Context: an optimization exercise on an open-source flow, tuned for small area, a short achievable clock period and few clock cycles per item. The choices shown serve that exercise and are no tape-out recipe.
Where RTL was checked, it was by simulation tests only, not by an equivalence proof against the original.
Some runs may be left out. An edit can pass the tests and still lose a function that they never use.
For runs 6 to 9, only the layout was checked, not whether the RTL still works.

==> flow/design.v, too long to show whole: its modules and the start of the top module <==
// module mul_unit: 46 lines
// module mul_fa: 4 lines
// module mul_bsel: 5 lines
// module mul_bsel8: 8 lines
// module mul_nand2: 3 lines
// module mul_xor2: 3 lines
// module mul_aoi22: 3 lines
// module mul_xnor2: 3 lines
// module mul_x2: 3 lines
// module mul_x3: 3 lines
// module mul_mj: 3 lines
// module mul_and2: 3 lines
// module mul_ao21: 3 lines
// module mul_ha: 4 lines
// module shift_add_multiplier: 1644 lines
module mul_unit
(
    input  logic                  clk,
    input  logic                  rst,
    input  logic                  start,
    input  logic [1:0]            mul_type,
    input  logic [31:0]           a,
    input  logic [31:0]           b,
    input  logic [4:0]            arch_reg,
    input  logic [5:0]   phys_reg,
    input  logic [2:0]  rob,
    input  logic                  cdb_mul_ack,
    input  logic                  branch,
    output logic                  cdb_valid,
    output logic [2:0]  cdb_rob,
    output logic [4:0]            cdb_arch_reg,
    output logic [5:0]   cdb_phys_reg,
    output logic [31:0]           cdb_data,
    output logic [31:0]           cdb_ps1_rdata,
    output logic [31:0]           cdb_ps2_rdata,
    output logic                  done
);
  // ...
==> flow/flow/run.sh <==
#!/bin/bash
# The standard ORFS layout (standard.sh) with two changes:
#  - the port buffers are sky130_fd_sc_hd__buf_1 instead of the cell
#    buffer_ports picks by itself (a slow delay cell);
#  - after the standard synthesis every combinational cell is set to its
#    drive-1 variant; floorplan/placement repair sizes up what timing needs.
set -euo pipefail
export BUFFER_PORTS_ARGS="-buffer_cell sky130_fd_sc_hd__buf_1"
RES=orfs/results/${FLOW_PLATFORM}/mul_unit/base
bash standard.sh synth > synth.log 2>&1
DS_ODB=$RES/1_synth.odb openroad -no_init -exit flow/downsize.tcl > downsize.log 2>&1
touch $RES/1_synth.sdc
bash standard.sh > standard.log 2>&1
==> flow/flow/downsize.tcl <==
# Set every combinational cell of the synthesized netlist to its drive-1
# variant; the resizer's repair steps size up what timing needs.
set odb_file $::env(DS_ODB)
read_db $odb_file
set db [ord::get_db]
set n 0
foreach inst [[ord::get_db_block] getInsts] {
  set m [[$inst getMaster] getName]
  if {[regexp {^(sky130_fd_sc_hd__[a-z0-9]+)_([0-9]+)$} $m -> base drive]} {
    if {$drive <= 1} continue
    if {[regexp {df|dl|sdf|edf|clk|conb|buf} $base]} continue
    set new [$db findMaster ${base}_1]
    if {$new == "NULL" || $new == ""} continue
    $inst swapMaster $new
    incr n
  }
}
puts "downsized $n cells"
write_db $odb_file
==> flow/standard.sh <==
#!/bin/bash
# synth_recipe.tcl (not shown) runs the flow's synth.tcl, then flattens the netlist and writes it again
# the make line also repeats each setting of config.mk as NAME=value (left out here)
make -C /OpenROAD-flow-scripts/flow DESIGN_CONFIG=/design/flow/config.mk WORK_HOME=/design/flow/orfs CLKGATE_MAP_FILE= SYNTH_SCRIPT=/design/flow/synth_recipe.tcl "${@:-finish}"
==> flow/config.mk <==
export PLATFORM = sky130hd
export DESIGN_NAME = mul_unit
export DESIGN_NICKNAME = mul_unit
export VERILOG_FILES = /design/flow/design.v
export SDC_FILE = /design/flow/constraint.sdc
export NUM_CORES = 4
export LEC_CHECK = 0
export CAP_MARGIN = 20
export CORE_MARGIN = 2
export CORE_UTILIZATION = 60
export SETUP_SLACK_MARGIN = 0.9
export SLEW_MARGIN = 20
export SYNTH_HIERARCHICAL = 1
export SYNTH_MINIMUM_KEEP_SIZE = 0
==> flow/constraint.sdc <==
create_clock -name core_clock -period 5.0 [get_ports {clk}]
set_input_delay 1.0000 -clock core_clock [delete_from_list [all_inputs] [get_ports {clk}]]
set_output_delay 1.0000 -clock core_clock [all_outputs]
set_load 0.01 [all_outputs]
==> run_1/ff_map.png <==
(3 px per um) Other sequential cells in the stronger grey, the rest of the logic in the fainter grey.
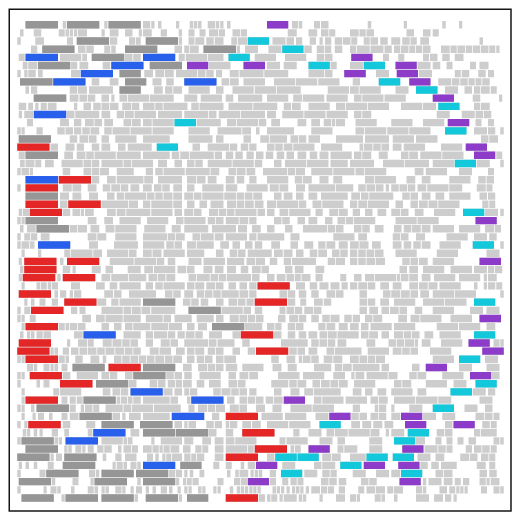
- u_mul.cs1_q: cyan (placed flops 30)
- u_mul.cs0_q: purple (placed flops 31)
- u_mul.bt_q: blue (placed flops 16)
- u_mul.a_q: red (placed flops 32)

==> run_1/closeup.png <==
Window x 22 to 62, y 22 to 62 um. Cells in grey, sequential cells in the stronger grey; small squares are vias.
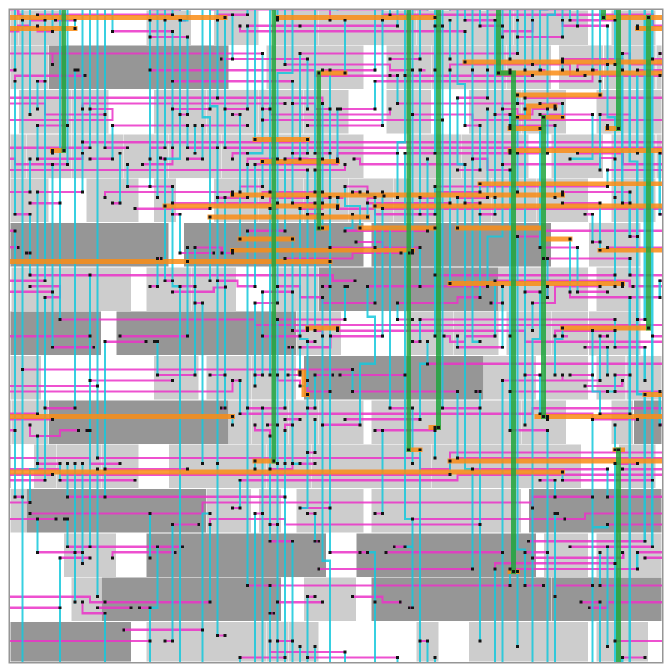
- M4: green
- M1: magenta
- M3: orange
- M2: cyan
- sequential cells in the window: 17
- cells with their middle in the window: 117
- most frequent: buf_4 (28), edfxtp_1 (17), a22oi_1 (16)

==> run_1/m1.png <==
(3 px per um) Supply wires on this layer in grey.
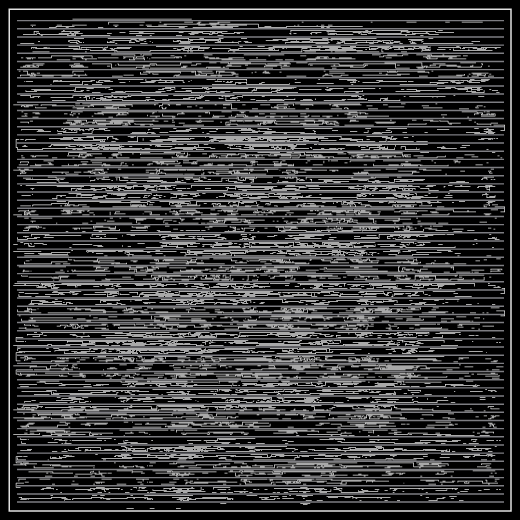
- main direction: horizontal
- share of all routed wire: 39%
- nets with wire on the layer: 1864

==> run_1/placed.png <==
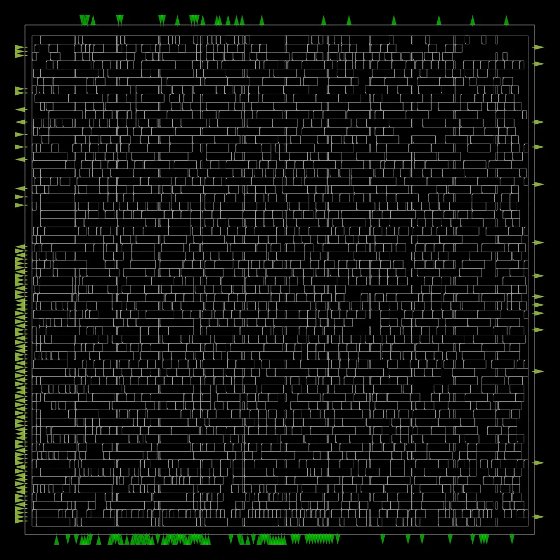
sequential share of cell area: 21.5%
core footprint: 26100 um^2
final-layout fill cell count: 1872

==> impl_metrics.csv, run 1 <==
group,metric,value,unit
placement,dp_cells,1930,
clock_tree,insertion_delay,450,ps
floorplan,ioPinCount,197,
final_layout,clock_cell_area_share,3.21,%
worst_setup_path,critPathLaunchType,"register",
final_layout,layout_commonest_cell,"xnor2_1",
final_layout,stdcell_area,19400,um^2
final_layout,inv_count,2,
sta,tns,0,ps
sta,rsz0062_at_grt,"true",
floorplan,start_util,61.0,%
final_layout,multi_input_area_share,61.7,%
clock_tree,hold_buffers,0,
final_layout,regArea,4170,um^2
floorplan,die-width,167,um
drt,dr_wl_met3,4020,um
drt,num_vias,13100,
worst_setup_path,crit_required,5390,ps
final_layout,buffer_area_share,11.4,%
sta,tightest_slew,945,ps
final_layout,num-nonclk-buffers,369,
grt,grt_usage,34.0,%
drt,drtIter0Drc,1516,
sta,relSlewSlack,37.0,%
sta,hold_slack,571,ps
sta,setup_viol,0,
outcome,outcome,"timing/DRC/antenna clean",
yosys,synthCells,1341,
grt,first_global_vias,13200,
floorplan,die_y,167,um
placement,post-place-ws,807,ps
final_layout,largest_reg_flops,32,
clock_tree,cts_buffers,17,
worst_setup_path,crit_fanout,9,
sta,slew_violations,0,
drt,via_per_inst,6.29,
grt,grt_pass1_wl,73000,um
placement,placed_area,17700,um^2
yosys,yosysWarnings,7,
grt,grt_max_degree,82,
final_layout,nClkBuffers,17,
final_layout,multi_input_gates,1175,
clock_tree,clkSinkCount,161,
drt,drt-total-wl,48700,um
worst_setup_path,worstPathArrival,4470,ps
sta,hold_violations,0,
clock_tree,cts_max_level,4,
drt,route.met2.wl,23400,um
worst_setup_path,crit_type,"reg -> reg",
floorplan,die-area,27800,um^2
worst_setup_path,crit_top_cell,"fa_2",
grt,met2_usage,56.0,%
drt,firstDrtPassIters,8,
final_layout,layout.nets,2066,
sta,fin_crit,4080,ps
placement,gp_congestion,0.921,
yosys,syn_area,15900,um^2
clock_tree,cts_buffer_depth,2,
final_layout,antenna_cells,0,
clock_tree,cts-root-buf,"clkbuf_16",
final_layout,seq_cells,161,
grt,busiest_layer,"met2",
grt,overflow,0,
grt,grt_util_met3,5.68,%
clock_tree,cts-resized-gates,1,
drt,top_layer,"met4",
final_layout,dominant_cells,"multi-input gates",
sta,setup_slack,924,ps
sta,finalCritPeriodShare,81.5,%
clock_tree,cts_tree,"yes",
worst_setup_path,r2r_cells,9,
final_layout,area_growth,22.2,%
drt,drtAntennaViolNets,0,
grt,grt_use_met1,44.3,%
drt,wl_per_cell,23.5,um
placement,post-dp-hpwl,34100,um
worst_setup_path,critPathCaptureType,"register",
worst_hold_path,hp-class,"reg -> reg",
worst_setup_path,crit_chain,"a22oi_1, xnor2_1, fa_1, fa_2, fa_2, fa_2, fa_2, fa_1, ha_2",
worst_setup_path,crit_path_max_incr_delay,650,ps
worst_setup_path,cp_top_family,"adder cells",
drt,met1_length,18900,um
drt,route.detailed.drc,0,
final_layout,final_cell_count_no_fill,2074,
floorplan,fp-row-count,59,
worst_setup_path,worst-path-buf-inv,0,
final_layout,drive_gt1_share,16.0,%
clock_tree,cts_setup_buffers,40,
grt,antenna_found_initial,0,
run,drv_cap,0,
worst_hold_path,hold-path-cell-count,1,
clock_tree,clkTransAtPathRegs,80,ps
placement,io_buffers,196,
final_layout,multi_input_area,12000,um^2
Testbench counts for the RTL of run 1, summed over its fixed seeds: cycles 7,208, ops 2,400.
==> run_1/m3.png <==
(3 px per um) Cells faint in the background.
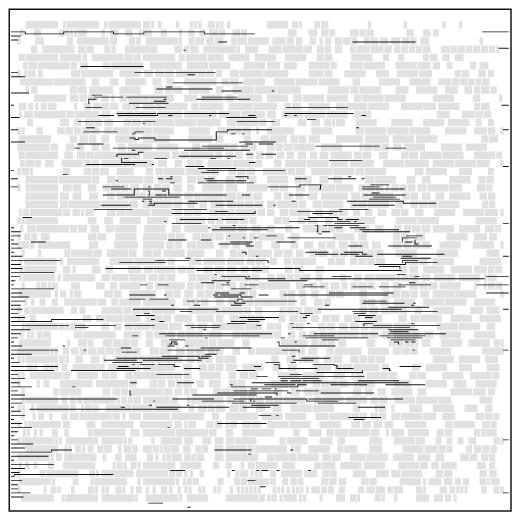

==> run 2, diff against run 1 <==
--- a/flow/config.mk
+++ b/flow/config.mk
@@ -8,7 +8,7 @@
 export CAP_MARGIN = 20
 export CORE_MARGIN = 2
 export CORE_UTILIZATION = 60
-export SETUP_SLACK_MARGIN = 0.9
+export SETUP_SLACK_MARGIN = 0.45
 export SLEW_MARGIN = 20
 export SYNTH_HIERARCHICAL = 1
 export SYNTH_MINIMUM_KEEP_SIZE = 0
==> run_2/m3.png <==
(3 px per um) Cells faint in the background.
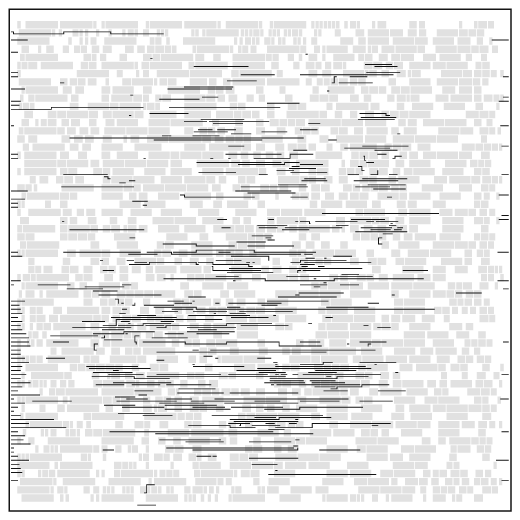
- share of all routed wire: 9.6%
- main direction: horizontal
- wire length on this layer: 4470 um
- nets with wire on the layer: 288
Total Wirelength: 46500 um
Via Count: 12200
met3 Track Usage GR: 7.77%

==> run_2/m1.png <==
(3 px per um) Supply wires on this layer in grey.
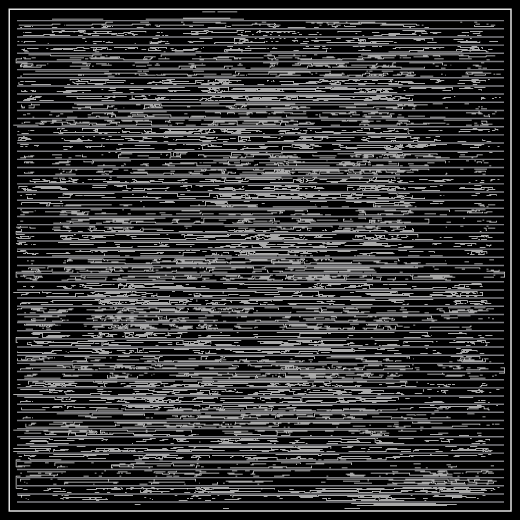
- longest straight run: 62.6 um
- nets with wire on the layer: 1753
- share of all routed wire: 40%
- main direction: horizontal
met1 Usage GRT: 45.8%

==> run 2 against run 1 <==
  * Still clean on timing, DRC and antenna
  * Clock-buffer cell count did not move
  * First-iteration DRC count fell by 13%
  * Synthesized cell count did not move
  * Core utilization fell by 5.2 points
  * Sequential share of layout area rose by 1.6 points
  * Global-route usage fell by 0.12 points
  * Die area did not move
==> impl_metrics.csv, run 2 <==
group,metric,value,unit
final_layout,stdcell_area,18100,um^2
floorplan,start_util,61.0,%
sta,tightest_slew,1040,ps
run,drv_cap,0,
worst_hold_path,hold-path-cell-count,1,
floorplan,taps,335,
floorplan,die-width,167,um
drt,top_layer,"met5",
sta,fin_crit,4390,ps
final_layout,seq_share,23.1,%
worst_hold_path,hp-class,"reg -> reg",
final_layout,area_growth,13.7,%
grt,grt_pass1_wl,71800,um
worst_setup_path,path_depth,9,
floorplan,core,26100,um^2
clock_tree,cts_max_level,4,
floorplan,die-area,27800,um^2
sta,rsz0062_at_grt,"false",
drt,drtAntennaViolNets,0,
clock_tree,cts-resized-gates,0,
sta,finClkSkew,17.8,ps
drt,via_per_inst,6.25,
drt,wl_per_cell,23.8,um
worst_setup_path,crit_path_max_incr_delay,810,ps
final_layout,layout.nets,1947,
yosys,yosysWarnings,7,
final_layout,multi_input_area,11700,um^2
clock_tree,hold_buffers,0,
final_layout,nClkBuffers,17,
grt,antenna_found_initial,1,
final_layout,drive_gt1_share,5.62,%
placement,gp_congestion,1.01,
placement,dp_cells,1920,
worst_setup_path,crit_type,"reg -> reg",
worst_setup_path,critPathLaunchType,"register",
final_layout,clock_cell_area_share,3.42,%
worst_setup_path,worstPathArrival,4710,ps
final_layout,num-nonclk-buffers,250,
final_layout,final_cell_count_no_fill,1956,
worst_setup_path,crit_required,5310,ps
sta,setup_viol,0,
final_layout,largest_reg_flops,32,
floorplan,ioPinCount,197,
sta,setup_slack,606,ps
worst_setup_path,crit_chain,"a22oi_1, xnor2_1, fa_1, fa_1, fa_1, fa_1, fa_1, fa_1, fa_1",
floorplan,fp-row-count,59,
final_layout,layout_commonest_cell,"xnor2_1",
worst_setup_path,critPathCaptureType,"register",
final_layout,seq_cells,161,
drt,met1_length,18600,um
final_layout,dominant_cells,"multi-input gates",
worst_setup_path,r2r_setup_slack,610,ps
placement,post-dp-hpwl,34300,um
grt,first_global_vias,12500,
final_layout,fin_util,69.4,%
yosys,syn_area,15900,um^2
drt,route.detailed.drc,0,
grt,overflow,0,
sta,slew_violations,0,
worst_setup_path,crit_fanout,16,
worst_setup_path,crit_top_cell,"fa_1",
grt,busiest_layer,"met2",
drt,firstDrtPassIters,7,
clock_tree,insertion_delay,440,ps
clock_tree,cts_buffers,17,
sta,tns,0,ps
final_layout,buffer_area_share,6.31,%
final_layout,multi_input_area_share,64.8,%
yosys,syn_avg_cell_area,11.9,um^2
grt,grt_max_degree,82,
grt,met2_usage,53.6,%
worst_setup_path,r2r_cells,9,
clock_tree,clkSinkCount,161,
clock_tree,cts_buffer_depth,2,
sta,finalCritPeriodShare,87.9,%
final_layout,inv_count,2,
final_layout,fill_cells,2039,
drt,route.met2.wl,21900,um
final_layout,mostFrequentLayoutCells,"xnor2_1 (270), a22oi_1 (255), fa_1 (196), buf_1 (196), and2_1 (157)",
clock_tree,clkTransAtPathRegs,80,ps
placement,io_buffers,196,
worst_setup_path,cp_top_family,"adder cells",
clock_tree,cts_tree,"yes",
sta,hold_violations,0,
final_layout,regArea,4170,um^2
final_layout,antenna_cells,1,
clock_tree,cts_setup_buffers,0,
placement,placed_area,17400,um^2
sta,hold_slack,558,ps
floorplan,die_y,167,um
sta,max_freq,0.228,GHz
grt,grt_usage,33.9,%
drt,drtIter0Drc,1323,
sta,relSlewSlack,30.7,%
placement,post-place-ws,652,ps
drt,dr_wl_met3,4470,um
yosys,synthCells,1341,
worst_setup_path,cp_slowest_cell,"edfxtp_1",
worst_setup_path,worst-path-buf-inv,0,
clock_tree,cts-root-buf,"clkbuf_16",
outcome,outcome,"timing/DRC/antenna clean",
final_layout,multi_input_gates,1175,
==> run_2/clock_nets.png <==
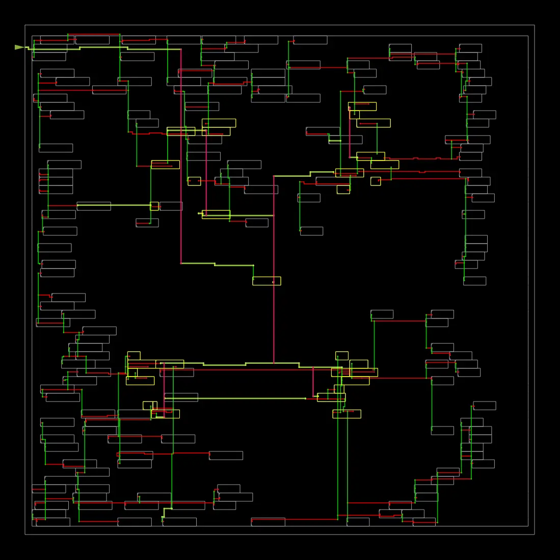

==> run 3, diff against run 2 <==
--- a/flow/config.mk
+++ b/flow/config.mk
@@ -8,7 +8,8 @@
 export CAP_MARGIN = 20
 export CORE_MARGIN = 2
 export CORE_UTILIZATION = 60
-export SETUP_SLACK_MARGIN = 0.45
+export CTS_BUF_LIST = sky130_fd_sc_hd__clkbuf_4 sky130_fd_sc_hd__clkbuf_8
+export SETUP_SLACK_MARGIN = 0.65
 export SLEW_MARGIN = 20
 export SYNTH_HIERARCHICAL = 1
 export SYNTH_MINIMUM_KEEP_SIZE = 0
==> run_3/clock_nets.png <==
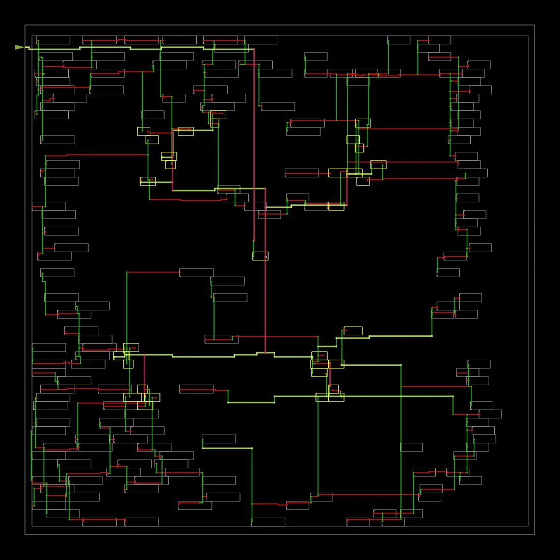
TritonCTS buffer count: 17
clk_buf instances: 17
Worst Clk Skew: 26.7 ps
Clk Latency, worst-skew pair: 490 ps

==> run 3 against run 2 <==
  * First-iteration DRC count increased by 0.76%
  * Setup slack improved by 160 ps
  * Non-clock buffer count increased by 26
  * Via count increased by 1.6%
  * Maximum frequency increased by 3.8%
  * Die area unchanged
  * Routed wire length increased by 0.17%
  * Clock-buffer cell count unchanged
  * Critical path type unchanged
==> impl_metrics.csv, run 3 <==
group,metric,value,unit
sta,setup_viol,0,
drt,dr_wl_met3,4550,um
outcome,outcome,"timing/DRC/antenna clean",
drt,route.met2.wl,22200,um
worst_setup_path,crit_type,"reg -> reg",
clock_tree,clkSinkCount,161,
sta,tns,0,ps
worst_setup_path,cp_slowest_cell,"edfxtp_1",
sta,hold_violations,0,
floorplan,taps,335,
grt,antenna_found_initial,1,
final_layout,fin_util,70.0,%
clock_tree,cts-resized-gates,0,
grt,overflow,0,
final_layout,regArea,4170,um^2
worst_setup_path,critPathLaunchType,"register",
worst_setup_path,crit_fanout,21,
clock_tree,cts_max_level,4,
worst_setup_path,worstPathArrival,4610,ps
sta,hold_slack,586,ps
clock_tree,cts-root-buf,"clkbuf_8",
final_layout,largest_reg_flops,32,
worst_setup_path,r2r_setup_slack,770,ps
clock_tree,cts_buffer_depth,2,
clock_tree,hold_buffers,0,
sta,setup_slack,768,ps
worst_setup_path,crit_path_max_incr_delay,570,ps
final_layout,inv_count,2,
sta,fin_crit,4230,ps
placement,post-place-ws,676,ps
final_layout,mostFrequentLayoutCells,"xnor2_1 (260), a22oi_1 (255), buf_1 (196)",
sta,rsz0062_at_grt,"true",
grt,grt_pass1_wl,71500,um
worst_setup_path,r2r_cells,9,
final_layout,layout_commonest_cell,"xnor2_1",
final_layout,multi_input_area,11800,um^2
final_layout,dominant_cells,"multi-input gates",
sta,max_freq,0.236,GHz
final_layout,stdcell_area,18200,um^2
drt,met1_length,18000,um
final_layout,multi_input_gates,1175,
drt,route.detailed.drc,0,
grt,grt_usage,33.5,%
placement,gp_congestion,0.967,
sta,slew_violations,0,
grt,grt_use_met1,44.9,%
drt,drt-total-wl,46600,um
sta,tightest_slew,1010,ps
sta,finalCritPeriodShare,84.6,%
worst_setup_path,path_depth,9,
worst_setup_path,crit_required,5380,ps
drt,top_layer,"met4",
drt,drtIter0Drc,1333,
floorplan,die_y,167,um
placement,io_buffers,196,
yosys,syn_area,15900,um^2
grt,met2_usage,53.5,%
final_layout,seq_cells,161,
sta,relSlewSlack,32.9,%
floorplan,ioPinCount,197,
final_layout,clock_cell_area_share,2.22,%
worst_setup_path,crit_top_cell,"fa_1",
final_layout,drive_gt1_share,8.75,%
final_layout,fill_cells,1995,
grt,first_global_vias,12600,
floorplan,core,26100,um^2
final_layout,antenna_cells,1,
worst_setup_path,worst-path-buf-inv,1,
final_layout,num-nonclk-buffers,276,
final_layout,final_cell_count_no_fill,1982,
worst_hold_path,hold-path-cell-count,1,
drt,wl_per_cell,23.5,um
drt,firstDrtPassIters,9,
clock_tree,cts_tree,"yes",
grt,grt_max_degree,79,
floorplan,start_util,61.0,%
yosys,yosysWarnings,7,
final_layout,seq_share,22.9,%
floorplan,die-width,167,um
worst_setup_path,cp_top_family,"adder cells",
clock_tree,clkTransAtPathRegs,120,ps
final_layout,buffer_area_share,7.67,%
final_layout,area_growth,14.7,%
placement,post-dp-hpwl,33900,um
yosys,syn_avg_cell_area,11.9,um^2
placement,dp_cells,1925,
final_layout,layout.nets,1973,
final_layout,multi_input_area_share,64.8,%
yosys,synthCells,1341,
floorplan,fp-row-count,59,
worst_setup_path,critPathCaptureType,"register",
clock_tree,cts_setup_buffers,0,
grt,grt_util_met3,6.63,%
drt,via_per_inst,6.27,
==> run_3/closeup.png <==
Window x 22 to 62, y 22 to 62 um. Cells in grey, sequential cells in the stronger grey; small squares are vias.
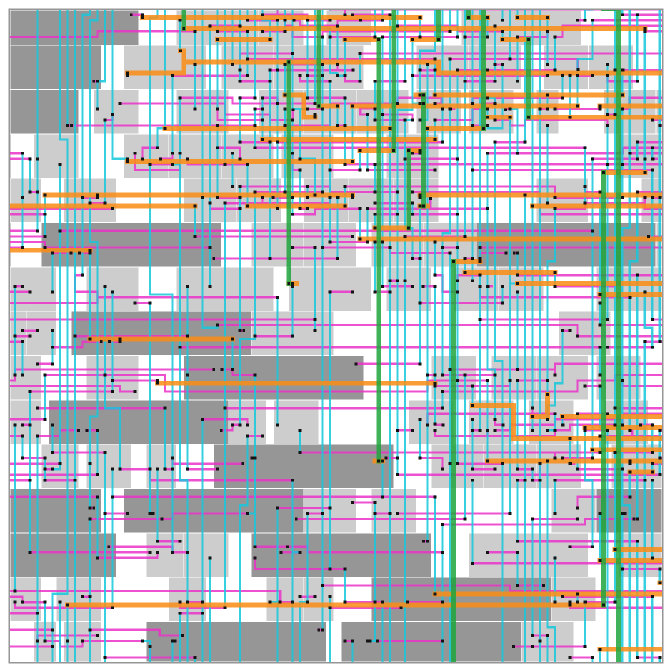
- M2: cyan
- M4: green
- M1: magenta
- M3: orange
- sequential cells in the window: 15
- most frequent: a22oi_1 (21), xnor2_1 (17), edfxtp_1 (15)
- cells with their middle in the window: 101

==> run_3/m3.png <==
(3 px per um) Cells faint in the background.
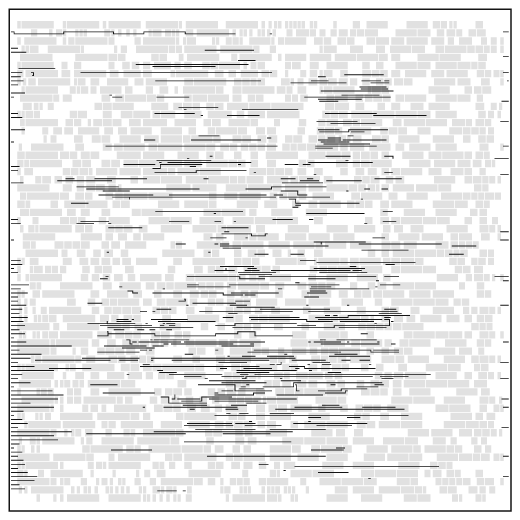

==> run 4, diff against run 3 <==
--- a/flow/config.mk
+++ b/flow/config.mk
@@ -8,7 +8,6 @@
 export CAP_MARGIN = 20
 export CORE_MARGIN = 2
 export CORE_UTILIZATION = 60
-export CTS_BUF_LIST = sky130_fd_sc_hd__clkbuf_4 sky130_fd_sc_hd__clkbuf_8
 export SETUP_SLACK_MARGIN = 0.65
 export SLEW_MARGIN = 20
 export SYNTH_HIERARCHICAL = 1
==> run_4/m3.png <==
(3 px per um) Cells faint in the background.
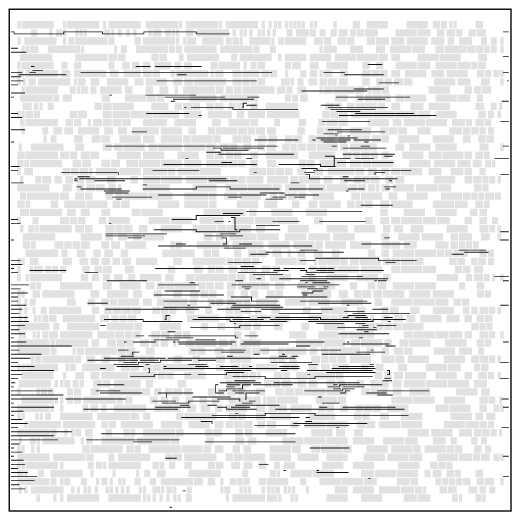
- main direction: horizontal
- longest straight run: 64.4 um
- nets with wire on the layer: 299
- share of all routed wire: 9.5%
- wire length on this layer: 4420 um

==> run 4 against run 3 <==
  * Still clean on timing, DRC and antenna
  * Non-clock buffer count grew 2
  * Cell count rose by 0.10%
  * Hold slack worse by 6.5 ps
  * Setup slack better by 9.2 ps
  * Critical path type unchanged
  * Largest cell class unchanged
==> impl_metrics.csv, run 4 <==
group,metric,value,unit
final_layout,buffer_area_share,7.60,%
sta,fin_crit,4220,ps
drt,wl_per_cell,23.6,um
drt,drtAntennaViolNets,0,
worst_setup_path,worst-path-buf-inv,0,
clock_tree,cts_max_level,4,
final_layout,antenna_cells,1,
final_layout,nClkBuffers,17,
drt,route.met2.wl,22600,um
worst_setup_path,worstPathArrival,4540,ps
sta,finalCritPeriodShare,84.5,%
drt,drtIter0Drc,1146,
worst_setup_path,crit_top_cell,"fa_1",
outcome,outcome,"timing/DRC/antenna clean",
clock_tree,cts_setup_buffers,0,
final_layout,multi_input_area,11800,um^2
grt,busiest_layer,"met2",
sta,relSlewSlack,32.8,%
final_layout,dominant_cells,"multi-input gates",
worst_setup_path,cp_top_family,"adder cells",
clock_tree,cts_buffer_depth,2,
sta,setup_viol,0,
worst_setup_path,crit_required,5320,ps
placement,post-place-ws,676,ps
clock_tree,cts-root-buf,"clkbuf_16",
clock_tree,clkTransAtPathRegs,80,ps
drt,route.detailed.drc,0,
sta,hold_violations,0,
placement,io_buffers,196,
clock_tree,cts_buffers,17,
final_layout,layout_commonest_cell,"xnor2_1",
clock_tree,clkSinkCount,161,
yosys,syn_avg_cell_area,11.9,um^2
grt,grt_max_degree,79,
drt,num_vias,12400,
final_layout,seq_cells,161,
sta,max_freq,0.237,GHz
sta,finClkSkew,14.9,ps
worst_setup_path,cp_slowest_cell,"edfxtp_1",
floorplan,ioPinCount,197,
final_layout,clock_cell_area_share,3.24,%
worst_setup_path,crit_fanout,14,
worst_setup_path,crit_path_max_incr_delay,730,ps
grt,antenna_found_initial,1,
drt,dr_wl_met3,4420,um
worst_setup_path,crit_chain,"a22oi_1, xnor2_1, fa_1, fa_1, fa_1, fa_2, fa_1, fa_2, fa_1",
final_layout,largest_reg_flops,32,
drt,drt-total-wl,46700,um
grt,overflow,0,
final_layout,multi_input_area_share,64.2,%
final_layout,regArea,4170,um^2
worst_setup_path,path_depth,9,
drt,firstDrtPassIters,8,
clock_tree,cts_tree,"yes",
placement,gp_congestion,0.967,
sta,hold_slack,579,ps
worst_setup_path,r2r_cells,9,
clock_tree,insertion_delay,450,ps
floorplan,core,26100,um^2
final_layout,multi_input_gates,1175,
clock_tree,cts-resized-gates,0,
drt,met1_length,18000,um
worst_setup_path,critPathLaunchType,"register",
sta,tns,0,ps
placement,placed_area,17600,um^2
clock_tree,hold_buffers,0,
final_layout,layout.nets,1975,
worst_setup_path,r2r_setup_slack,780,ps
worst_hold_path,hold-path-cell-count,1,
grt,grt_use_met1,44.2,%
placement,dp_cells,1925,
yosys,yosysWarnings,7,
run,drv_cap,0,
final_layout,stdcell_area,18400,um^2
final_layout,mostFrequentLayoutCells,"xnor2_1 (260), a22oi_1 (255), buf_1 (196)",
sta,setup_slack,777,ps
grt,grt_usage,33.8,%
drt,top_layer,"met4",
placement,post-dp-hpwl,33900,um
floorplan,die-width,167,um
worst_setup_path,critPathCaptureType,"register",
final_layout,area_growth,16.0,%
yosys,syn_area,15900,um^2
final_layout,drive_gt1_share,8.86,%
sta,tightest_slew,1010,ps
floorplan,die_y,167,um
drt,via_per_inst,6.24,
grt,grt_util_met3,7.30,%
worst_hold_path,hp-class,"reg -> reg",
sta,rsz0062_at_grt,"false",
floorplan,die-area,27800,um^2
grt,grt_pass1_wl,72000,um
final_layout,num-nonclk-buffers,278,
floorplan,start_util,61.0,%
final_layout,fin_util,70.7,%
sta,slew_violations,0,
worst_setup_path,crit_type,"reg -> reg",
yosys,synthCells,1341,
final_layout,seq_share,22.7,%
final_layout,inv_count,2,
grt,met2_usage,55.1,%
grt,first_global_vias,12700,
==> run_4/placed.png <==
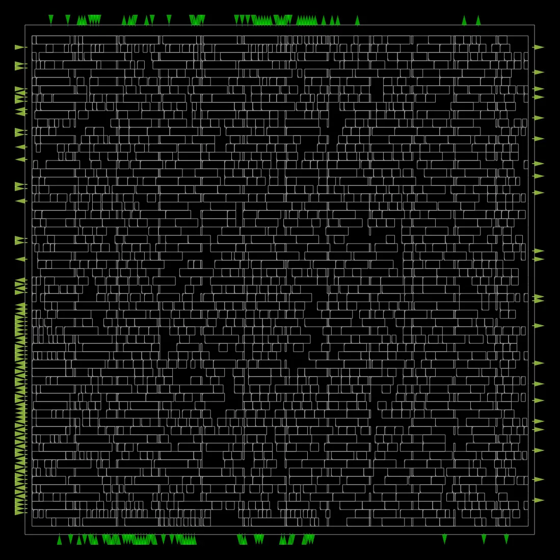
tap cells: 335
final-layout fill cell count: 1949
row cnt: 59
fin cells: 1984

==> run_4/m1.png <==
(3 px per um) Supply wires on this layer in grey.
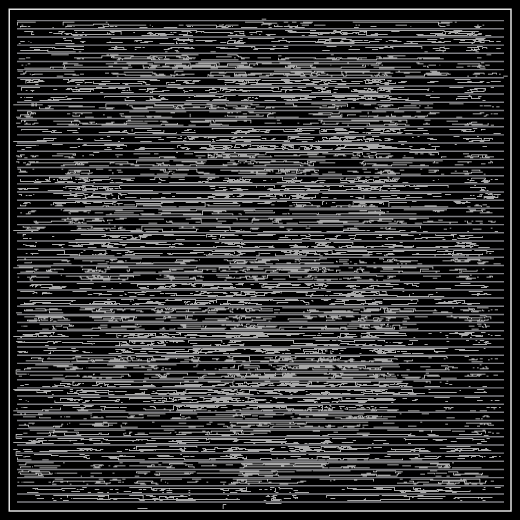

==> run 5, diff against run 4 <==
--- a/flow/config.mk
+++ b/flow/config.mk
@@ -8,6 +8,7 @@
 export CAP_MARGIN = 20
 export CORE_MARGIN = 2
 export CORE_UTILIZATION = 60
+export CTS_BUF_LIST = sky130_fd_sc_hd__clkbuf_8
 export SETUP_SLACK_MARGIN = 0.65
 export SLEW_MARGIN = 20
 export SYNTH_HIERARCHICAL = 1
==> run_5/m1.png <==
(3 px per um) Supply wires on this layer in grey.
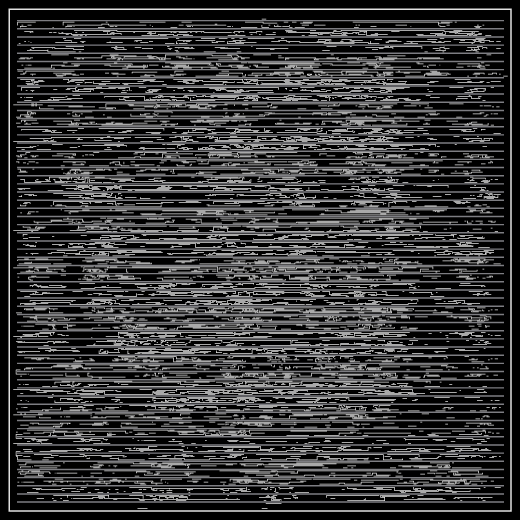
- share of all routed wire: 39%
- nets with wire on the layer: 1762
- wire length on this layer: 18000 um
- main direction: horizontal
Total Wirelength: 46600 um
met1 Usage GRT: 44.9%

==> run_5/ff_map.png <==
(3 px per um) Other sequential cells in the stronger grey, the rest of the logic in the fainter grey.
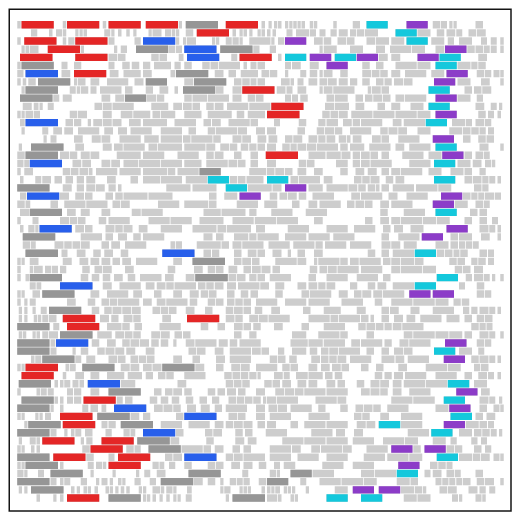
sequential share of cell area: 22.9%
final core utilization: 70.0%
sequential cell area: 4170 um^2

==> run 5 against run 4 <==
  * Core utilization shrank 0.74 points
  * Sequential share of layout area up 0.24 points
  * First-iteration DRC count is 16% higher
  * Cell count is 0.10% lower
  * Flip-flop and latch count unchanged
  * Die area unchanged
  * Highest routed layer unchanged
  * Routed wire length fell by 0.33%
  * Register-to-register slack barely moved
  * Critical path depth did not move
  * Hold slack improved by 6.5 ps
  * Largest cell class unchanged
==> impl_metrics.csv, run 5 <==
group,metric,value,unit
floorplan,taps,335,
sta,fin_crit,4230,ps
sta,tns,0,ps
worst_setup_path,r2r_cells,9,
final_layout,multi_input_area_share,64.8,%
final_layout,clock_cell_area_share,2.22,%
grt,grt_util_met3,6.63,%
sta,tightest_slew,1010,ps
yosys,synthCells,1341,
grt,grt_usage,33.5,%
worst_setup_path,crit_top_cell,"fa_1",
worst_setup_path,crit_fanout,21,
final_layout,buffer_area_share,7.67,%
worst_setup_path,cp_slowest_cell,"edfxtp_1",
final_layout,area_growth,14.7,%
worst_setup_path,crit_type,"reg -> reg",
drt,num_vias,12400,
worst_setup_path,critPathCaptureType,"register",
yosys,yosysWarnings,7,
yosys,syn_avg_cell_area,11.9,um^2
grt,grt_max_degree,79,
drt,top_layer,"met4",
drt,route.detailed.drc,0,
worst_setup_path,critPathLaunchType,"register",
clock_tree,cts_max_level,4,
grt,overflow,0,
drt,drtIter0Drc,1333,
worst_hold_path,hp-class,"reg -> reg",
outcome,outcome,"timing/DRC/antenna clean",
sta,finClkSkew,26.7,ps
sta,hold_slack,586,ps
final_layout,multi_input_gates,1175,
floorplan,core,26100,um^2
final_layout,antenna_cells,1,
placement,io_buffers,196,
final_layout,num-nonclk-buffers,276,
clock_tree,cts_buffer_depth,2,
floorplan,die_y,167,um
grt,first_global_vias,12600,
drt,via_per_inst,6.27,
placement,post-place-ws,676,ps
worst_setup_path,crit_path_max_incr_delay,570,ps
placement,gp_congestion,0.967,
grt,met2_usage,53.5,%
floorplan,die-width,167,um
run,drv_cap,0,
floorplan,start_util,61.0,%
clock_tree,cts-resized-gates,0,
sta,relSlewSlack,32.9,%
worst_setup_path,worst-path-buf-inv,1,
sta,slew_violations,0,
final_layout,inv_count,2,
worst_hold_path,hold-path-cell-count,1,
worst_setup_path,cp_top_family,"adder cells",
drt,firstDrtPassIters,9,
clock_tree,cts_tree,"yes",
sta,rsz0062_at_grt,"true",
grt,busiest_layer,"met2",
final_layout,drive_gt1_share,8.75,%
drt,wl_per_cell,23.5,um
clock_tree,cts_buffers,17,
clock_tree,cts-root-buf,"clkbuf_8",
final_layout,multi_input_area,11800,um^2
placement,post-dp-hpwl,33900,um
final_layout,final_cell_count_no_fill,1982,
placement,dp_cells,1925,
final_layout,seq_cells,161,
final_layout,nClkBuffers,17,
final_layout,layout.nets,1973,
floorplan,ioPinCount,197,
worst_setup_path,r2r_setup_slack,770,ps
final_layout,largest_reg_flops,32,
final_layout,mostFrequentLayoutCells,"xnor2_1 (260), a22oi_1 (255), buf_1 (196)",
worst_setup_path,path_depth,9,
final_layout,stdcell_area,18200,um^2
grt,antenna_found_initial,1,
sta,setup_slack,768,ps
final_layout,dominant_cells,"multi-input gates",
sta,setup_viol,0,
yosys,syn_area,15900,um^2
grt,grt_pass1_wl,71500,um
placement,placed_area,17600,um^2
clock_tree,clkTransAtPathRegs,120,ps
clock_tree,insertion_delay,490,ps
final_layout,layout_commonest_cell,"xnor2_1",
clock_tree,cts_setup_buffers,0,
worst_setup_path,worstPathArrival,4610,ps
sta,max_freq,0.236,GHz
clock_tree,clkSinkCount,161,
worst_setup_path,crit_chain,"buf_4, a22oi_1, xnor2_1, fa_1, fa_1, fa_1, fa_1, fa_1, ha_1",
drt,met1_length,18000,um
sta,hold_violations,0,
drt,drtAntennaViolNets,0,
clock_tree,hold_buffers,0,
sta,finalCritPeriodShare,84.6,%
final_layout,fill_cells,1995,
worst_setup_path,crit_required,5380,ps
==> run_5/placed.png <==
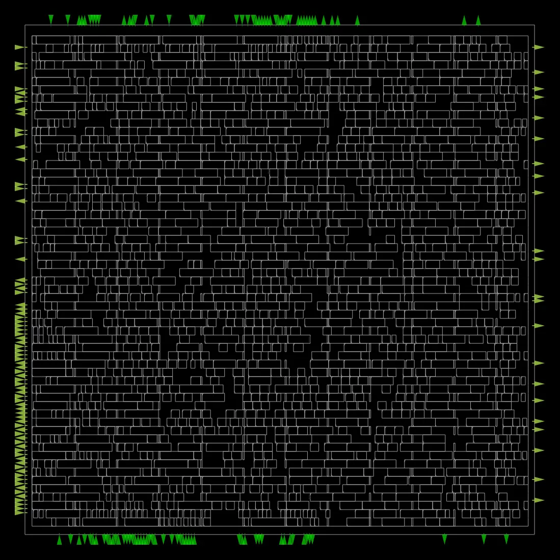

## Run 6: large edit since run 5, in outline
flow/design.v: 1918 -> 1905 lines; modules unchanged: 14
  shift_add_multiplier: edited, 1644 -> 1631 lines
--- a/flow/config.mk
+++ b/flow/config.mk
@@ -9,6 +9,5 @@
 export CORE_MARGIN = 2
 export CORE_UTILIZATION = 60
-export CTS_BUF_LIST = sky130_fd_sc_hd__clkbuf_8
-export SETUP_SLACK_MARGIN = 0.65
+export SETUP_SLACK_MARGIN = 0.8
 export SLEW_MARGIN = 20
 export SYNTH_HIERARCHICAL = 1
==> run_6/placed.png <==
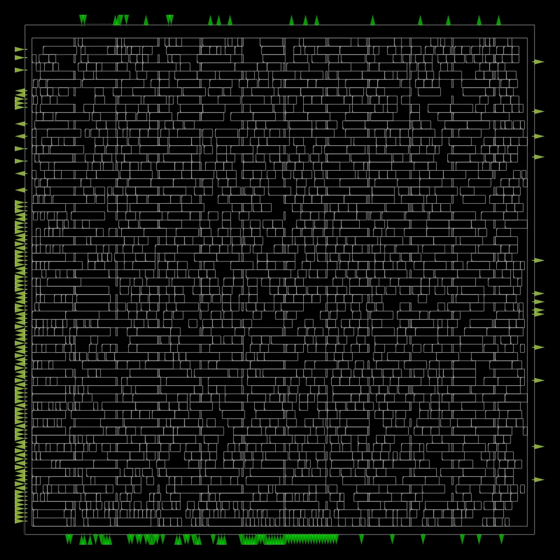
final core utilization: 71.1%
fin cells: 1994
core footprint: 26100 um^2

==> run_6/closeup.png <==
Window x 22 to 62, y 22 to 62 um. Cells in grey, sequential cells in the stronger grey; small squares are vias.
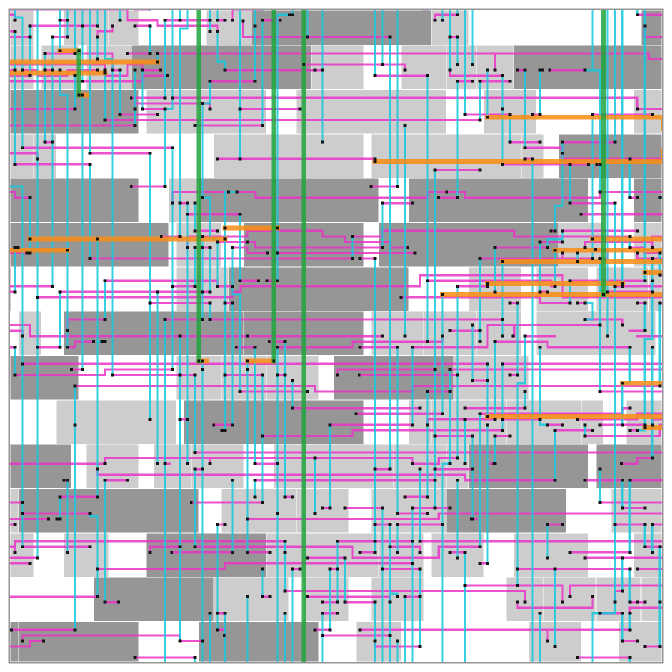
- M2: cyan
- M4: green
- M1: magenta
- M3: orange
- cells with their middle in the window: 97
- sequential cells in the window: 24
- most frequent: edfxtp_1 (14), dfxtp_1 (10)

==> run 6 against run 5 <==
  * Critical path depth up 3
  * Non-clock buffer count up 5
  * Routed wire length up 3.7%
  * Synthesized cell count up 0.52%
  * Cell count up 0.61%
  * Die area up 0.88%
  * Core utilization up 1.1 points
==> impl_metrics.csv, run 6 <==
group,metric,value,unit
worst_setup_path,crit_chain,"fa_2, ha_4, and2_4, a21o_1, a21o_1, a21o_1, a21o_1, xnor2_2, xnor2_1, xnor2_1, and2_1, buf_2",
final_layout,inv_count,2,
worst_setup_path,r2r_cells,8,
final_layout,dominant_cells,"multi-input gates",
final_layout,multi_input_area_share,63.5,%
drt,num_vias,12600,
placement,post-dp-hpwl,34700,um
clock_tree,cts-root-buf,"clkbuf_16",
sta,hold_violations,0,
clock_tree,cts_max_level,4,
sta,relSlewSlack,32.3,%
clock_tree,clkTransAtPathRegs,90,ps
placement,io_buffers,196,
drt,drtAntennaViolNets,0,
worst_setup_path,critPathCaptureType,"output port",
final_layout,buffer_area_share,7.57,%
worst_setup_path,worst-path-buf-inv,1,
clock_tree,cts_buffer_depth,2,
worst_setup_path,crit_path_max_incr_delay,610,ps
sta,tightest_slew,1010,ps
drt,route.met2.wl,22500,um
worst_setup_path,crit_type,"reg -> out",
outcome,outcome,"timing/DRC/antenna clean",
clock_tree,cts-resized-gates,9,
final_layout,seq_cells,168,
worst_setup_path,worstPathArrival,3240,ps
final_layout,layout.nets,1986,
sta,finalCritPeriodShare,84.9,%
final_layout,mostFrequentLayoutCells,"xnor2_1 (273), a22oi_1 (255), fa_1 (196)",
clock_tree,clkSinkCount,168,
final_layout,drive_gt1_share,8.20,%
final_layout,regArea,4320,um^2
floorplan,taps,335,
grt,met2_usage,56.0,%
floorplan,fp-row-count,59,
worst_hold_path,hp-class,"reg -> reg",
floorplan,die-area,28100,um^2
sta,setup_viol,0,
final_layout,seq_share,23.2,%
grt,overflow,0,
yosys,synthCells,1348,
final_layout,multi_input_gates,1176,
final_layout,num-nonclk-buffers,281,
grt,first_global_vias,13100,
yosys,syn_area,16000,um^2
worst_setup_path,critPathLaunchType,"register",
drt,via_per_inst,6.32,
floorplan,ioPinCount,197,
drt,firstDrtPassIters,18,
placement,dp_cells,1955,
placement,placed_area,17800,um^2
placement,gp_congestion,0.881,
final_layout,stdcell_area,18600,um^2
yosys,yosysWarnings,7,
clock_tree,cts_setup_buffers,1,
placement,post-place-ws,1020,ps
final_layout,layout_commonest_cell,"xnor2_1",
worst_setup_path,cp_slowest_cell,"fa_2",
sta,slew_violations,0,
grt,grt_max_degree,82,
grt,grt_use_met1,47.3,%
floorplan,die-width,167,um
grt,grt_pass1_wl,74900,um
worst_setup_path,crit_fanout,3,
clock_tree,cts_tree,"yes",
worst_setup_path,cp_top_family,"adder cells",
final_layout,fill_cells,2023,
sta,max_freq,0.236,GHz
grt,grt_util_met3,6.81,%
sta,tns,0,ps
yosys,syn_avg_cell_area,11.9,um^2
worst_setup_path,path_depth,12,
drt,top_layer,"met4",
drt,met1_length,19200,um
sta,hold_slack,557,ps
floorplan,start_util,61.4,%
final_layout,nClkBuffers,17,
drt,drt-total-wl,48300,um
worst_setup_path,crit_top_cell,"a21o_1",
sta,finClkSkew,18.4,ps
final_layout,antenna_cells,0,
grt,grt_usage,35.1,%
drt,dr_wl_met3,4510,um
worst_hold_path,hold-path-cell-count,1,
sta,setup_slack,756,ps
clock_tree,hold_buffers,0,
final_layout,clock_cell_area_share,3.42,%
drt,wl_per_cell,24.2,um
run,drv_cap,0,
grt,antenna_found_initial,0,
sta,rsz0062_at_grt,"true",
sta,fin_crit,4240,ps
drt,route.detailed.drc,0,
grt,busiest_layer,"met2",
floorplan,die_y,167,um
final_layout,largest_reg_flops,32,
clock_tree,cts_buffers,17,
final_layout,area_growth,15.8,%
worst_setup_path,r2r_setup_slack,920,ps
drt,drtIter0Drc,1306,
final_layout,multi_input_area,11800,um^2
worst_setup_path,crit_required,4000,ps
clock_tree,insertion_delay,440,ps
==> run_6/m3.png <==
(3 px per um) Cells faint in the background.
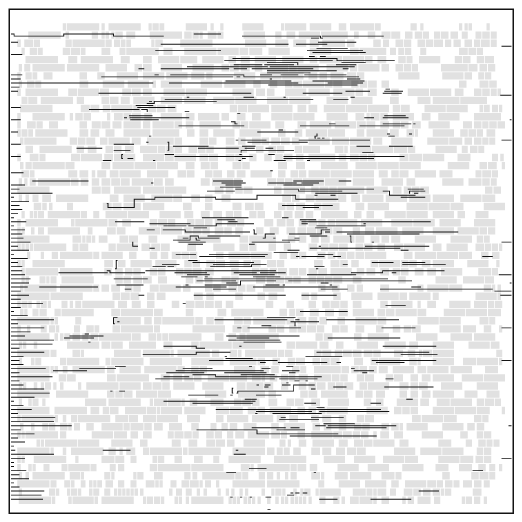

==> run 7, diff against run 6 <==
--- a/flow/design.v
+++ b/flow/design.v
@@ -1878,7 +1878,13 @@
     mul_x2 u_sum28 (.a(pg_p[28]), .b(sk4_g27), .s(prod[28]));
     mul_x2 u_sum29 (.a(pg_p[29]), .b(sk4_g28), .s(prod[29]));
     mul_x2 u_sum30 (.a(pg_p[30]), .b(sk4_g29), .s(prod[30]));
-    assign prod[31] = sk4_g30 ^ (^top_q) ^ o3_c[31];
+    logic p31_2;
+    mul_x2 u_p31_2 (.a(top_q[0]), .b(top_q[1]), .s(p31_2));
+    logic p31_1;
+    mul_x2 u_p31_1 (.a(top_q[2]), .b(o3_c[31]), .s(p31_1));
+    logic p31_0;
+    mul_x2 u_p31_0 (.a(p31_2), .b(p31_1), .s(p31_0));
+    mul_x2 u_sum31 (.a(p31_0), .b(sk4_g30), .s(prod[31]));
     logic g, gd;
     assign g  = deliver;
     assign gd = deliver & ~zero_q;
--- a/flow/config.mk
+++ b/flow/config.mk
@@ -8,7 +8,7 @@
 export CAP_MARGIN = 20
 export CORE_MARGIN = 2
 export CORE_UTILIZATION = 60
-export SETUP_SLACK_MARGIN = 0.8
+export SETUP_SLACK_MARGIN = 1.1
 export SLEW_MARGIN = 20
 export SYNTH_HIERARCHICAL = 1
 export SYNTH_MINIMUM_KEEP_SIZE = 0
==> run_7/m3.png <==
(3 px per um) Cells faint in the background.
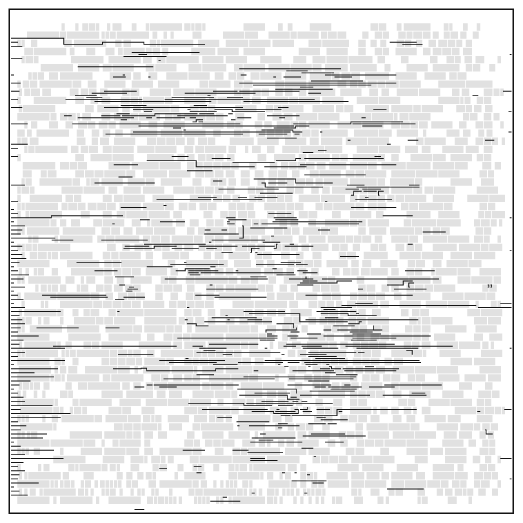
met3 Track Usage GR: 6.33%
Via Count: 13000

==> run_7/closeup.png <==
Window x 22 to 62, y 22 to 62 um. Cells in grey, sequential cells in the stronger grey; small squares are vias.
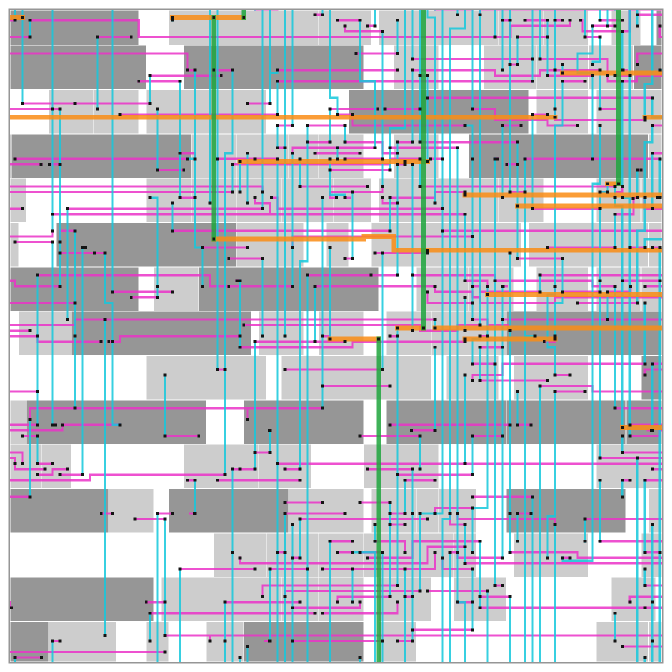
- M3: orange
- M4: green
- M2: cyan
- M1: magenta
- sequential cells in the window: 20
- most frequent: edfxtp_1 (14), buf_4 (13), xnor2_1 (10)
- cells with their middle in the window: 96

==> run 7 against run 6 <==
  * Still clean on timing, DRC and antenna
  * Clock skew up 7.8 ps
  * Critical path depth down 2
  * Die area about the same
  * Hold slack better by 3.5 ps
  * Critical endpoint unchanged
  * Non-clock buffer count up 74
  * Critical path type unchanged
==> impl_metrics.csv, run 7 <==
group,metric,value,unit
outcome,outcome,"timing/DRC/antenna clean",
final_layout,multi_input_area_share,61.2,%
placement,post-dp-hpwl,34600,um
clock_tree,cts_buffer_depth,2,
worst_setup_path,path_depth,10,
placement,dp_cells,1955,
final_layout,nClkBuffers,17,
drt,drtAntennaViolNets,0,
worst_setup_path,critPathLaunchType,"register",
sta,max_freq,0.254,GHz
worst_setup_path,crit_fanout,4,
clock_tree,hold_buffers,0,
grt,busiest_layer,"met2",
run,drv_cap,0,
sta,rsz0062_at_grt,"true",
yosys,syn_area,16000,um^2
final_layout,inv_count,2,
sta,finClkSkew,26.3,ps
worst_hold_path,hold-path-cell-count,1,
yosys,yosysWarnings,7,
worst_setup_path,r2r_cells,8,
final_layout,dominant_cells,"multi-input gates",
sta,setup_slack,1070,ps
floorplan,ioPinCount,197,
grt,overflow,0,
clock_tree,cts-root-buf,"clkbuf_16",
final_layout,multi_input_area,12000,um^2
placement,gp_congestion,0.916,
drt,top_layer,"met4",
clock_tree,clkSinkCount,168,
sta,tightest_slew,876,ps
clock_tree,insertion_delay,460,ps
floorplan,die_y,168,um
drt,dr_wl_met3,4590,um
drt,route.detailed.drc,0,
sta,finalCritPeriodShare,78.6,%
grt,grt_pass1_wl,74200,um
clock_tree,cts_buffers,17,
worst_setup_path,worst-path-buf-inv,1,
final_layout,regArea,4320,um^2
sta,hold_slack,561,ps
clock_tree,cts_setup_buffers,9,
grt,grt_max_degree,82,
worst_setup_path,cp_top_family,"adder cells",
worst_setup_path,critPathCaptureType,"output port",
final_layout,buffer_area_share,11.4,%
final_layout,drive_gt1_share,15.1,%
floorplan,core,26100,um^2
floorplan,die-area,28100,um^2
final_layout,largest_reg_flops,32,
sta,fin_crit,3930,ps
final_layout,stdcell_area,19600,um^2
grt,antenna_found_initial,0,
final_layout,clock_cell_area_share,3.23,%
final_layout,antenna_cells,0,
drt,via_per_inst,6.27,
worst_setup_path,cp_slowest_cell,"fa_2",
grt,first_global_vias,12800,
yosys,syn_avg_cell_area,11.9,um^2
sta,relSlewSlack,41.6,%
final_layout,seq_cells,168,
drt,drt-total-wl,48700,um
grt,met2_usage,55.4,%
clock_tree,cts-resized-gates,8,
grt,grt_use_met1,46.6,%
clock_tree,clkTransAtPathRegs,80,ps
clock_tree,cts_max_level,4,
sta,slew_violations,0,
drt,met1_length,19100,um
final_layout,fin_util,75.1,%
floorplan,taps,335,
final_layout,seq_share,22.0,%
sta,tns,0,ps
final_layout,num-nonclk-buffers,355,
placement,post-place-ws,1050,ps
grt,grt_usage,34.6,%
floorplan,start_util,61.4,%
final_layout,final_cell_count_no_fill,2069,
final_layout,multi_input_gates,1177,
sta,hold_violations,0,
worst_setup_path,crit_type,"reg -> out",
clock_tree,cts_tree,"yes",
worst_setup_path,crit_top_cell,"a21o_1",
final_layout,area_growth,22.4,%
final_layout,layout.nets,2061,
sta,setup_viol,0,
worst_setup_path,crit_path_max_incr_delay,600,ps
worst_setup_path,worstPathArrival,2930,ps
placement,placed_area,18000,um^2
worst_setup_path,r2r_setup_slack,1150,ps
final_layout,fill_cells,1850,
final_layout,layout_commonest_cell,"xnor2_1",
worst_setup_path,crit_chain,"fa_2, ha_4, and2_4, a21o_1, a21o_1, a21o_1, a21o_1, xor2_1, and2_1, buf_2",
drt,wl_per_cell,23.5,um
drt,drtIter0Drc,1362,
drt,firstDrtPassIters,19,
worst_setup_path,crit_required,4000,ps
final_layout,mostFrequentLayoutCells,"xnor2_1 (256), a22oi_1 (254), buf_1 (190)",
drt,route.met2.wl,23100,um
floorplan,die-width,168,um
placement,io_buffers,196,
floorplan,fp-row-count,59,
worst_hold_path,hp-class,"reg -> reg",
yosys,synthCells,1348,
==> run_7/placed.png <==
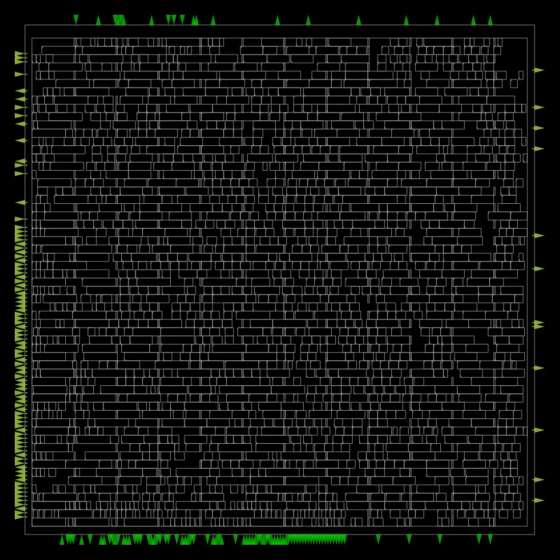

--- run 8: outline of the changes from run 7 ---
flow/design.v: 1911 -> 1893 lines; modules unchanged: 14
  shift_add_multiplier: edited, 1637 -> 1619 lines
--- a/flow/config.mk
+++ b/flow/config.mk
@@ -9,5 +9,5 @@
 export CORE_MARGIN = 2
 export CORE_UTILIZATION = 60
-export SETUP_SLACK_MARGIN = 1.1
+export SETUP_SLACK_MARGIN = 0.65
 export SLEW_MARGIN = 20
 export SYNTH_HIERARCHICAL = 1
==> run_8/placed.png <==
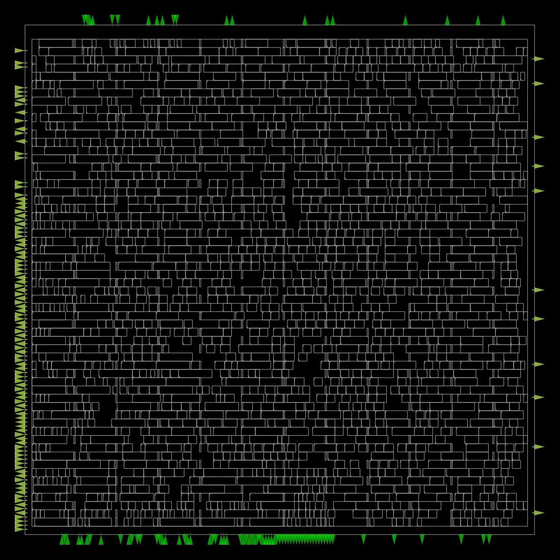
final-layout fill cell count: 2020
Seq cells: 172

==> run_8/clock_nets.png <==
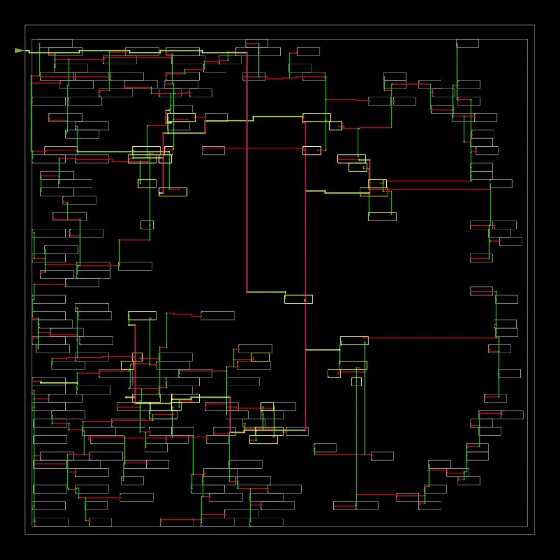
Clk Latency, worst-skew pair: 450 ps
Worst Clk Skew: 14.3 ps
CTS Sinks: 172

==> run 8 against run 7 <==
  * Still clean
  * Routed wire length down 4.8%
  * Cell count is 3.7% lower
  * Die area increased by 0.47%
  * Register-to-register slack got worse by 30 ps
  * Core utilization fell by 4.0 points
==> impl_metrics.csv, run 8 <==
group,metric,value,unit
final_layout,fin_util,71.1,%
yosys,syn_avg_cell_area,11.9,um^2
floorplan,start_util,61.5,%
worst_setup_path,path_depth,12,
yosys,syn_area,16100,um^2
sta,max_freq,0.235,GHz
drt,via_per_inst,6.27,
final_layout,multi_input_area_share,63.5,%
final_layout,layout_commonest_cell,"xnor2_1",
drt,drtAntennaViolNets,0,
grt,grt_pass1_wl,72500,um
worst_setup_path,critPathCaptureType,"output port",
floorplan,core,26200,um^2
clock_tree,cts_buffer_depth,2,
final_layout,largest_reg_flops,32,
drt,top_layer,"met4",
final_layout,layout.nets,1984,
final_layout,multi_input_area,11800,um^2
worst_setup_path,r2r_setup_slack,1120,ps
grt,grt_max_degree,82,
yosys,synthCells,1352,
placement,post-place-ws,1060,ps
drt,wl_per_cell,23.2,um
placement,post-dp-hpwl,33100,um
drt,route.met2.wl,21700,um
drt,dr_wl_met3,3970,um
final_layout,drive_gt1_share,7.91,%
grt,busiest_layer,"met2",
final_layout,mostFrequentLayoutCells,"xnor2_1 (273), a22oi_1 (255), fa_1 (197)",
final_layout,clock_cell_area_share,3.26,%
final_layout,final_cell_count_no_fill,1992,
worst_hold_path,hold-path-cell-count,1,
placement,gp_congestion,0.890,
sta,hold_violations,0,
drt,firstDrtPassIters,7,
floorplan,die_y,168,um
drt,num_vias,12500,
final_layout,seq_share,23.6,%
worst_setup_path,crit_required,4000,ps
final_layout,num-nonclk-buffers,275,
worst_setup_path,crit_type,"reg -> out",
clock_tree,cts-resized-gates,5,
placement,placed_area,17900,um^2
floorplan,die-area,28200,um^2
grt,grt_util_met3,5.83,%
worst_setup_path,critPathLaunchType,"register",
drt,met1_length,18500,um
clock_tree,cts-root-buf,"clkbuf_16",
clock_tree,cts_tree,"yes",
final_layout,area_growth,15.7,%
final_layout,antenna_cells,0,
worst_setup_path,crit_fanout,4,
placement,io_buffers,196,
grt,overflow,0,
floorplan,die-width,168,um
final_layout,stdcell_area,18600,um^2
worst_setup_path,crit_path_max_incr_delay,590,ps
placement,dp_cells,1956,
worst_setup_path,worstPathArrival,3250,ps
worst_setup_path,r2r_cells,7,
clock_tree,clkTransAtPathRegs,80,ps
sta,fin_crit,4250,ps
grt,grt_use_met1,45.0,%
clock_tree,hold_buffers,0,
worst_setup_path,worst-path-buf-inv,1,
final_layout,regArea,4390,um^2
drt,drt-total-wl,46300,um
clock_tree,cts_setup_buffers,0,
sta,tns,0,ps
worst_setup_path,cp_slowest_cell,"fa_1",
run,drv_cap,0,
grt,grt_usage,33.7,%
sta,tightest_slew,985,ps
grt,first_global_vias,12900,
clock_tree,cts_buffers,17,
final_layout,multi_input_gates,1176,
final_layout,inv_count,2,
outcome,outcome,"timing/DRC/antenna clean",
sta,setup_slack,747,ps
sta,hold_slack,579,ps
final_layout,nClkBuffers,17,
floorplan,ioPinCount,197,
drt,drtIter0Drc,1096,
sta,relSlewSlack,34.4,%
sta,setup_viol,0,
floorplan,fp-row-count,59,
sta,finalCritPeriodShare,85.1,%
final_layout,dominant_cells,"multi-input gates",
worst_setup_path,crit_top_cell,"a21o_1",
grt,antenna_found_initial,0,
worst_setup_path,crit_chain,"fa_1, ha_4, a21o_1, a21o_1, a21o_1, a21o_1, a21o_1, xnor2_2, xnor2_1, xnor2_1, and2_1, buf_2",
worst_setup_path,cp_top_family,"compound AO/OA/AOI/OAI gates",
sta,rsz0062_at_grt,"true",
sta,slew_violations,0,
clock_tree,cts_max_level,4,
grt,met2_usage,54.1,%
drt,route.detailed.drc,0,
worst_hold_path,hp-class,"reg -> reg",
yosys,yosysWarnings,7,
floorplan,taps,335,
final_layout,buffer_area_share,7.34,%
==> run_8/m3.png <==
(3 px per um) Cells faint in the background.
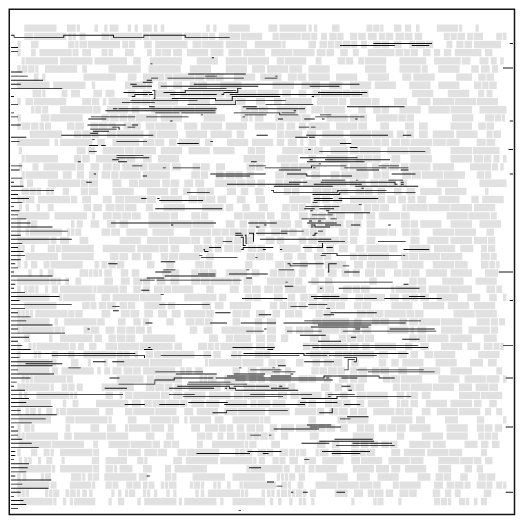

==> run 9, diff against run 8 <==
--- a/flow/config.mk
+++ b/flow/config.mk
@@ -8,7 +8,7 @@
 export CAP_MARGIN = 20
 export CORE_MARGIN = 2
 export CORE_UTILIZATION = 60
-export SETUP_SLACK_MARGIN = 0.65
+export SETUP_SLACK_MARGIN = 0.9
 export SLEW_MARGIN = 20
 export SYNTH_HIERARCHICAL = 1
 export SYNTH_MINIMUM_KEEP_SIZE = 0
==> run_9/m3.png <==
(3 px per um) Cells faint in the background.
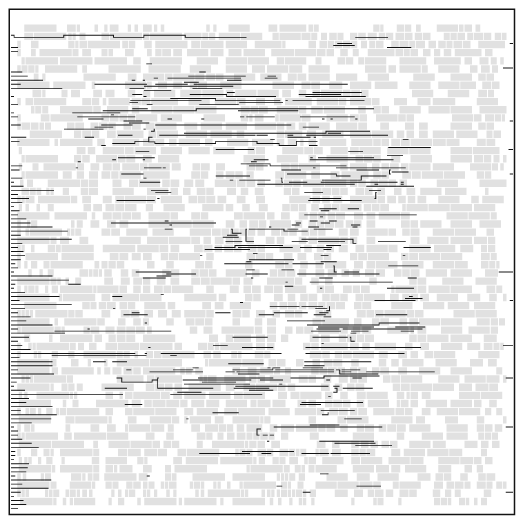
- wire length on this layer: 3720 um
- longest straight run: 59.1 um
- nets with wire on the layer: 280

==> run 9 against run 8 <==
  * Critical path depth did not move
  * Cell count rose by 0.15%
  * Synthesized area did not move
  * Sequential share of layout area barely moved
  * Setup slack improved by 24 ps
  * Core utilization rose by 0.18 points
  * Design area rose by 0.25%
  * Largest cell class unchanged
==> impl_metrics.csv, run 9 <==
group,metric,value,unit
outcome,outcome,"timing/DRC/antenna clean",
yosys,syn_avg_cell_area,11.9,um^2
sta,fin_crit,4230,ps
grt,overflow,0,
worst_setup_path,cp_slowest_cell,"fa_1",
yosys,synthCells,1352,
sta,finalCritPeriodShare,84.6,%
drt,via_per_inst,6.23,
final_layout,fin_util,71.3,%
drt,top_layer,"met4",
sta,tns,0,ps
floorplan,ioPinCount,197,
worst_setup_path,r2r_cells,7,
final_layout,final_cell_count_no_fill,1995,
final_layout,dominant_cells,"multi-input gates",
clock_tree,cts_buffer_depth,2,
floorplan,die-width,168,um
final_layout,nClkBuffers,17,
worst_hold_path,hp-class,"reg -> reg",
worst_setup_path,crit_top_cell,"a21o_1",
final_layout,multi_input_gates,1176,
drt,wl_per_cell,23.3,um
clock_tree,cts_setup_buffers,7,
drt,route.detailed.drc,0,
floorplan,fp-row-count,59,
worst_setup_path,path_depth,12,
sta,setup_viol,0,
final_layout,layout.nets,1987,
sta,hold_violations,0,
drt,route.met2.wl,22200,um
clock_tree,cts_max_level,4,
drt,drtAntennaViolNets,0,
final_layout,stdcell_area,18700,um^2
drt,met1_length,18800,um
final_layout,num-nonclk-buffers,278,
placement,gp_congestion,0.890,
worst_setup_path,worst-path-buf-inv,1,
grt,grt_use_met1,45.0,%
placement,post-dp-hpwl,33100,um
placement,io_buffers,196,
grt,grt_pass1_wl,72900,um
worst_setup_path,critPathCaptureType,"output port",
floorplan,die_y,168,um
worst_setup_path,cp_top_family,"compound AO/OA/AOI/OAI gates",
final_layout,drive_gt1_share,8.80,%
grt,met2_usage,55.1,%
grt,busiest_layer,"met2",
floorplan,taps,335,
run,drv_cap,0,
clock_tree,cts_buffers,17,
clock_tree,clkTransAtPathRegs,80,ps
sta,hold_slack,579,ps
yosys,yosysWarnings,7,
clock_tree,cts_tree,"yes",
floorplan,die-area,28200,um^2
sta,tightest_slew,992,ps
grt,grt_max_degree,82,
worst_setup_path,crit_chain,"fa_1, ha_4, a21o_1, a21o_1, a21o_4, a21o_1, a21o_1, xnor2_2, xnor2_1, xnor2_1, and2_1, buf_2",
final_layout,regArea,4400,um^2
final_layout,clock_cell_area_share,3.25,%
floorplan,core,26200,um^2
clock_tree,clkSinkCount,172,
final_layout,fill_cells,2013,
final_layout,inv_count,2,
worst_setup_path,worstPathArrival,3230,ps
final_layout,mostFrequentLayoutCells,"xnor2_1 (273), a22oi_1 (255), fa_1 (197)",
clock_tree,cts-root-buf,"clkbuf_16",
sta,relSlewSlack,33.9,%
drt,num_vias,12400,
worst_setup_path,crit_fanout,3,
worst_setup_path,r2r_setup_slack,1070,ps
grt,antenna_found_initial,0,
placement,placed_area,17900,um^2
floorplan,start_util,61.5,%
placement,post-place-ws,1060,ps
sta,setup_slack,771,ps
sta,finClkSkew,13.8,ps
final_layout,antenna_cells,0,
final_layout,buffer_area_share,7.48,%
grt,grt_util_met3,6.06,%
final_layout,seq_share,23.5,%
grt,first_global_vias,13000,
clock_tree,insertion_delay,450,ps
final_layout,area_growth,16.0,%
final_layout,largest_reg_flops,32,
sta,rsz0062_at_grt,"true",
worst_setup_path,critPathLaunchType,"register",
placement,dp_cells,1956,
sta,max_freq,0.236,GHz
clock_tree,hold_buffers,0,
grt,grt_usage,33.9,%
drt,firstDrtPassIters,6,
final_layout,multi_input_area,11900,um^2
worst_setup_path,crit_required,4000,ps
worst_setup_path,crit_type,"reg -> out",
drt,drtIter0Drc,1141,
clock_tree,cts-resized-gates,26,
final_layout,multi_input_area_share,63.4,%
worst_hold_path,hold-path-cell-count,1,
yosys,syn_area,16100,um^2
worst_setup_path,crit_path_max_incr_delay,600,ps
sta,slew_violations,0,
drt,dr_wl_met3,3720,um
final_layout,layout_commonest_cell,"xnor2_1",
final_layout,seq_cells,172,
drt,drt-total-wl,46500,um
==> run_9/ff_map.png <==
(3 px per um) Other sequential cells in the stronger grey, the rest of the logic in the fainter grey.
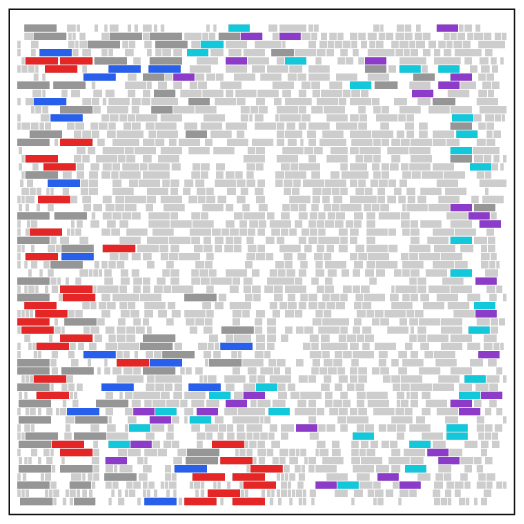
- u_mul.cs1_q: cyan (placed flops 30)
- u_mul.cs0_q: purple (placed flops 31; where all over the die)
- u_mul.bt_q: blue (placed flops 16)
- u_mul.a_q: red (placed flops 32)

==> run_9/closeup.png <==
Window x 22 to 62, y 22 to 62 um. Cells in grey, sequential cells in the stronger grey; small squares are vias.
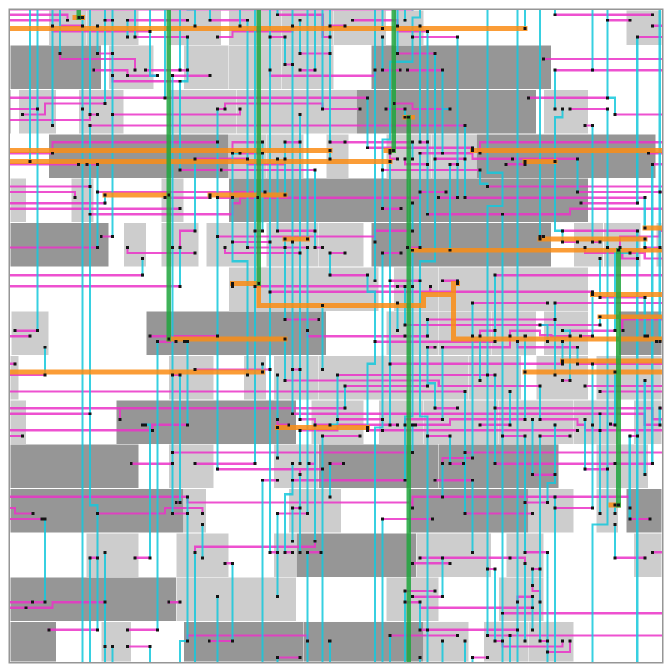

==> run 10, diff against run 9 <==
--- a/flow/design.v
+++ b/flow/design.v
@@ -1866,7 +1866,13 @@
     mul_x2 u_sum28 (.a(pg_p[28]), .b(sk4_g27), .s(prod[28]));
     mul_x2 u_sum29 (.a(pg_p[29]), .b(sk4_g28), .s(prod[29]));
     mul_x2 u_sum30 (.a(pg_p[30]), .b(sk4_g29), .s(prod[30]));
-    assign prod[31] = sk4_g30 ^ (^top_q) ^ o3_c[31];
+    logic p31_2;
+    mul_x2 u_p31_2 (.a(top_q[0]), .b(top_q[1]), .s(p31_2));
+    logic p31_1;
+    mul_x2 u_p31_1 (.a(top_q[2]), .b(o3_c[31]), .s(p31_1));
+    logic p31_0;
+    mul_x2 u_p31_0 (.a(p31_2), .b(p31_1), .s(p31_0));
+    mul_x2 u_sum31 (.a(p31_0), .b(sk4_g30), .s(prod[31]));
     logic g, gd;
     assign g  = deliver;
     assign gd = deliver & ~zero_q;
--- a/flow/config.mk
+++ b/flow/config.mk
@@ -8,7 +8,7 @@
 export CAP_MARGIN = 20
 export CORE_MARGIN = 2
 export CORE_UTILIZATION = 60
-export SETUP_SLACK_MARGIN = 0.9
+export SETUP_SLACK_MARGIN = 1.35
 export SLEW_MARGIN = 20
 export SYNTH_HIERARCHICAL = 1
 export SYNTH_MINIMUM_KEEP_SIZE = 0
==> run_10/closeup.png <==
Window x 22 to 62, y 22 to 62 um. Cells in grey, sequential cells in the stronger grey; small squares are vias.
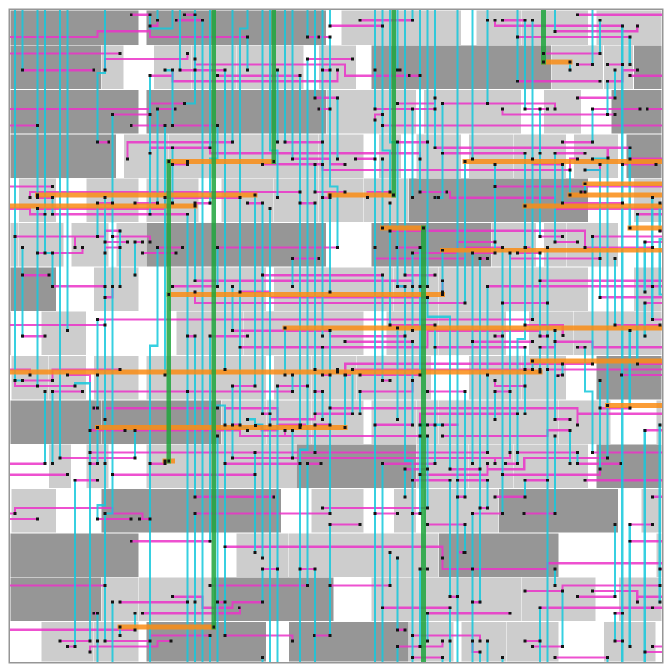
- M1: magenta
- M2: cyan
- M3: orange
- M4: green
- sequential cells in the window: 23
- most frequent: xnor2_1 (14), buf_4 (14), edfxtp_1 (13)
- cells with their middle in the window: 112

==> run 10 against run 9 <==
  * Still clean on timing, DRC and antenna
  * Die area about the same
  * Critical path depth down 2
  * Setup slack better by 360 ps
  * Flip-flop and latch count unchanged
  * Core utilization up 6.8 points
  * Global-route usage up 2.3 points
  * Critical endpoint unchanged
  * Largest cell class unchanged
  * Highest routed layer unchanged
==> impl_metrics.csv, run 10 <==
group,metric,value,unit
outcome,outcome,"timing/DRC/antenna clean",
placement,post-place-ws,1140,ps
drt,drt-total-wl,51000,um
clock_tree,cts_setup_buffers,125,
grt,met2_usage,58.9,%
final_layout,num-nonclk-buffers,423,
drt,wl_per_cell,23.8,um
yosys,synthCells,1352,
grt,antenna_found_initial,0,
worst_setup_path,crit_fanout,8,
final_layout,seq_share,21.5,%
final_layout,fill_cells,1669,
drt,route.detailed.drc,0,
final_layout,multi_input_area,12100,um^2
worst_setup_path,crit_path_max_incr_delay,580,ps
worst_setup_path,r2r_setup_slack,1400,ps
floorplan,core,26200,um^2
drt,dr_wl_met3,5310,um
final_layout,layout.nets,2133,
clock_tree,cts_buffer_depth,2,
final_layout,seq_cells,172,
run,drv_cap,0,
sta,slew_violations,0,
final_layout,fin_util,78.1,%
worst_setup_path,r2r_cells,8,
drt,met1_length,19300,um
placement,post-dp-hpwl,33000,um
final_layout,area_growth,27.0,%
final_layout,mostFrequentLayoutCells,"xnor2_1 (265), a22oi_1 (251), buf_4 (190)",
sta,setup_slack,1130,ps
grt,busiest_layer,"met2",
final_layout,largest_reg_flops,32,
placement,gp_congestion,0.896,
final_layout,final_cell_count_no_fill,2141,
clock_tree,cts-resized-gates,42,
worst_setup_path,worstPathArrival,2870,ps
floorplan,taps,335,
clock_tree,cts_max_level,4,
floorplan,die-width,168,um
final_layout,drive_gt1_share,20.1,%
grt,grt_util_met3,7.57,%
placement,placed_area,17800,um^2
worst_hold_path,hp-class,"reg -> reg",
final_layout,clock_cell_area_share,3.18,%
sta,max_freq,0.258,GHz
sta,finalCritPeriodShare,77.4,%
sta,tns,0,ps
floorplan,ioPinCount,197,
grt,grt_pass1_wl,77600,um
clock_tree,cts_tree,"yes",
worst_setup_path,crit_chain,"fa_1, ha_4, and2_4, and2_4, a21o_4, a21o_1, a21o_1, xor2_1, and2_1, buf_2",
yosys,yosysWarnings,7,
drt,route.met2.wl,23900,um
grt,grt_usage,36.2,%
floorplan,start_util,61.5,%
worst_setup_path,cp_slowest_cell,"fa_1",
worst_hold_path,hold-path-cell-count,1,
worst_setup_path,path_depth,10,
sta,relSlewSlack,53.6,%
worst_setup_path,critPathLaunchType,"register",
worst_setup_path,crit_type,"reg -> out",
drt,drtIter0Drc,1806,
final_layout,stdcell_area,20500,um^2
floorplan,die_y,168,um
clock_tree,cts-root-buf,"clkbuf_16",
placement,dp_cells,1948,
final_layout,dominant_cells,"multi-input gates",
grt,overflow,0,
floorplan,fp-row-count,59,
worst_setup_path,cp_top_family,"adder cells",
yosys,syn_area,16100,um^2
clock_tree,hold_buffers,0,
final_layout,buffer_area_share,13.9,%
clock_tree,clkTransAtPathRegs,90,ps
drt,num_vias,13400,
worst_setup_path,critPathCaptureType,"output port",
clock_tree,cts_buffers,17,
worst_setup_path,worst-path-buf-inv,1,
final_layout,regArea,4410,um^2
worst_setup_path,crit_required,4000,ps
sta,fin_crit,3870,ps
grt,first_global_vias,13800,
grt,grt_use_met1,46.7,%
sta,tightest_slew,696,ps
final_layout,nClkBuffers,17,
placement,io_buffers,196,
grt,grt_max_degree,57,
sta,setup_viol,0,
floorplan,die-area,28200,um^2
final_layout,multi_input_gates,1177,
final_layout,inv_count,2,
sta,hold_slack,556,ps
sta,hold_violations,0,
drt,drtAntennaViolNets,0,
final_layout,layout_commonest_cell,"xnor2_1",
drt,via_per_inst,6.28,
Testbench counts for the RTL of run 10, summed over its fixed seeds: cycles 7,208, ops 2,400.
==> run_10/clock_nets.png <==
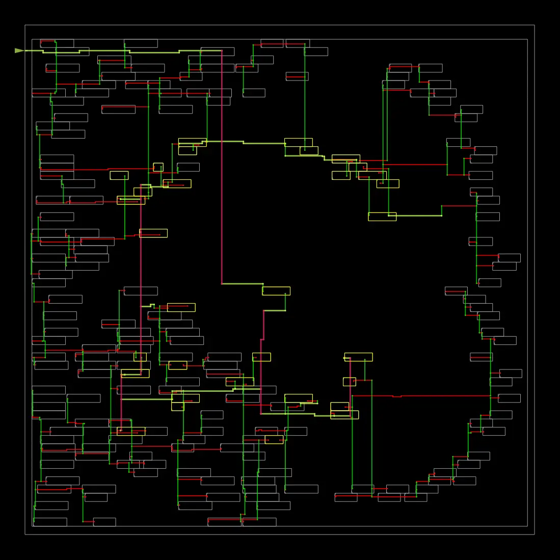
Clk Latency, worst-skew pair: 460 ps
Worst Clk Skew: 15.6 ps

==> run_10/m1.png <==
(3 px per um) Supply wires on this layer in grey.
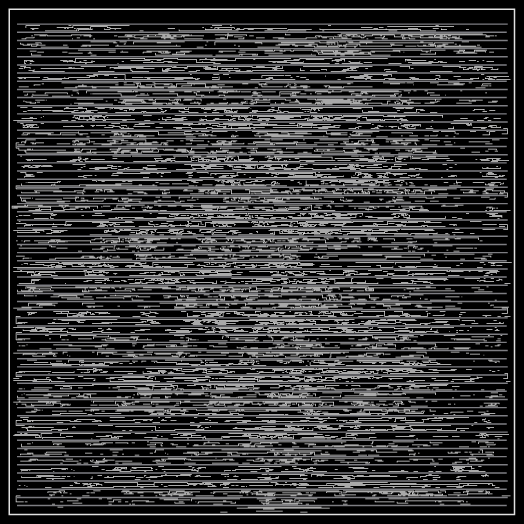

==> run 11, diff against run 10 <==
--- a/flow/config.mk
+++ b/flow/config.mk
@@ -8,7 +8,7 @@
 export CAP_MARGIN = 20
 export CORE_MARGIN = 2
 export CORE_UTILIZATION = 60
-export SETUP_SLACK_MARGIN = 1.35
+export SETUP_SLACK_MARGIN = 1.2
 export SLEW_MARGIN = 20
 export SYNTH_HIERARCHICAL = 1
 export SYNTH_MINIMUM_KEEP_SIZE = 0
==> run_11/m1.png <==
(3 px per um) Supply wires on this layer in grey.
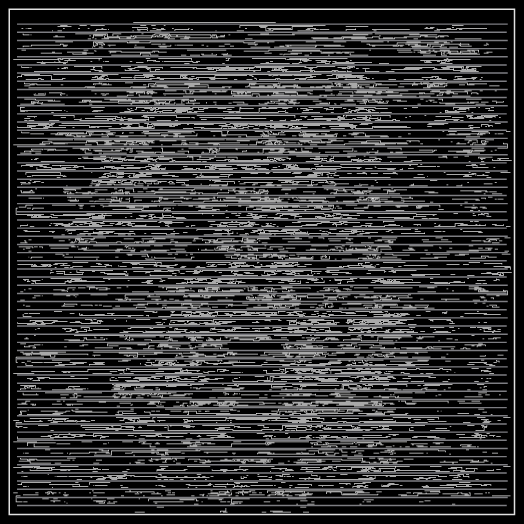
- main direction: horizontal
- nets with wire on the layer: 1837
- share of all routed wire: 38%
- wire length on this layer: 17800 um
Via Count: 12600
Total Wirelength: 46400 um

==> run_11/closeup.png <==
Window x 22 to 62, y 22 to 62 um. Cells in grey, sequential cells in the stronger grey; small squares are vias.
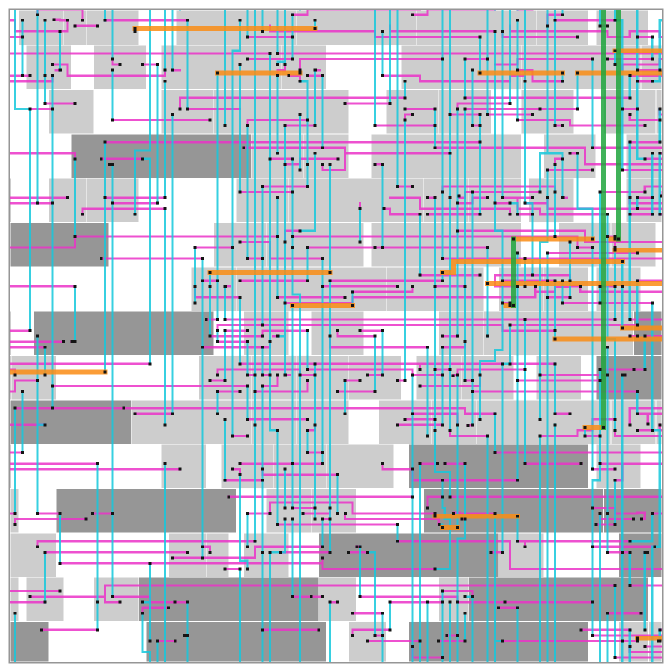

==> run 11 against run 10 <==
  * Setup slack got worse by 75 ps
  * Non-clock buffer count down 90
  * Design area decreased by 5.3%
  * Clock skew is 1.1 ps higher
  * Cell count fell by 4.2%
  * Flip-flop and latch count unchanged
  * Highest routed layer unchanged
  * Critical endpoint unchanged
  * Via count decreased by 5.9%
  * Global-route usage decreased by 3.1 points
  * First-iteration DRC count shrank 21%
==> impl_metrics.csv, run 11 <==
group,metric,value,unit
drt,wl_per_cell,22.6,um
final_layout,clock_cell_area_share,3.10,%
outcome,outcome,"timing/DRC/antenna clean",
sta,setup_viol,0,
final_layout,drive_gt1_share,12.8,%
final_layout,multi_input_area,12000,um^2
yosys,yosysWarnings,7,
grt,grt_usage,33.1,%
worst_setup_path,r2r_setup_slack,1230,ps
worst_setup_path,crit_path_max_incr_delay,650,ps
sta,tns,0,ps
final_layout,final_cell_count_no_fill,2052,
clock_tree,clkSinkCount,172,
worst_setup_path,crit_required,4000,ps
clock_tree,cts-resized-gates,34,
clock_tree,cts_buffer_depth,2,
final_layout,layout_commonest_cell,"xnor2_1",
final_layout,mostFrequentLayoutCells,"xnor2_1 (266), a22oi_1 (255), fa_1 (188), buf_1 (188), and2_1 (152)",
sta,finalCritPeriodShare,78.9,%
final_layout,fin_util,74.0,%
drt,route.detailed.drc,0,
placement,dp_cells,1943,
final_layout,multi_input_area_share,61.7,%
worst_setup_path,crit_top_cell,"and2_1",
drt,drtIter0Drc,1425,
sta,relSlewSlack,31.8,%
grt,met2_usage,56.3,%
grt,grt_pass1_wl,71800,um
clock_tree,cts_setup_buffers,45,
floorplan,die-area,28200,um^2
worst_setup_path,worst-path-buf-inv,1,
worst_setup_path,worstPathArrival,2950,ps
drt,met1_length,17800,um
worst_setup_path,crit_type,"reg -> out",
final_layout,seq_cells,172,
worst_setup_path,path_depth,10,
drt,via_per_inst,6.16,
sta,hold_slack,564,ps
drt,firstDrtPassIters,6,
worst_hold_path,hold-path-cell-count,1,
clock_tree,cts_buffers,17,
grt,overflow,0,
placement,post-dp-hpwl,32300,um
drt,drtAntennaViolNets,0,
worst_setup_path,crit_fanout,3,
worst_hold_path,hp-class,"reg -> reg",
clock_tree,insertion_delay,440,ps
yosys,syn_area,16100,um^2
final_layout,dominant_cells,"multi-input gates",
final_layout,stdcell_area,19400,um^2
placement,placed_area,17800,um^2
worst_setup_path,critPathLaunchType,"register",
floorplan,ioPinCount,197,
placement,gp_congestion,0.967,
floorplan,taps,335,
floorplan,die-width,168,um
worst_setup_path,critPathCaptureType,"output port",
placement,post-place-ws,1100,ps
final_layout,seq_share,22.7,%
worst_setup_path,cp_top_family,"adder cells",
sta,rsz0062_at_grt,"true",
drt,dr_wl_met3,3940,um
floorplan,core,26200,um^2
drt,route.met2.wl,22900,um
sta,tightest_slew,1020,ps
clock_tree,clkTransAtPathRegs,80,ps
worst_setup_path,cp_slowest_cell,"fa_2",
sta,max_freq,0.253,GHz
floorplan,start_util,61.5,%
clock_tree,cts-root-buf,"clkbuf_16",
drt,top_layer,"met4",
yosys,syn_avg_cell_area,11.9,um^2
final_layout,fill_cells,1863,
sta,finClkSkew,16.7,ps
grt,busiest_layer,"met2",
floorplan,fp-row-count,59,
grt,first_global_vias,13100,
floorplan,die_y,168,um
grt,grt_use_met1,41.7,%
grt,grt_util_met3,6.44,%
final_layout,multi_input_gates,1177,
clock_tree,cts_tree,"yes",
sta,slew_violations,0,
clock_tree,hold_buffers,0,
final_layout,num-nonclk-buffers,333,
final_layout,regArea,4400,um^2
final_layout,inv_count,2,
final_layout,nClkBuffers,18,
worst_setup_path,r2r_cells,8,
sta,fin_crit,3950,ps
final_layout,area_growth,20.3,%
==> run_11/placed.png <==
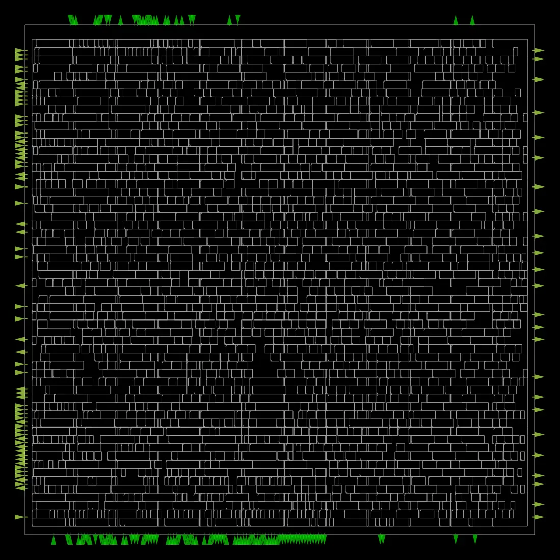

==> run 12, diff against run 11 <==
--- a/flow/config.mk
+++ b/flow/config.mk
@@ -8,7 +8,7 @@
 export CAP_MARGIN = 20
 export CORE_MARGIN = 2
 export CORE_UTILIZATION = 60
-export SETUP_SLACK_MARGIN = 1.2
+export SETUP_SLACK_MARGIN = 0.9
 export SLEW_MARGIN = 20
 export SYNTH_HIERARCHICAL = 1
 export SYNTH_MINIMUM_KEEP_SIZE = 0
==> run_12/placed.png <==
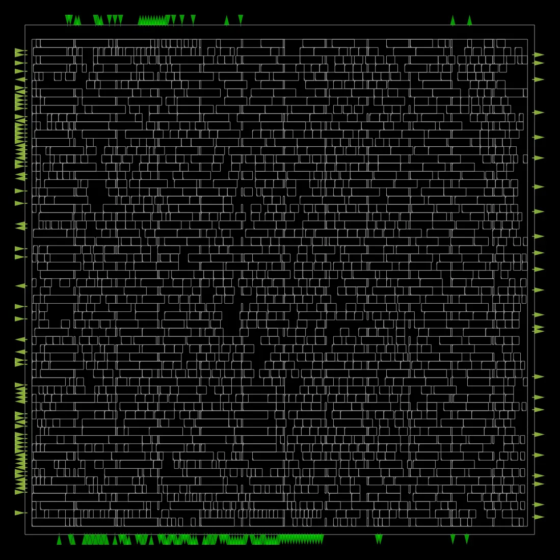
core footprint: 26200 um^2
fin cells: 1982
final core utilization: 70.7%
sequential share of cell area: 23.7%

==> run_12/m1.png <==
(3 px per um) Supply wires on this layer in grey.
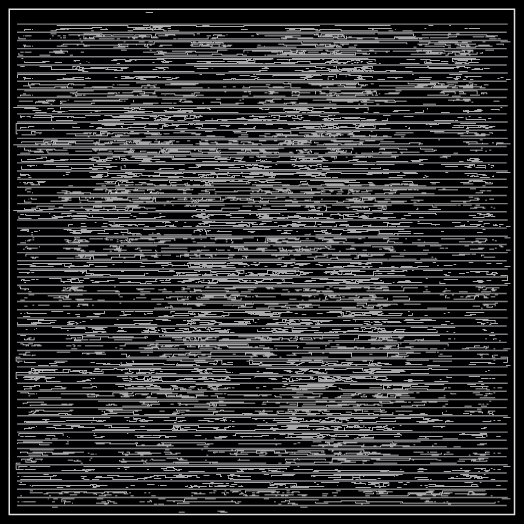
Total Wirelength: 44700 um
Via Count: 12100
met1 Usage GRT: 41.8%

==> run 12 against run 11 <==
  * Still clean
  * Setup slack got worse by 100 ps
  * Via count fell by 4.1%
  * Non-clock buffer count fell by 68
  * Design area fell by 4.4%
  * Cell count fell by 3.4%
  * Maximum frequency fell by 2.5%
  * Critical path type is now reg -> reg
==> impl_metrics.csv, run 12 <==
group,metric,value,unit
yosys,syn_area,16100,um^2
drt,dr_wl_met3,4140,um
grt,busiest_layer,"met2",
final_layout,inv_count,2,
drt,drtIter0Drc,1272,
worst_setup_path,worstPathArrival,4380,ps
drt,wl_per_cell,22.5,um
final_layout,nClkBuffers,17,
final_layout,largest_reg_flops,32,
sta,relSlewSlack,22.1,%
run,drv_cap,0,
outcome,outcome,"timing/DRC/antenna clean",
floorplan,die_y,168,um
yosys,synthCells,1352,
final_layout,antenna_cells,0,
drt,top_layer,"met4",
placement,post-dp-hpwl,32300,um
final_layout,layout_commonest_cell,"xnor2_1",
floorplan,die-area,28200,um^2
drt,met1_length,17600,um
sta,finClkSkew,18.3,ps
clock_tree,cts-root-buf,"clkbuf_16",
grt,grt_max_degree,57,
grt,first_global_vias,12600,
floorplan,die-width,168,um
yosys,yosysWarnings,7,
worst_hold_path,hp-class,"reg -> reg",
worst_setup_path,crit_required,5330,ps
clock_tree,cts_max_level,4,
sta,slew_violations,0,
final_layout,drive_gt1_share,7.59,%
final_layout,mostFrequentLayoutCells,"xnor2_1 (270), a22oi_1 (255), fa_1 (194)",
worst_setup_path,cp_slowest_cell,"edfxtp_1",
final_layout,clock_cell_area_share,3.32,%
floorplan,taps,335,
final_layout,stdcell_area,18500,um^2
sta,tns,0,ps
final_layout,buffer_area_share,6.80,%
worst_setup_path,critPathLaunchType,"register",
drt,route.detailed.drc,0,
clock_tree,cts_setup_buffers,2,
drt,via_per_inst,6.12,
final_layout,num-nonclk-buffers,265,
floorplan,start_util,61.5,%
final_layout,layout.nets,1974,
clock_tree,insertion_delay,450,ps
placement,io_buffers,196,
sta,rsz0062_at_grt,"false",
grt,met2_usage,53.1,%
clock_tree,clkSinkCount,172,
sta,setup_slack,950,ps
clock_tree,cts-resized-gates,2,
drt,firstDrtPassIters,6,
sta,hold_violations,0,
sta,fin_crit,4050,ps
placement,post-place-ws,1020,ps
grt,grt_util_met3,8.16,%
sta,max_freq,0.247,GHz
drt,drtAntennaViolNets,0,
worst_setup_path,critPathCaptureType,"register",
clock_tree,clkTransAtPathRegs,80,ps
worst_setup_path,crit_fanout,13,
placement,placed_area,17800,um^2
final_layout,fill_cells,2027,
worst_setup_path,crit_top_cell,"fa_1",
final_layout,seq_cells,172,
yosys,syn_avg_cell_area,11.9,um^2
clock_tree,cts_buffer_depth,2,
sta,hold_slack,559,ps
worst_setup_path,path_depth,9,
clock_tree,cts_buffers,17,
final_layout,dominant_cells,"multi-input gates",
floorplan,ioPinCount,197,
clock_tree,cts_tree,"yes",
worst_setup_path,crit_type,"reg -> reg",
sta,tightest_slew,1170,ps
final_layout,area_growth,14.9,%
grt,overflow,0,
final_layout,multi_input_area_share,63.8,%
sta,setup_viol,0,
placement,dp_cells,1948,
worst_setup_path,cp_top_family,"adder cells",
worst_setup_path,r2r_setup_slack,950,ps
final_layout,multi_input_gates,1176,
sta,finalCritPeriodShare,81.0,%
grt,grt_usage,32.5,%
worst_hold_path,hold-path-cell-count,1,
worst_setup_path,worst-path-buf-inv,1,
floorplan,fp-row-count,59,
drt,route.met2.wl,21100,um
grt,grt_pass1_wl,70200,um
worst_setup_path,crit_chain,"buf_4, a22oi_1, xnor2_1, fa_1, fa_1, fa_1, fa_1, fa_1, ha_1",
final_layout,multi_input_area,11800,um^2
final_layout,regArea,4400,um^2
clock_tree,hold_buffers,0,
grt,antenna_found_initial,0,
worst_setup_path,r2r_cells,9,
worst_setup_path,crit_path_max_incr_delay,930,ps
placement,gp_congestion,0.964,
==> run_12/m3.png <==
(3 px per um) Cells faint in the background.
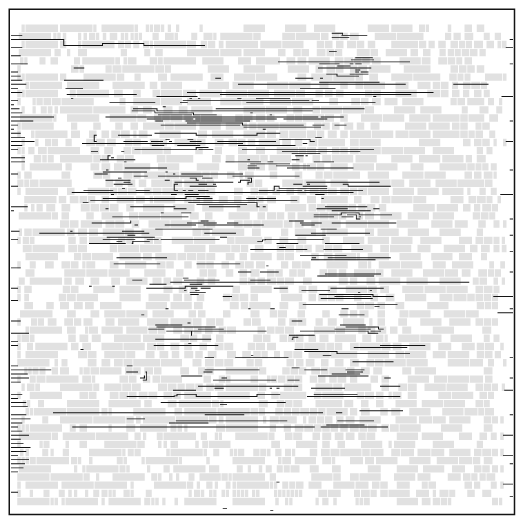

==> run 13, diff against run 12 <==
--- a/flow/config.mk
+++ b/flow/config.mk
@@ -8,7 +8,7 @@
 export CAP_MARGIN = 20
 export CORE_MARGIN = 2
 export CORE_UTILIZATION = 60
-export SETUP_SLACK_MARGIN = 0.9
+export SETUP_SLACK_MARGIN = 1.1
 export SLEW_MARGIN = 20
 export SYNTH_HIERARCHICAL = 1
 export SYNTH_MINIMUM_KEEP_SIZE = 0
==> run_13/m3.png <==
(3 px per um) Cells faint in the background.
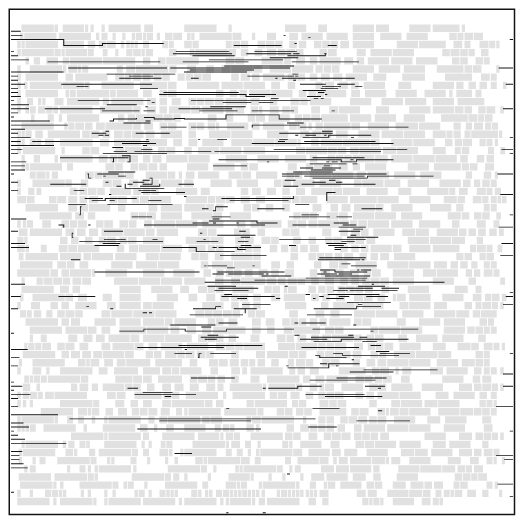
- wire length on this layer: 3940 um
- main direction: horizontal
- longest straight run: 81.7 um
met3 Track Usage GR: 5.50%
Total Wirelength: 44900 um
Via Count: 12300

==> run_13/clock_nets.png <==
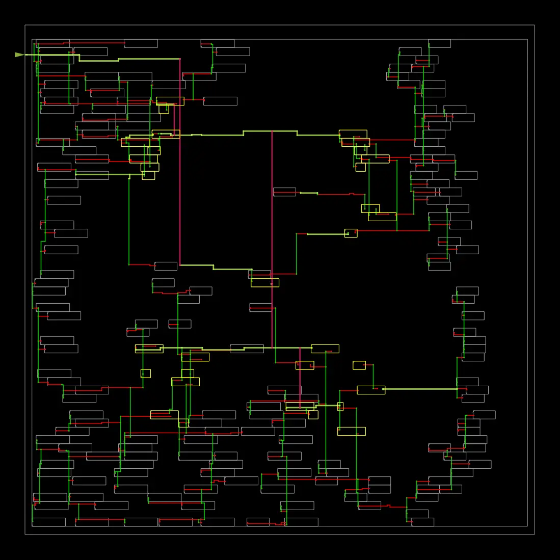
Clk Latency, worst-skew pair: 440 ps

==> run 13 against run 12 <==
  * Clock skew shrank 5.1 ps
  * Via count grew 1.4%
  * Largest cell class unchanged
==> impl_metrics.csv, run 13 <==
group,metric,value,unit
worst_setup_path,crit_chain,"fa_1, ha_4, and2_4, and2_4, a21o_4, a21o_1, a21o_1, xor2_1, and2_1, clkbuf_2",
floorplan,taps,335,
final_layout,drive_gt1_share,9.75,%
worst_setup_path,crit_path_max_incr_delay,590,ps
final_layout,multi_input_area,11900,um^2
floorplan,die-width,168,um
yosys,syn_avg_cell_area,11.9,um^2
floorplan,ioPinCount,197,
grt,grt_use_met1,41.7,%
drt,met1_length,17600,um
placement,post-place-ws,1150,ps
final_layout,buffer_area_share,8.29,%
clock_tree,cts-root-buf,"clkbuf_16",
drt,route.detailed.drc,0,
clock_tree,hold_buffers,0,
clock_tree,clkSinkCount,172,
placement,gp_congestion,0.970,
final_layout,clock_cell_area_share,3.13,%
worst_setup_path,r2r_setup_slack,1170,ps
yosys,synthCells,1352,
placement,post-dp-hpwl,32100,um
clock_tree,cts_buffer_depth,2,
worst_setup_path,cp_slowest_cell,"fa_1",
clock_tree,cts_tree,"yes",
final_layout,regArea,4400,um^2
run,drv_cap,0,
final_layout,layout_commonest_cell,"xnor2_1",
final_layout,layout.nets,1998,
worst_setup_path,crit_required,4000,ps
final_layout,seq_share,23.3,%
placement,placed_area,17800,um^2
final_layout,seq_cells,172,
placement,dp_cells,1946,
worst_setup_path,worst-path-buf-inv,1,
grt,busiest_layer,"met2",
final_layout,dominant_cells,"multi-input gates",
worst_setup_path,crit_fanout,8,
sta,finalCritPeriodShare,77.7,%
drt,drtIter0Drc,1182,
floorplan,die_y,168,um
final_layout,num-nonclk-buffers,289,
worst_setup_path,critPathLaunchType,"register",
clock_tree,cts_max_level,4,
sta,hold_slack,603,ps
drt,via_per_inst,6.13,
sta,tightest_slew,928,ps
worst_hold_path,hp-class,"reg -> reg",
final_layout,largest_reg_flops,32,
drt,top_layer,"met4",
clock_tree,clkTransAtPathRegs,80,ps
floorplan,start_util,61.5,%
sta,finClkSkew,13.2,ps
drt,dr_wl_met3,3940,um
final_layout,mostFrequentLayoutCells,"xnor2_1 (266), a22oi_1 (255), fa_1 (191)",
worst_setup_path,r2r_cells,7,
final_layout,fill_cells,2006,
drt,drtAntennaViolNets,0,
final_layout,fin_util,72.0,%
sta,hold_violations,0,
sta,max_freq,0.257,GHz
yosys,syn_area,16100,um^2
sta,fin_crit,3880,ps
grt,met2_usage,53.3,%
sta,tns,0,ps
final_layout,multi_input_gates,1176,
floorplan,core,26200,um^2
grt,first_global_vias,12400,
outcome,outcome,"timing/DRC/antenna clean",
drt,route.met2.wl,21400,um
sta,setup_slack,1120,ps
yosys,yosysWarnings,7,
worst_setup_path,path_depth,10,
grt,grt_usage,31.9,%
worst_hold_path,hold-path-cell-count,2,
clock_tree,cts-resized-gates,13,
final_layout,area_growth,17.0,%
drt,firstDrtPassIters,8,
clock_tree,cts_buffers,17,
floorplan,die-area,28200,um^2
final_layout,antenna_cells,0,
worst_setup_path,crit_type,"reg -> out",
floorplan,fp-row-count,59,
sta,setup_viol,0,
clock_tree,cts_setup_buffers,0,
grt,overflow,0,
drt,wl_per_cell,22.4,um
worst_setup_path,critPathCaptureType,"output port",
final_layout,final_cell_count_no_fill,2006,
sta,slew_violations,0,
worst_setup_path,worstPathArrival,2880,ps
placement,io_buffers,196,
final_layout,stdcell_area,18900,um^2
final_layout,multi_input_area_share,63.0,%
sta,relSlewSlack,38.1,%
sta,rsz0062_at_grt,"true",
final_layout,inv_count,2,
grt,antenna_found_initial,0,
final_layout,nClkBuffers,17,
grt,grt_pass1_wl,69000,um
grt,grt_max_degree,82,
worst_setup_path,cp_top_family,"adder cells",
==> run_13/m1.png <==
(3 px per um) Supply wires on this layer in grey.
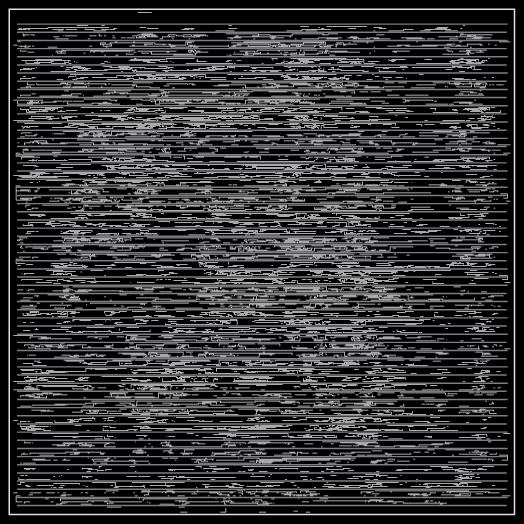

==> run 14, diff against run 13 <==
--- a/flow/config.mk
+++ b/flow/config.mk
@@ -8,6 +8,7 @@
 export CAP_MARGIN = 20
 export CORE_MARGIN = 2
 export CORE_UTILIZATION = 60
+export GPL_ROUTABILITY_DRIVEN = 0
 export SETUP_SLACK_MARGIN = 1.1
 export SLEW_MARGIN = 20
 export SYNTH_HIERARCHICAL = 1
==> run_14/m1.png <==
(3 px per um) Supply wires on this layer in grey.
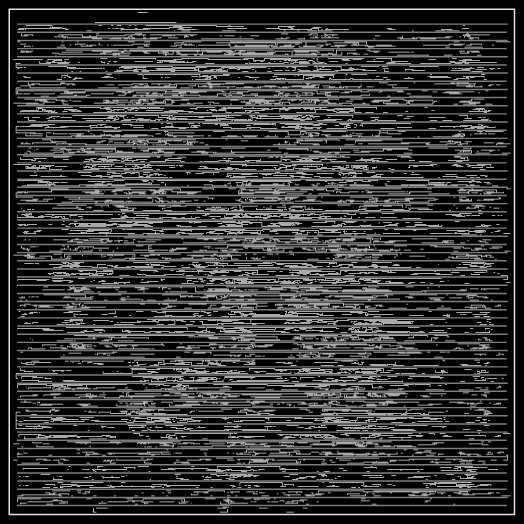
- share of all routed wire: 39%
- wire length on this layer: 17700 um

==> run_14/ff_map.png <==
(3 px per um) Other sequential cells in the stronger grey, the rest of the logic in the fainter grey.
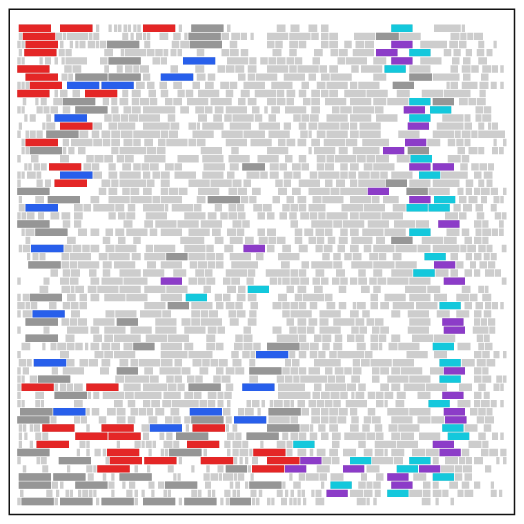
- u_mul.bt_q: blue (placed flops 16)
- u_mul.a_q: red (placed flops 32)
- u_mul.cs1_q: cyan (placed flops 30; where a column on the right)
- u_mul.cs0_q: purple (placed flops 31)
- not coloured: 63
sequential cell area: 4400 um^2
sequential share of cell area: 23.3%

==> run 14 against run 13 <==
  * Still clean
  * Sequential share of layout area about the same
  * Design area about the same
  * Core utilization about the same
  * Flip-flop and latch count unchanged
  * Maximum frequency decreased by 0.65%
  * Clock-buffer cell count unchanged
  * Routed wire length increased by 0.76%
  * First-iteration DRC count increased by 5.6%
  * Critical path type is now reg -> reg
  * Critical endpoint is now u_mul.cs1_q[19]
  * Largest cell class unchanged
  * Highest routed layer unchanged
==> impl_metrics.csv, run 14 <==
group,metric,value,unit
final_layout,area_growth,17.0,%
final_layout,layout_commonest_cell,"xnor2_1",
clock_tree,cts-root-buf,"clkbuf_16",
final_layout,fill_cells,1926,
final_layout,buffer_area_share,8.10,%
floorplan,die_y,168,um
grt,grt_use_met1,41.7,%
sta,max_freq,0.256,GHz
placement,io_buffers,196,
clock_tree,clkTransAtPathRegs,80,ps
final_layout,stdcell_area,18900,um^2
grt,overflow,0,
sta,fin_crit,3910,ps
final_layout,layout.nets,1996,
floorplan,core,26200,um^2
final_layout,final_cell_count_no_fill,2004,
floorplan,taps,335,
floorplan,start_util,61.5,%
sta,tightest_slew,1000,ps
worst_setup_path,crit_fanout,18,
sta,setup_viol,0,
sta,setup_slack,1090,ps
worst_setup_path,crit_required,5330,ps
grt,first_global_vias,12500,
floorplan,fp-row-count,59,
final_layout,largest_reg_flops,32,
clock_tree,insertion_delay,440,ps
final_layout,nClkBuffers,17,
clock_tree,hold_buffers,0,
drt,drtIter0Drc,1248,
grt,grt_max_degree,82,
final_layout,mostFrequentLayoutCells,"xnor2_1 (266), a22oi_1 (255), fa_1 (191)",
sta,hold_violations,0,
clock_tree,cts_setup_buffers,0,
grt,antenna_found_initial,0,
drt,num_vias,12400,
drt,wl_per_cell,22.6,um
drt,dr_wl_met3,4120,um
clock_tree,clkSinkCount,172,
outcome,outcome,"timing/DRC/antenna clean",
placement,dp_cells,1944,
worst_setup_path,crit_path_max_incr_delay,960,ps
worst_setup_path,worstPathArrival,4240,ps
placement,post-dp-hpwl,32200,um
clock_tree,cts_buffers,17,
grt,busiest_layer,"met2",
floorplan,die-width,168,um
run,drv_cap,0,
floorplan,die-area,28200,um^2
yosys,syn_avg_cell_area,11.9,um^2
placement,post-place-ws,1130,ps
final_layout,multi_input_area,11900,um^2
drt,route.met2.wl,21700,um
placement,placed_area,17800,um^2
clock_tree,cts-resized-gates,13,
final_layout,inv_count,2,
final_layout,fin_util,72.0,%
worst_setup_path,crit_top_cell,"fa_1",
clock_tree,cts_max_level,4,
final_layout,num-nonclk-buffers,287,
grt,grt_pass1_wl,69700,um
drt,top_layer,"met4",
grt,grt_usage,32.1,%
worst_setup_path,critPathLaunchType,"register",
drt,drtAntennaViolNets,0,
sta,hold_slack,564,ps
sta,finClkSkew,15.3,ps
final_layout,multi_input_area_share,63.0,%
final_layout,clock_cell_area_share,3.29,%
worst_setup_path,r2r_cells,8,
sta,finalCritPeriodShare,78.2,%
drt,drt-total-wl,45200,um
grt,met2_usage,53.2,%
worst_hold_path,hp-class,"reg -> reg",
final_layout,antenna_cells,0,
worst_setup_path,cp_top_family,"adder cells",
yosys,synthCells,1352,
sta,rsz0062_at_grt,"true",
clock_tree,cts_buffer_depth,2,
worst_setup_path,path_depth,8,
final_layout,seq_cells,172,
sta,tns,0,ps
drt,via_per_inst,6.21,
clock_tree,cts_tree,"yes",
sta,relSlewSlack,33.3,%
worst_setup_path,critPathCaptureType,"register",
grt,grt_util_met3,6.84,%
worst_setup_path,worst-path-buf-inv,0,
drt,firstDrtPassIters,6,
floorplan,ioPinCount,197,
yosys,syn_area,16100,um^2
worst_setup_path,crit_chain,"a22oi_1, xnor2_1, fa_1, fa_1, fa_1, fa_1, ha_2, ha_1",
final_layout,multi_input_gates,1176,
sta,slew_violations,0,
worst_hold_path,hold-path-cell-count,1,
==> run_14/clock_nets.png <==
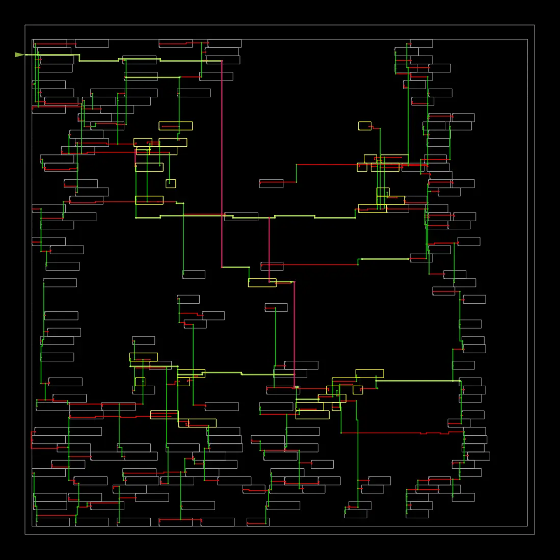

==> run 15, diff against run 14 <==
--- a/flow/config.mk
+++ b/flow/config.mk
@@ -7,8 +7,7 @@
 export LEC_CHECK = 0
 export CAP_MARGIN = 20
 export CORE_MARGIN = 2
-export CORE_UTILIZATION = 60
-export GPL_ROUTABILITY_DRIVEN = 0
+export CORE_UTILIZATION = 50
 export SETUP_SLACK_MARGIN = 1.1
 export SLEW_MARGIN = 20
 export SYNTH_HIERARCHICAL = 1
==> run_15/clock_nets.png <==
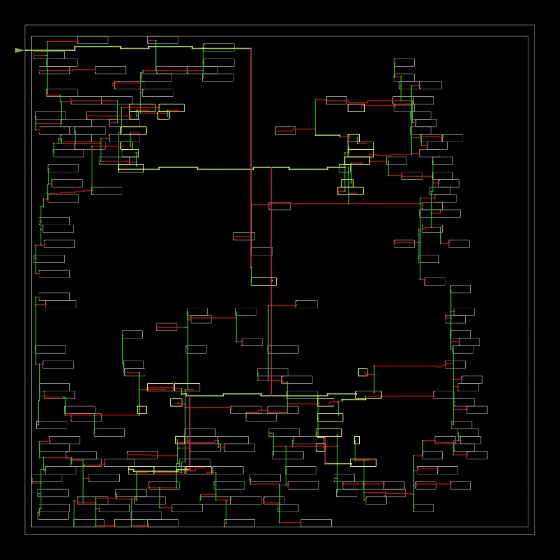
Worst Clk Skew: 13.6 ps
Clk Latency, worst-skew pair: 450 ps

==> run_15/m1.png <==
(3 px per um) Supply wires on this layer in grey.
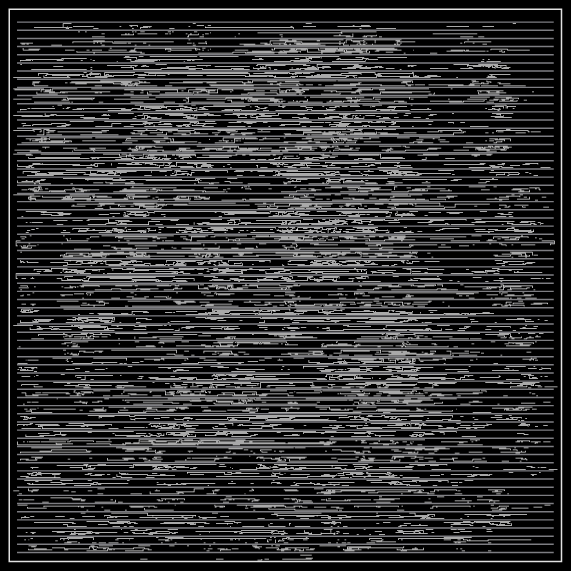
- wire length on this layer: 19400 um
- main direction: horizontal
- longest straight run: 70.8 um
- nets with wire on the layer: 1804
- share of all routed wire: 42%
Via Count: 12100
Total Wirelength: 46600 um
met1 Usage GRT: 37.5%

==> run 15 against run 14 <==
  * Clock-buffer cell count unchanged
  * Synthesized area stayed put
  * Via count decreased by 3.0%
  * Critical path type is now reg -> out
  * Largest cell class unchanged
==> impl_metrics.csv, run 15 <==
group,metric,value,unit
outcome,outcome,"timing/DRC/antenna clean",
drt,firstDrtPassIters,6,
clock_tree,cts_buffers,17,
placement,dp_cells,2014,
drt,top_layer,"met4",
final_layout,multi_input_gates,1176,
grt,grt_util_met3,3.66,%
final_layout,nClkBuffers,17,
final_layout,fill_cells,2742,
worst_setup_path,worst-path-buf-inv,1,
floorplan,die-width,184,um
drt,drtAntennaViolNets,0,
floorplan,start_util,51.0,%
worst_setup_path,r2r_cells,8,
worst_setup_path,cp_top_family,"adder cells",
worst_setup_path,path_depth,10,
placement,post-place-ws,1160,ps
final_layout,seq_share,23.4,%
final_layout,drive_gt1_share,9.39,%
sta,setup_viol,0,
final_layout,num-nonclk-buffers,279,
clock_tree,cts_tree,"yes",
worst_setup_path,critPathLaunchType,"register",
final_layout,seq_cells,172,
sta,rsz0062_at_grt,"true",
sta,hold_violations,0,
final_layout,mostFrequentLayoutCells,"xnor2_1 (266), a22oi_1 (255), fa_1 (191)",
grt,first_global_vias,12400,
floorplan,ioPinCount,197,
clock_tree,cts_buffer_depth,2,
grt,antenna_found_initial,1,
grt,grt_usage,28.2,%
worst_setup_path,crit_fanout,3,
sta,tightest_slew,930,ps
final_layout,multi_input_area_share,63.0,%
sta,tns,0,ps
final_layout,multi_input_area,11900,um^2
final_layout,clock_cell_area_share,3.14,%
clock_tree,cts-root-buf,"clkbuf_16",
final_layout,stdcell_area,18800,um^2
worst_setup_path,crit_chain,"fa_2, ha_4, and2_1, and2_1, and2_1, and2_1, a21o_1, xor2_1, and2_1, clkbuf_2",
final_layout,inv_count,2,
worst_hold_path,hp-class,"reg -> reg",
sta,slew_violations,0,
placement,gp_congestion,0.931,
final_layout,area_growth,16.8,%
worst_setup_path,crit_path_max_incr_delay,640,ps
grt,grt_pass1_wl,71900,um
final_layout,fin_util,59.5,%
grt,overflow,0,
floorplan,fp-row-count,65,
placement,io_buffers,196,
yosys,synthCells,1352,
worst_setup_path,cp_slowest_cell,"fa_2",
drt,route.detailed.drc,0,
final_layout,antenna_cells,1,
final_layout,buffer_area_share,7.73,%
drt,dr_wl_met3,2830,um
final_layout,layout_commonest_cell,"xnor2_1",
sta,hold_slack,571,ps
drt,drtIter0Drc,1087,
final_layout,layout.nets,1988,
clock_tree,cts_max_level,4,
run,drv_cap,0,
worst_setup_path,crit_top_cell,"and2_1",
final_layout,largest_reg_flops,32,
worst_setup_path,crit_type,"reg -> out",
clock_tree,hold_buffers,0,
placement,placed_area,17900,um^2
grt,grt_max_degree,82,
final_layout,regArea,4400,um^2
placement,post-dp-hpwl,34200,um
floorplan,die-area,33700,um^2
final_layout,final_cell_count_no_fill,2064,
yosys,syn_avg_cell_area,11.9,um^2
drt,via_per_inst,5.84,
clock_tree,cts-resized-gates,15,
grt,busiest_layer,"met2",
worst_setup_path,critPathCaptureType,"output port",
worst_hold_path,hold-path-cell-count,1,
sta,max_freq,0.257,GHz
yosys,syn_area,16100,um^2
final_layout,dominant_cells,"multi-input gates",
sta,finalCritPeriodShare,77.9,%
floorplan,die_y,184,um
floorplan,taps,402,
drt,wl_per_cell,22.6,um
yosys,yosysWarnings,7,
floorplan,core,31600,um^2
drt,route.met2.wl,23100,um
clock_tree,clkSinkCount,172,
clock_tree,cts_setup_buffers,1,
sta,relSlewSlack,38.0,%
sta,fin_crit,3900,ps
worst_setup_path,crit_required,4000,ps
drt,met1_length,19400,um
clock_tree,clkTransAtPathRegs,80,ps
sta,setup_slack,1100,ps
worst_setup_path,worstPathArrival,2900,ps
grt,met2_usage,47.5,%
worst_setup_path,r2r_setup_slack,1190,ps

## Gallery

M3 wires.
(3 px per um) Cells faint in the background.
image #1
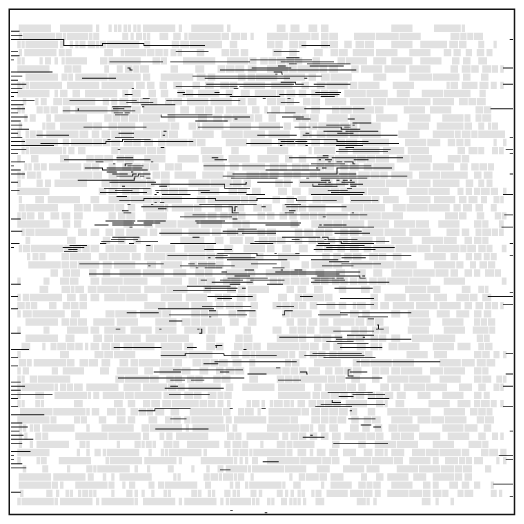
image #2
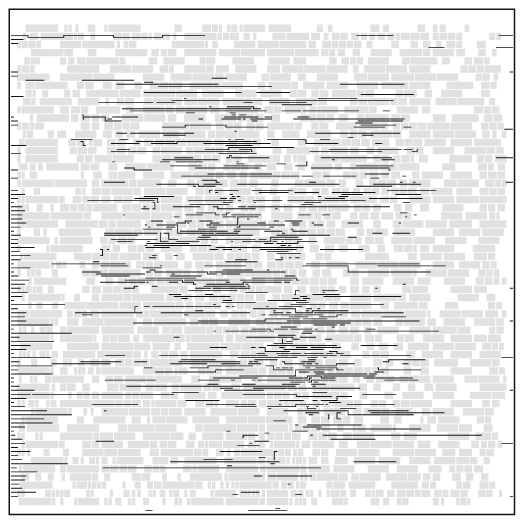
Image #1 comes from run 14.
Image #2 comes from run 10.

## separate check: timing with driven ports
The flow's constraints put no driver on any port. The routed layouts listed below were extracted and timed again, unchanged, in two steps.
Step 1 sets driving cells, clkbuf_16 on the clock port and buf_2 on the other inputs (assumed; they add their load-dependent delay and slew).
Step 2 times the ports against the registers' clock, not the clock port: input delays grow and output delays shrink by t, the midpoint of the rising clock arrivals with the driver on.
Three values: no drivers, after step 1, after step 2; two values: the first two.
run | t, ns | setup slack, ns | worst register clock-pin slew, ns
run 1 | 0.494 | 0.924 / 0.924 / 0.924 | 0.09 / 0.09
run 2 | 0.486 | 0.606 / 0.569 / 0.606 | 0.09 / 0.09
run 3 | 0.518 | 0.768 / 0.768 / 0.768 | 0.13 / 0.13
run 4 | 0.494 | 0.777 / 0.777 / 0.777 | 0.08 / 0.08
run 5 | 0.518 | 0.768 / 0.768 / 0.768 | 0.13 / 0.13
run 6 | 0.486 | 0.756 / 0.705 / 0.916 | 0.09 / 0.09
run 7 | 0.497 | 1.071 / 1.022 / 1.150 | 0.09 / 0.09
run 8 | 0.498 | 0.747 / 0.693 / 1.120 | 0.08 / 0.08
run 9 | 0.500 | 0.771 / 0.719 / 1.070 | 0.08 / 0.08
run 10 | 0.506 | 1.128 / 1.076 / 1.396 | 0.09 / 0.09
run 11 | 0.486 | 1.053 / 0.999 / 1.229 | 0.08 / 0.08
run 12 | 0.490 | 0.950 / 0.944 / 0.950 | 0.08 / 0.08
run 13 | 0.489 | 1.116 / 1.065 / 1.166 | 0.08 / 0.08
run 14 | 0.482 | 1.091 / 1.091 / 1.091 | 0.08 / 0.08
run 15 | 0.490 | 1.103 / 1.052 / 1.192 | 0.08 / 0.08
After both steps setup and hold are still met in every run listed.
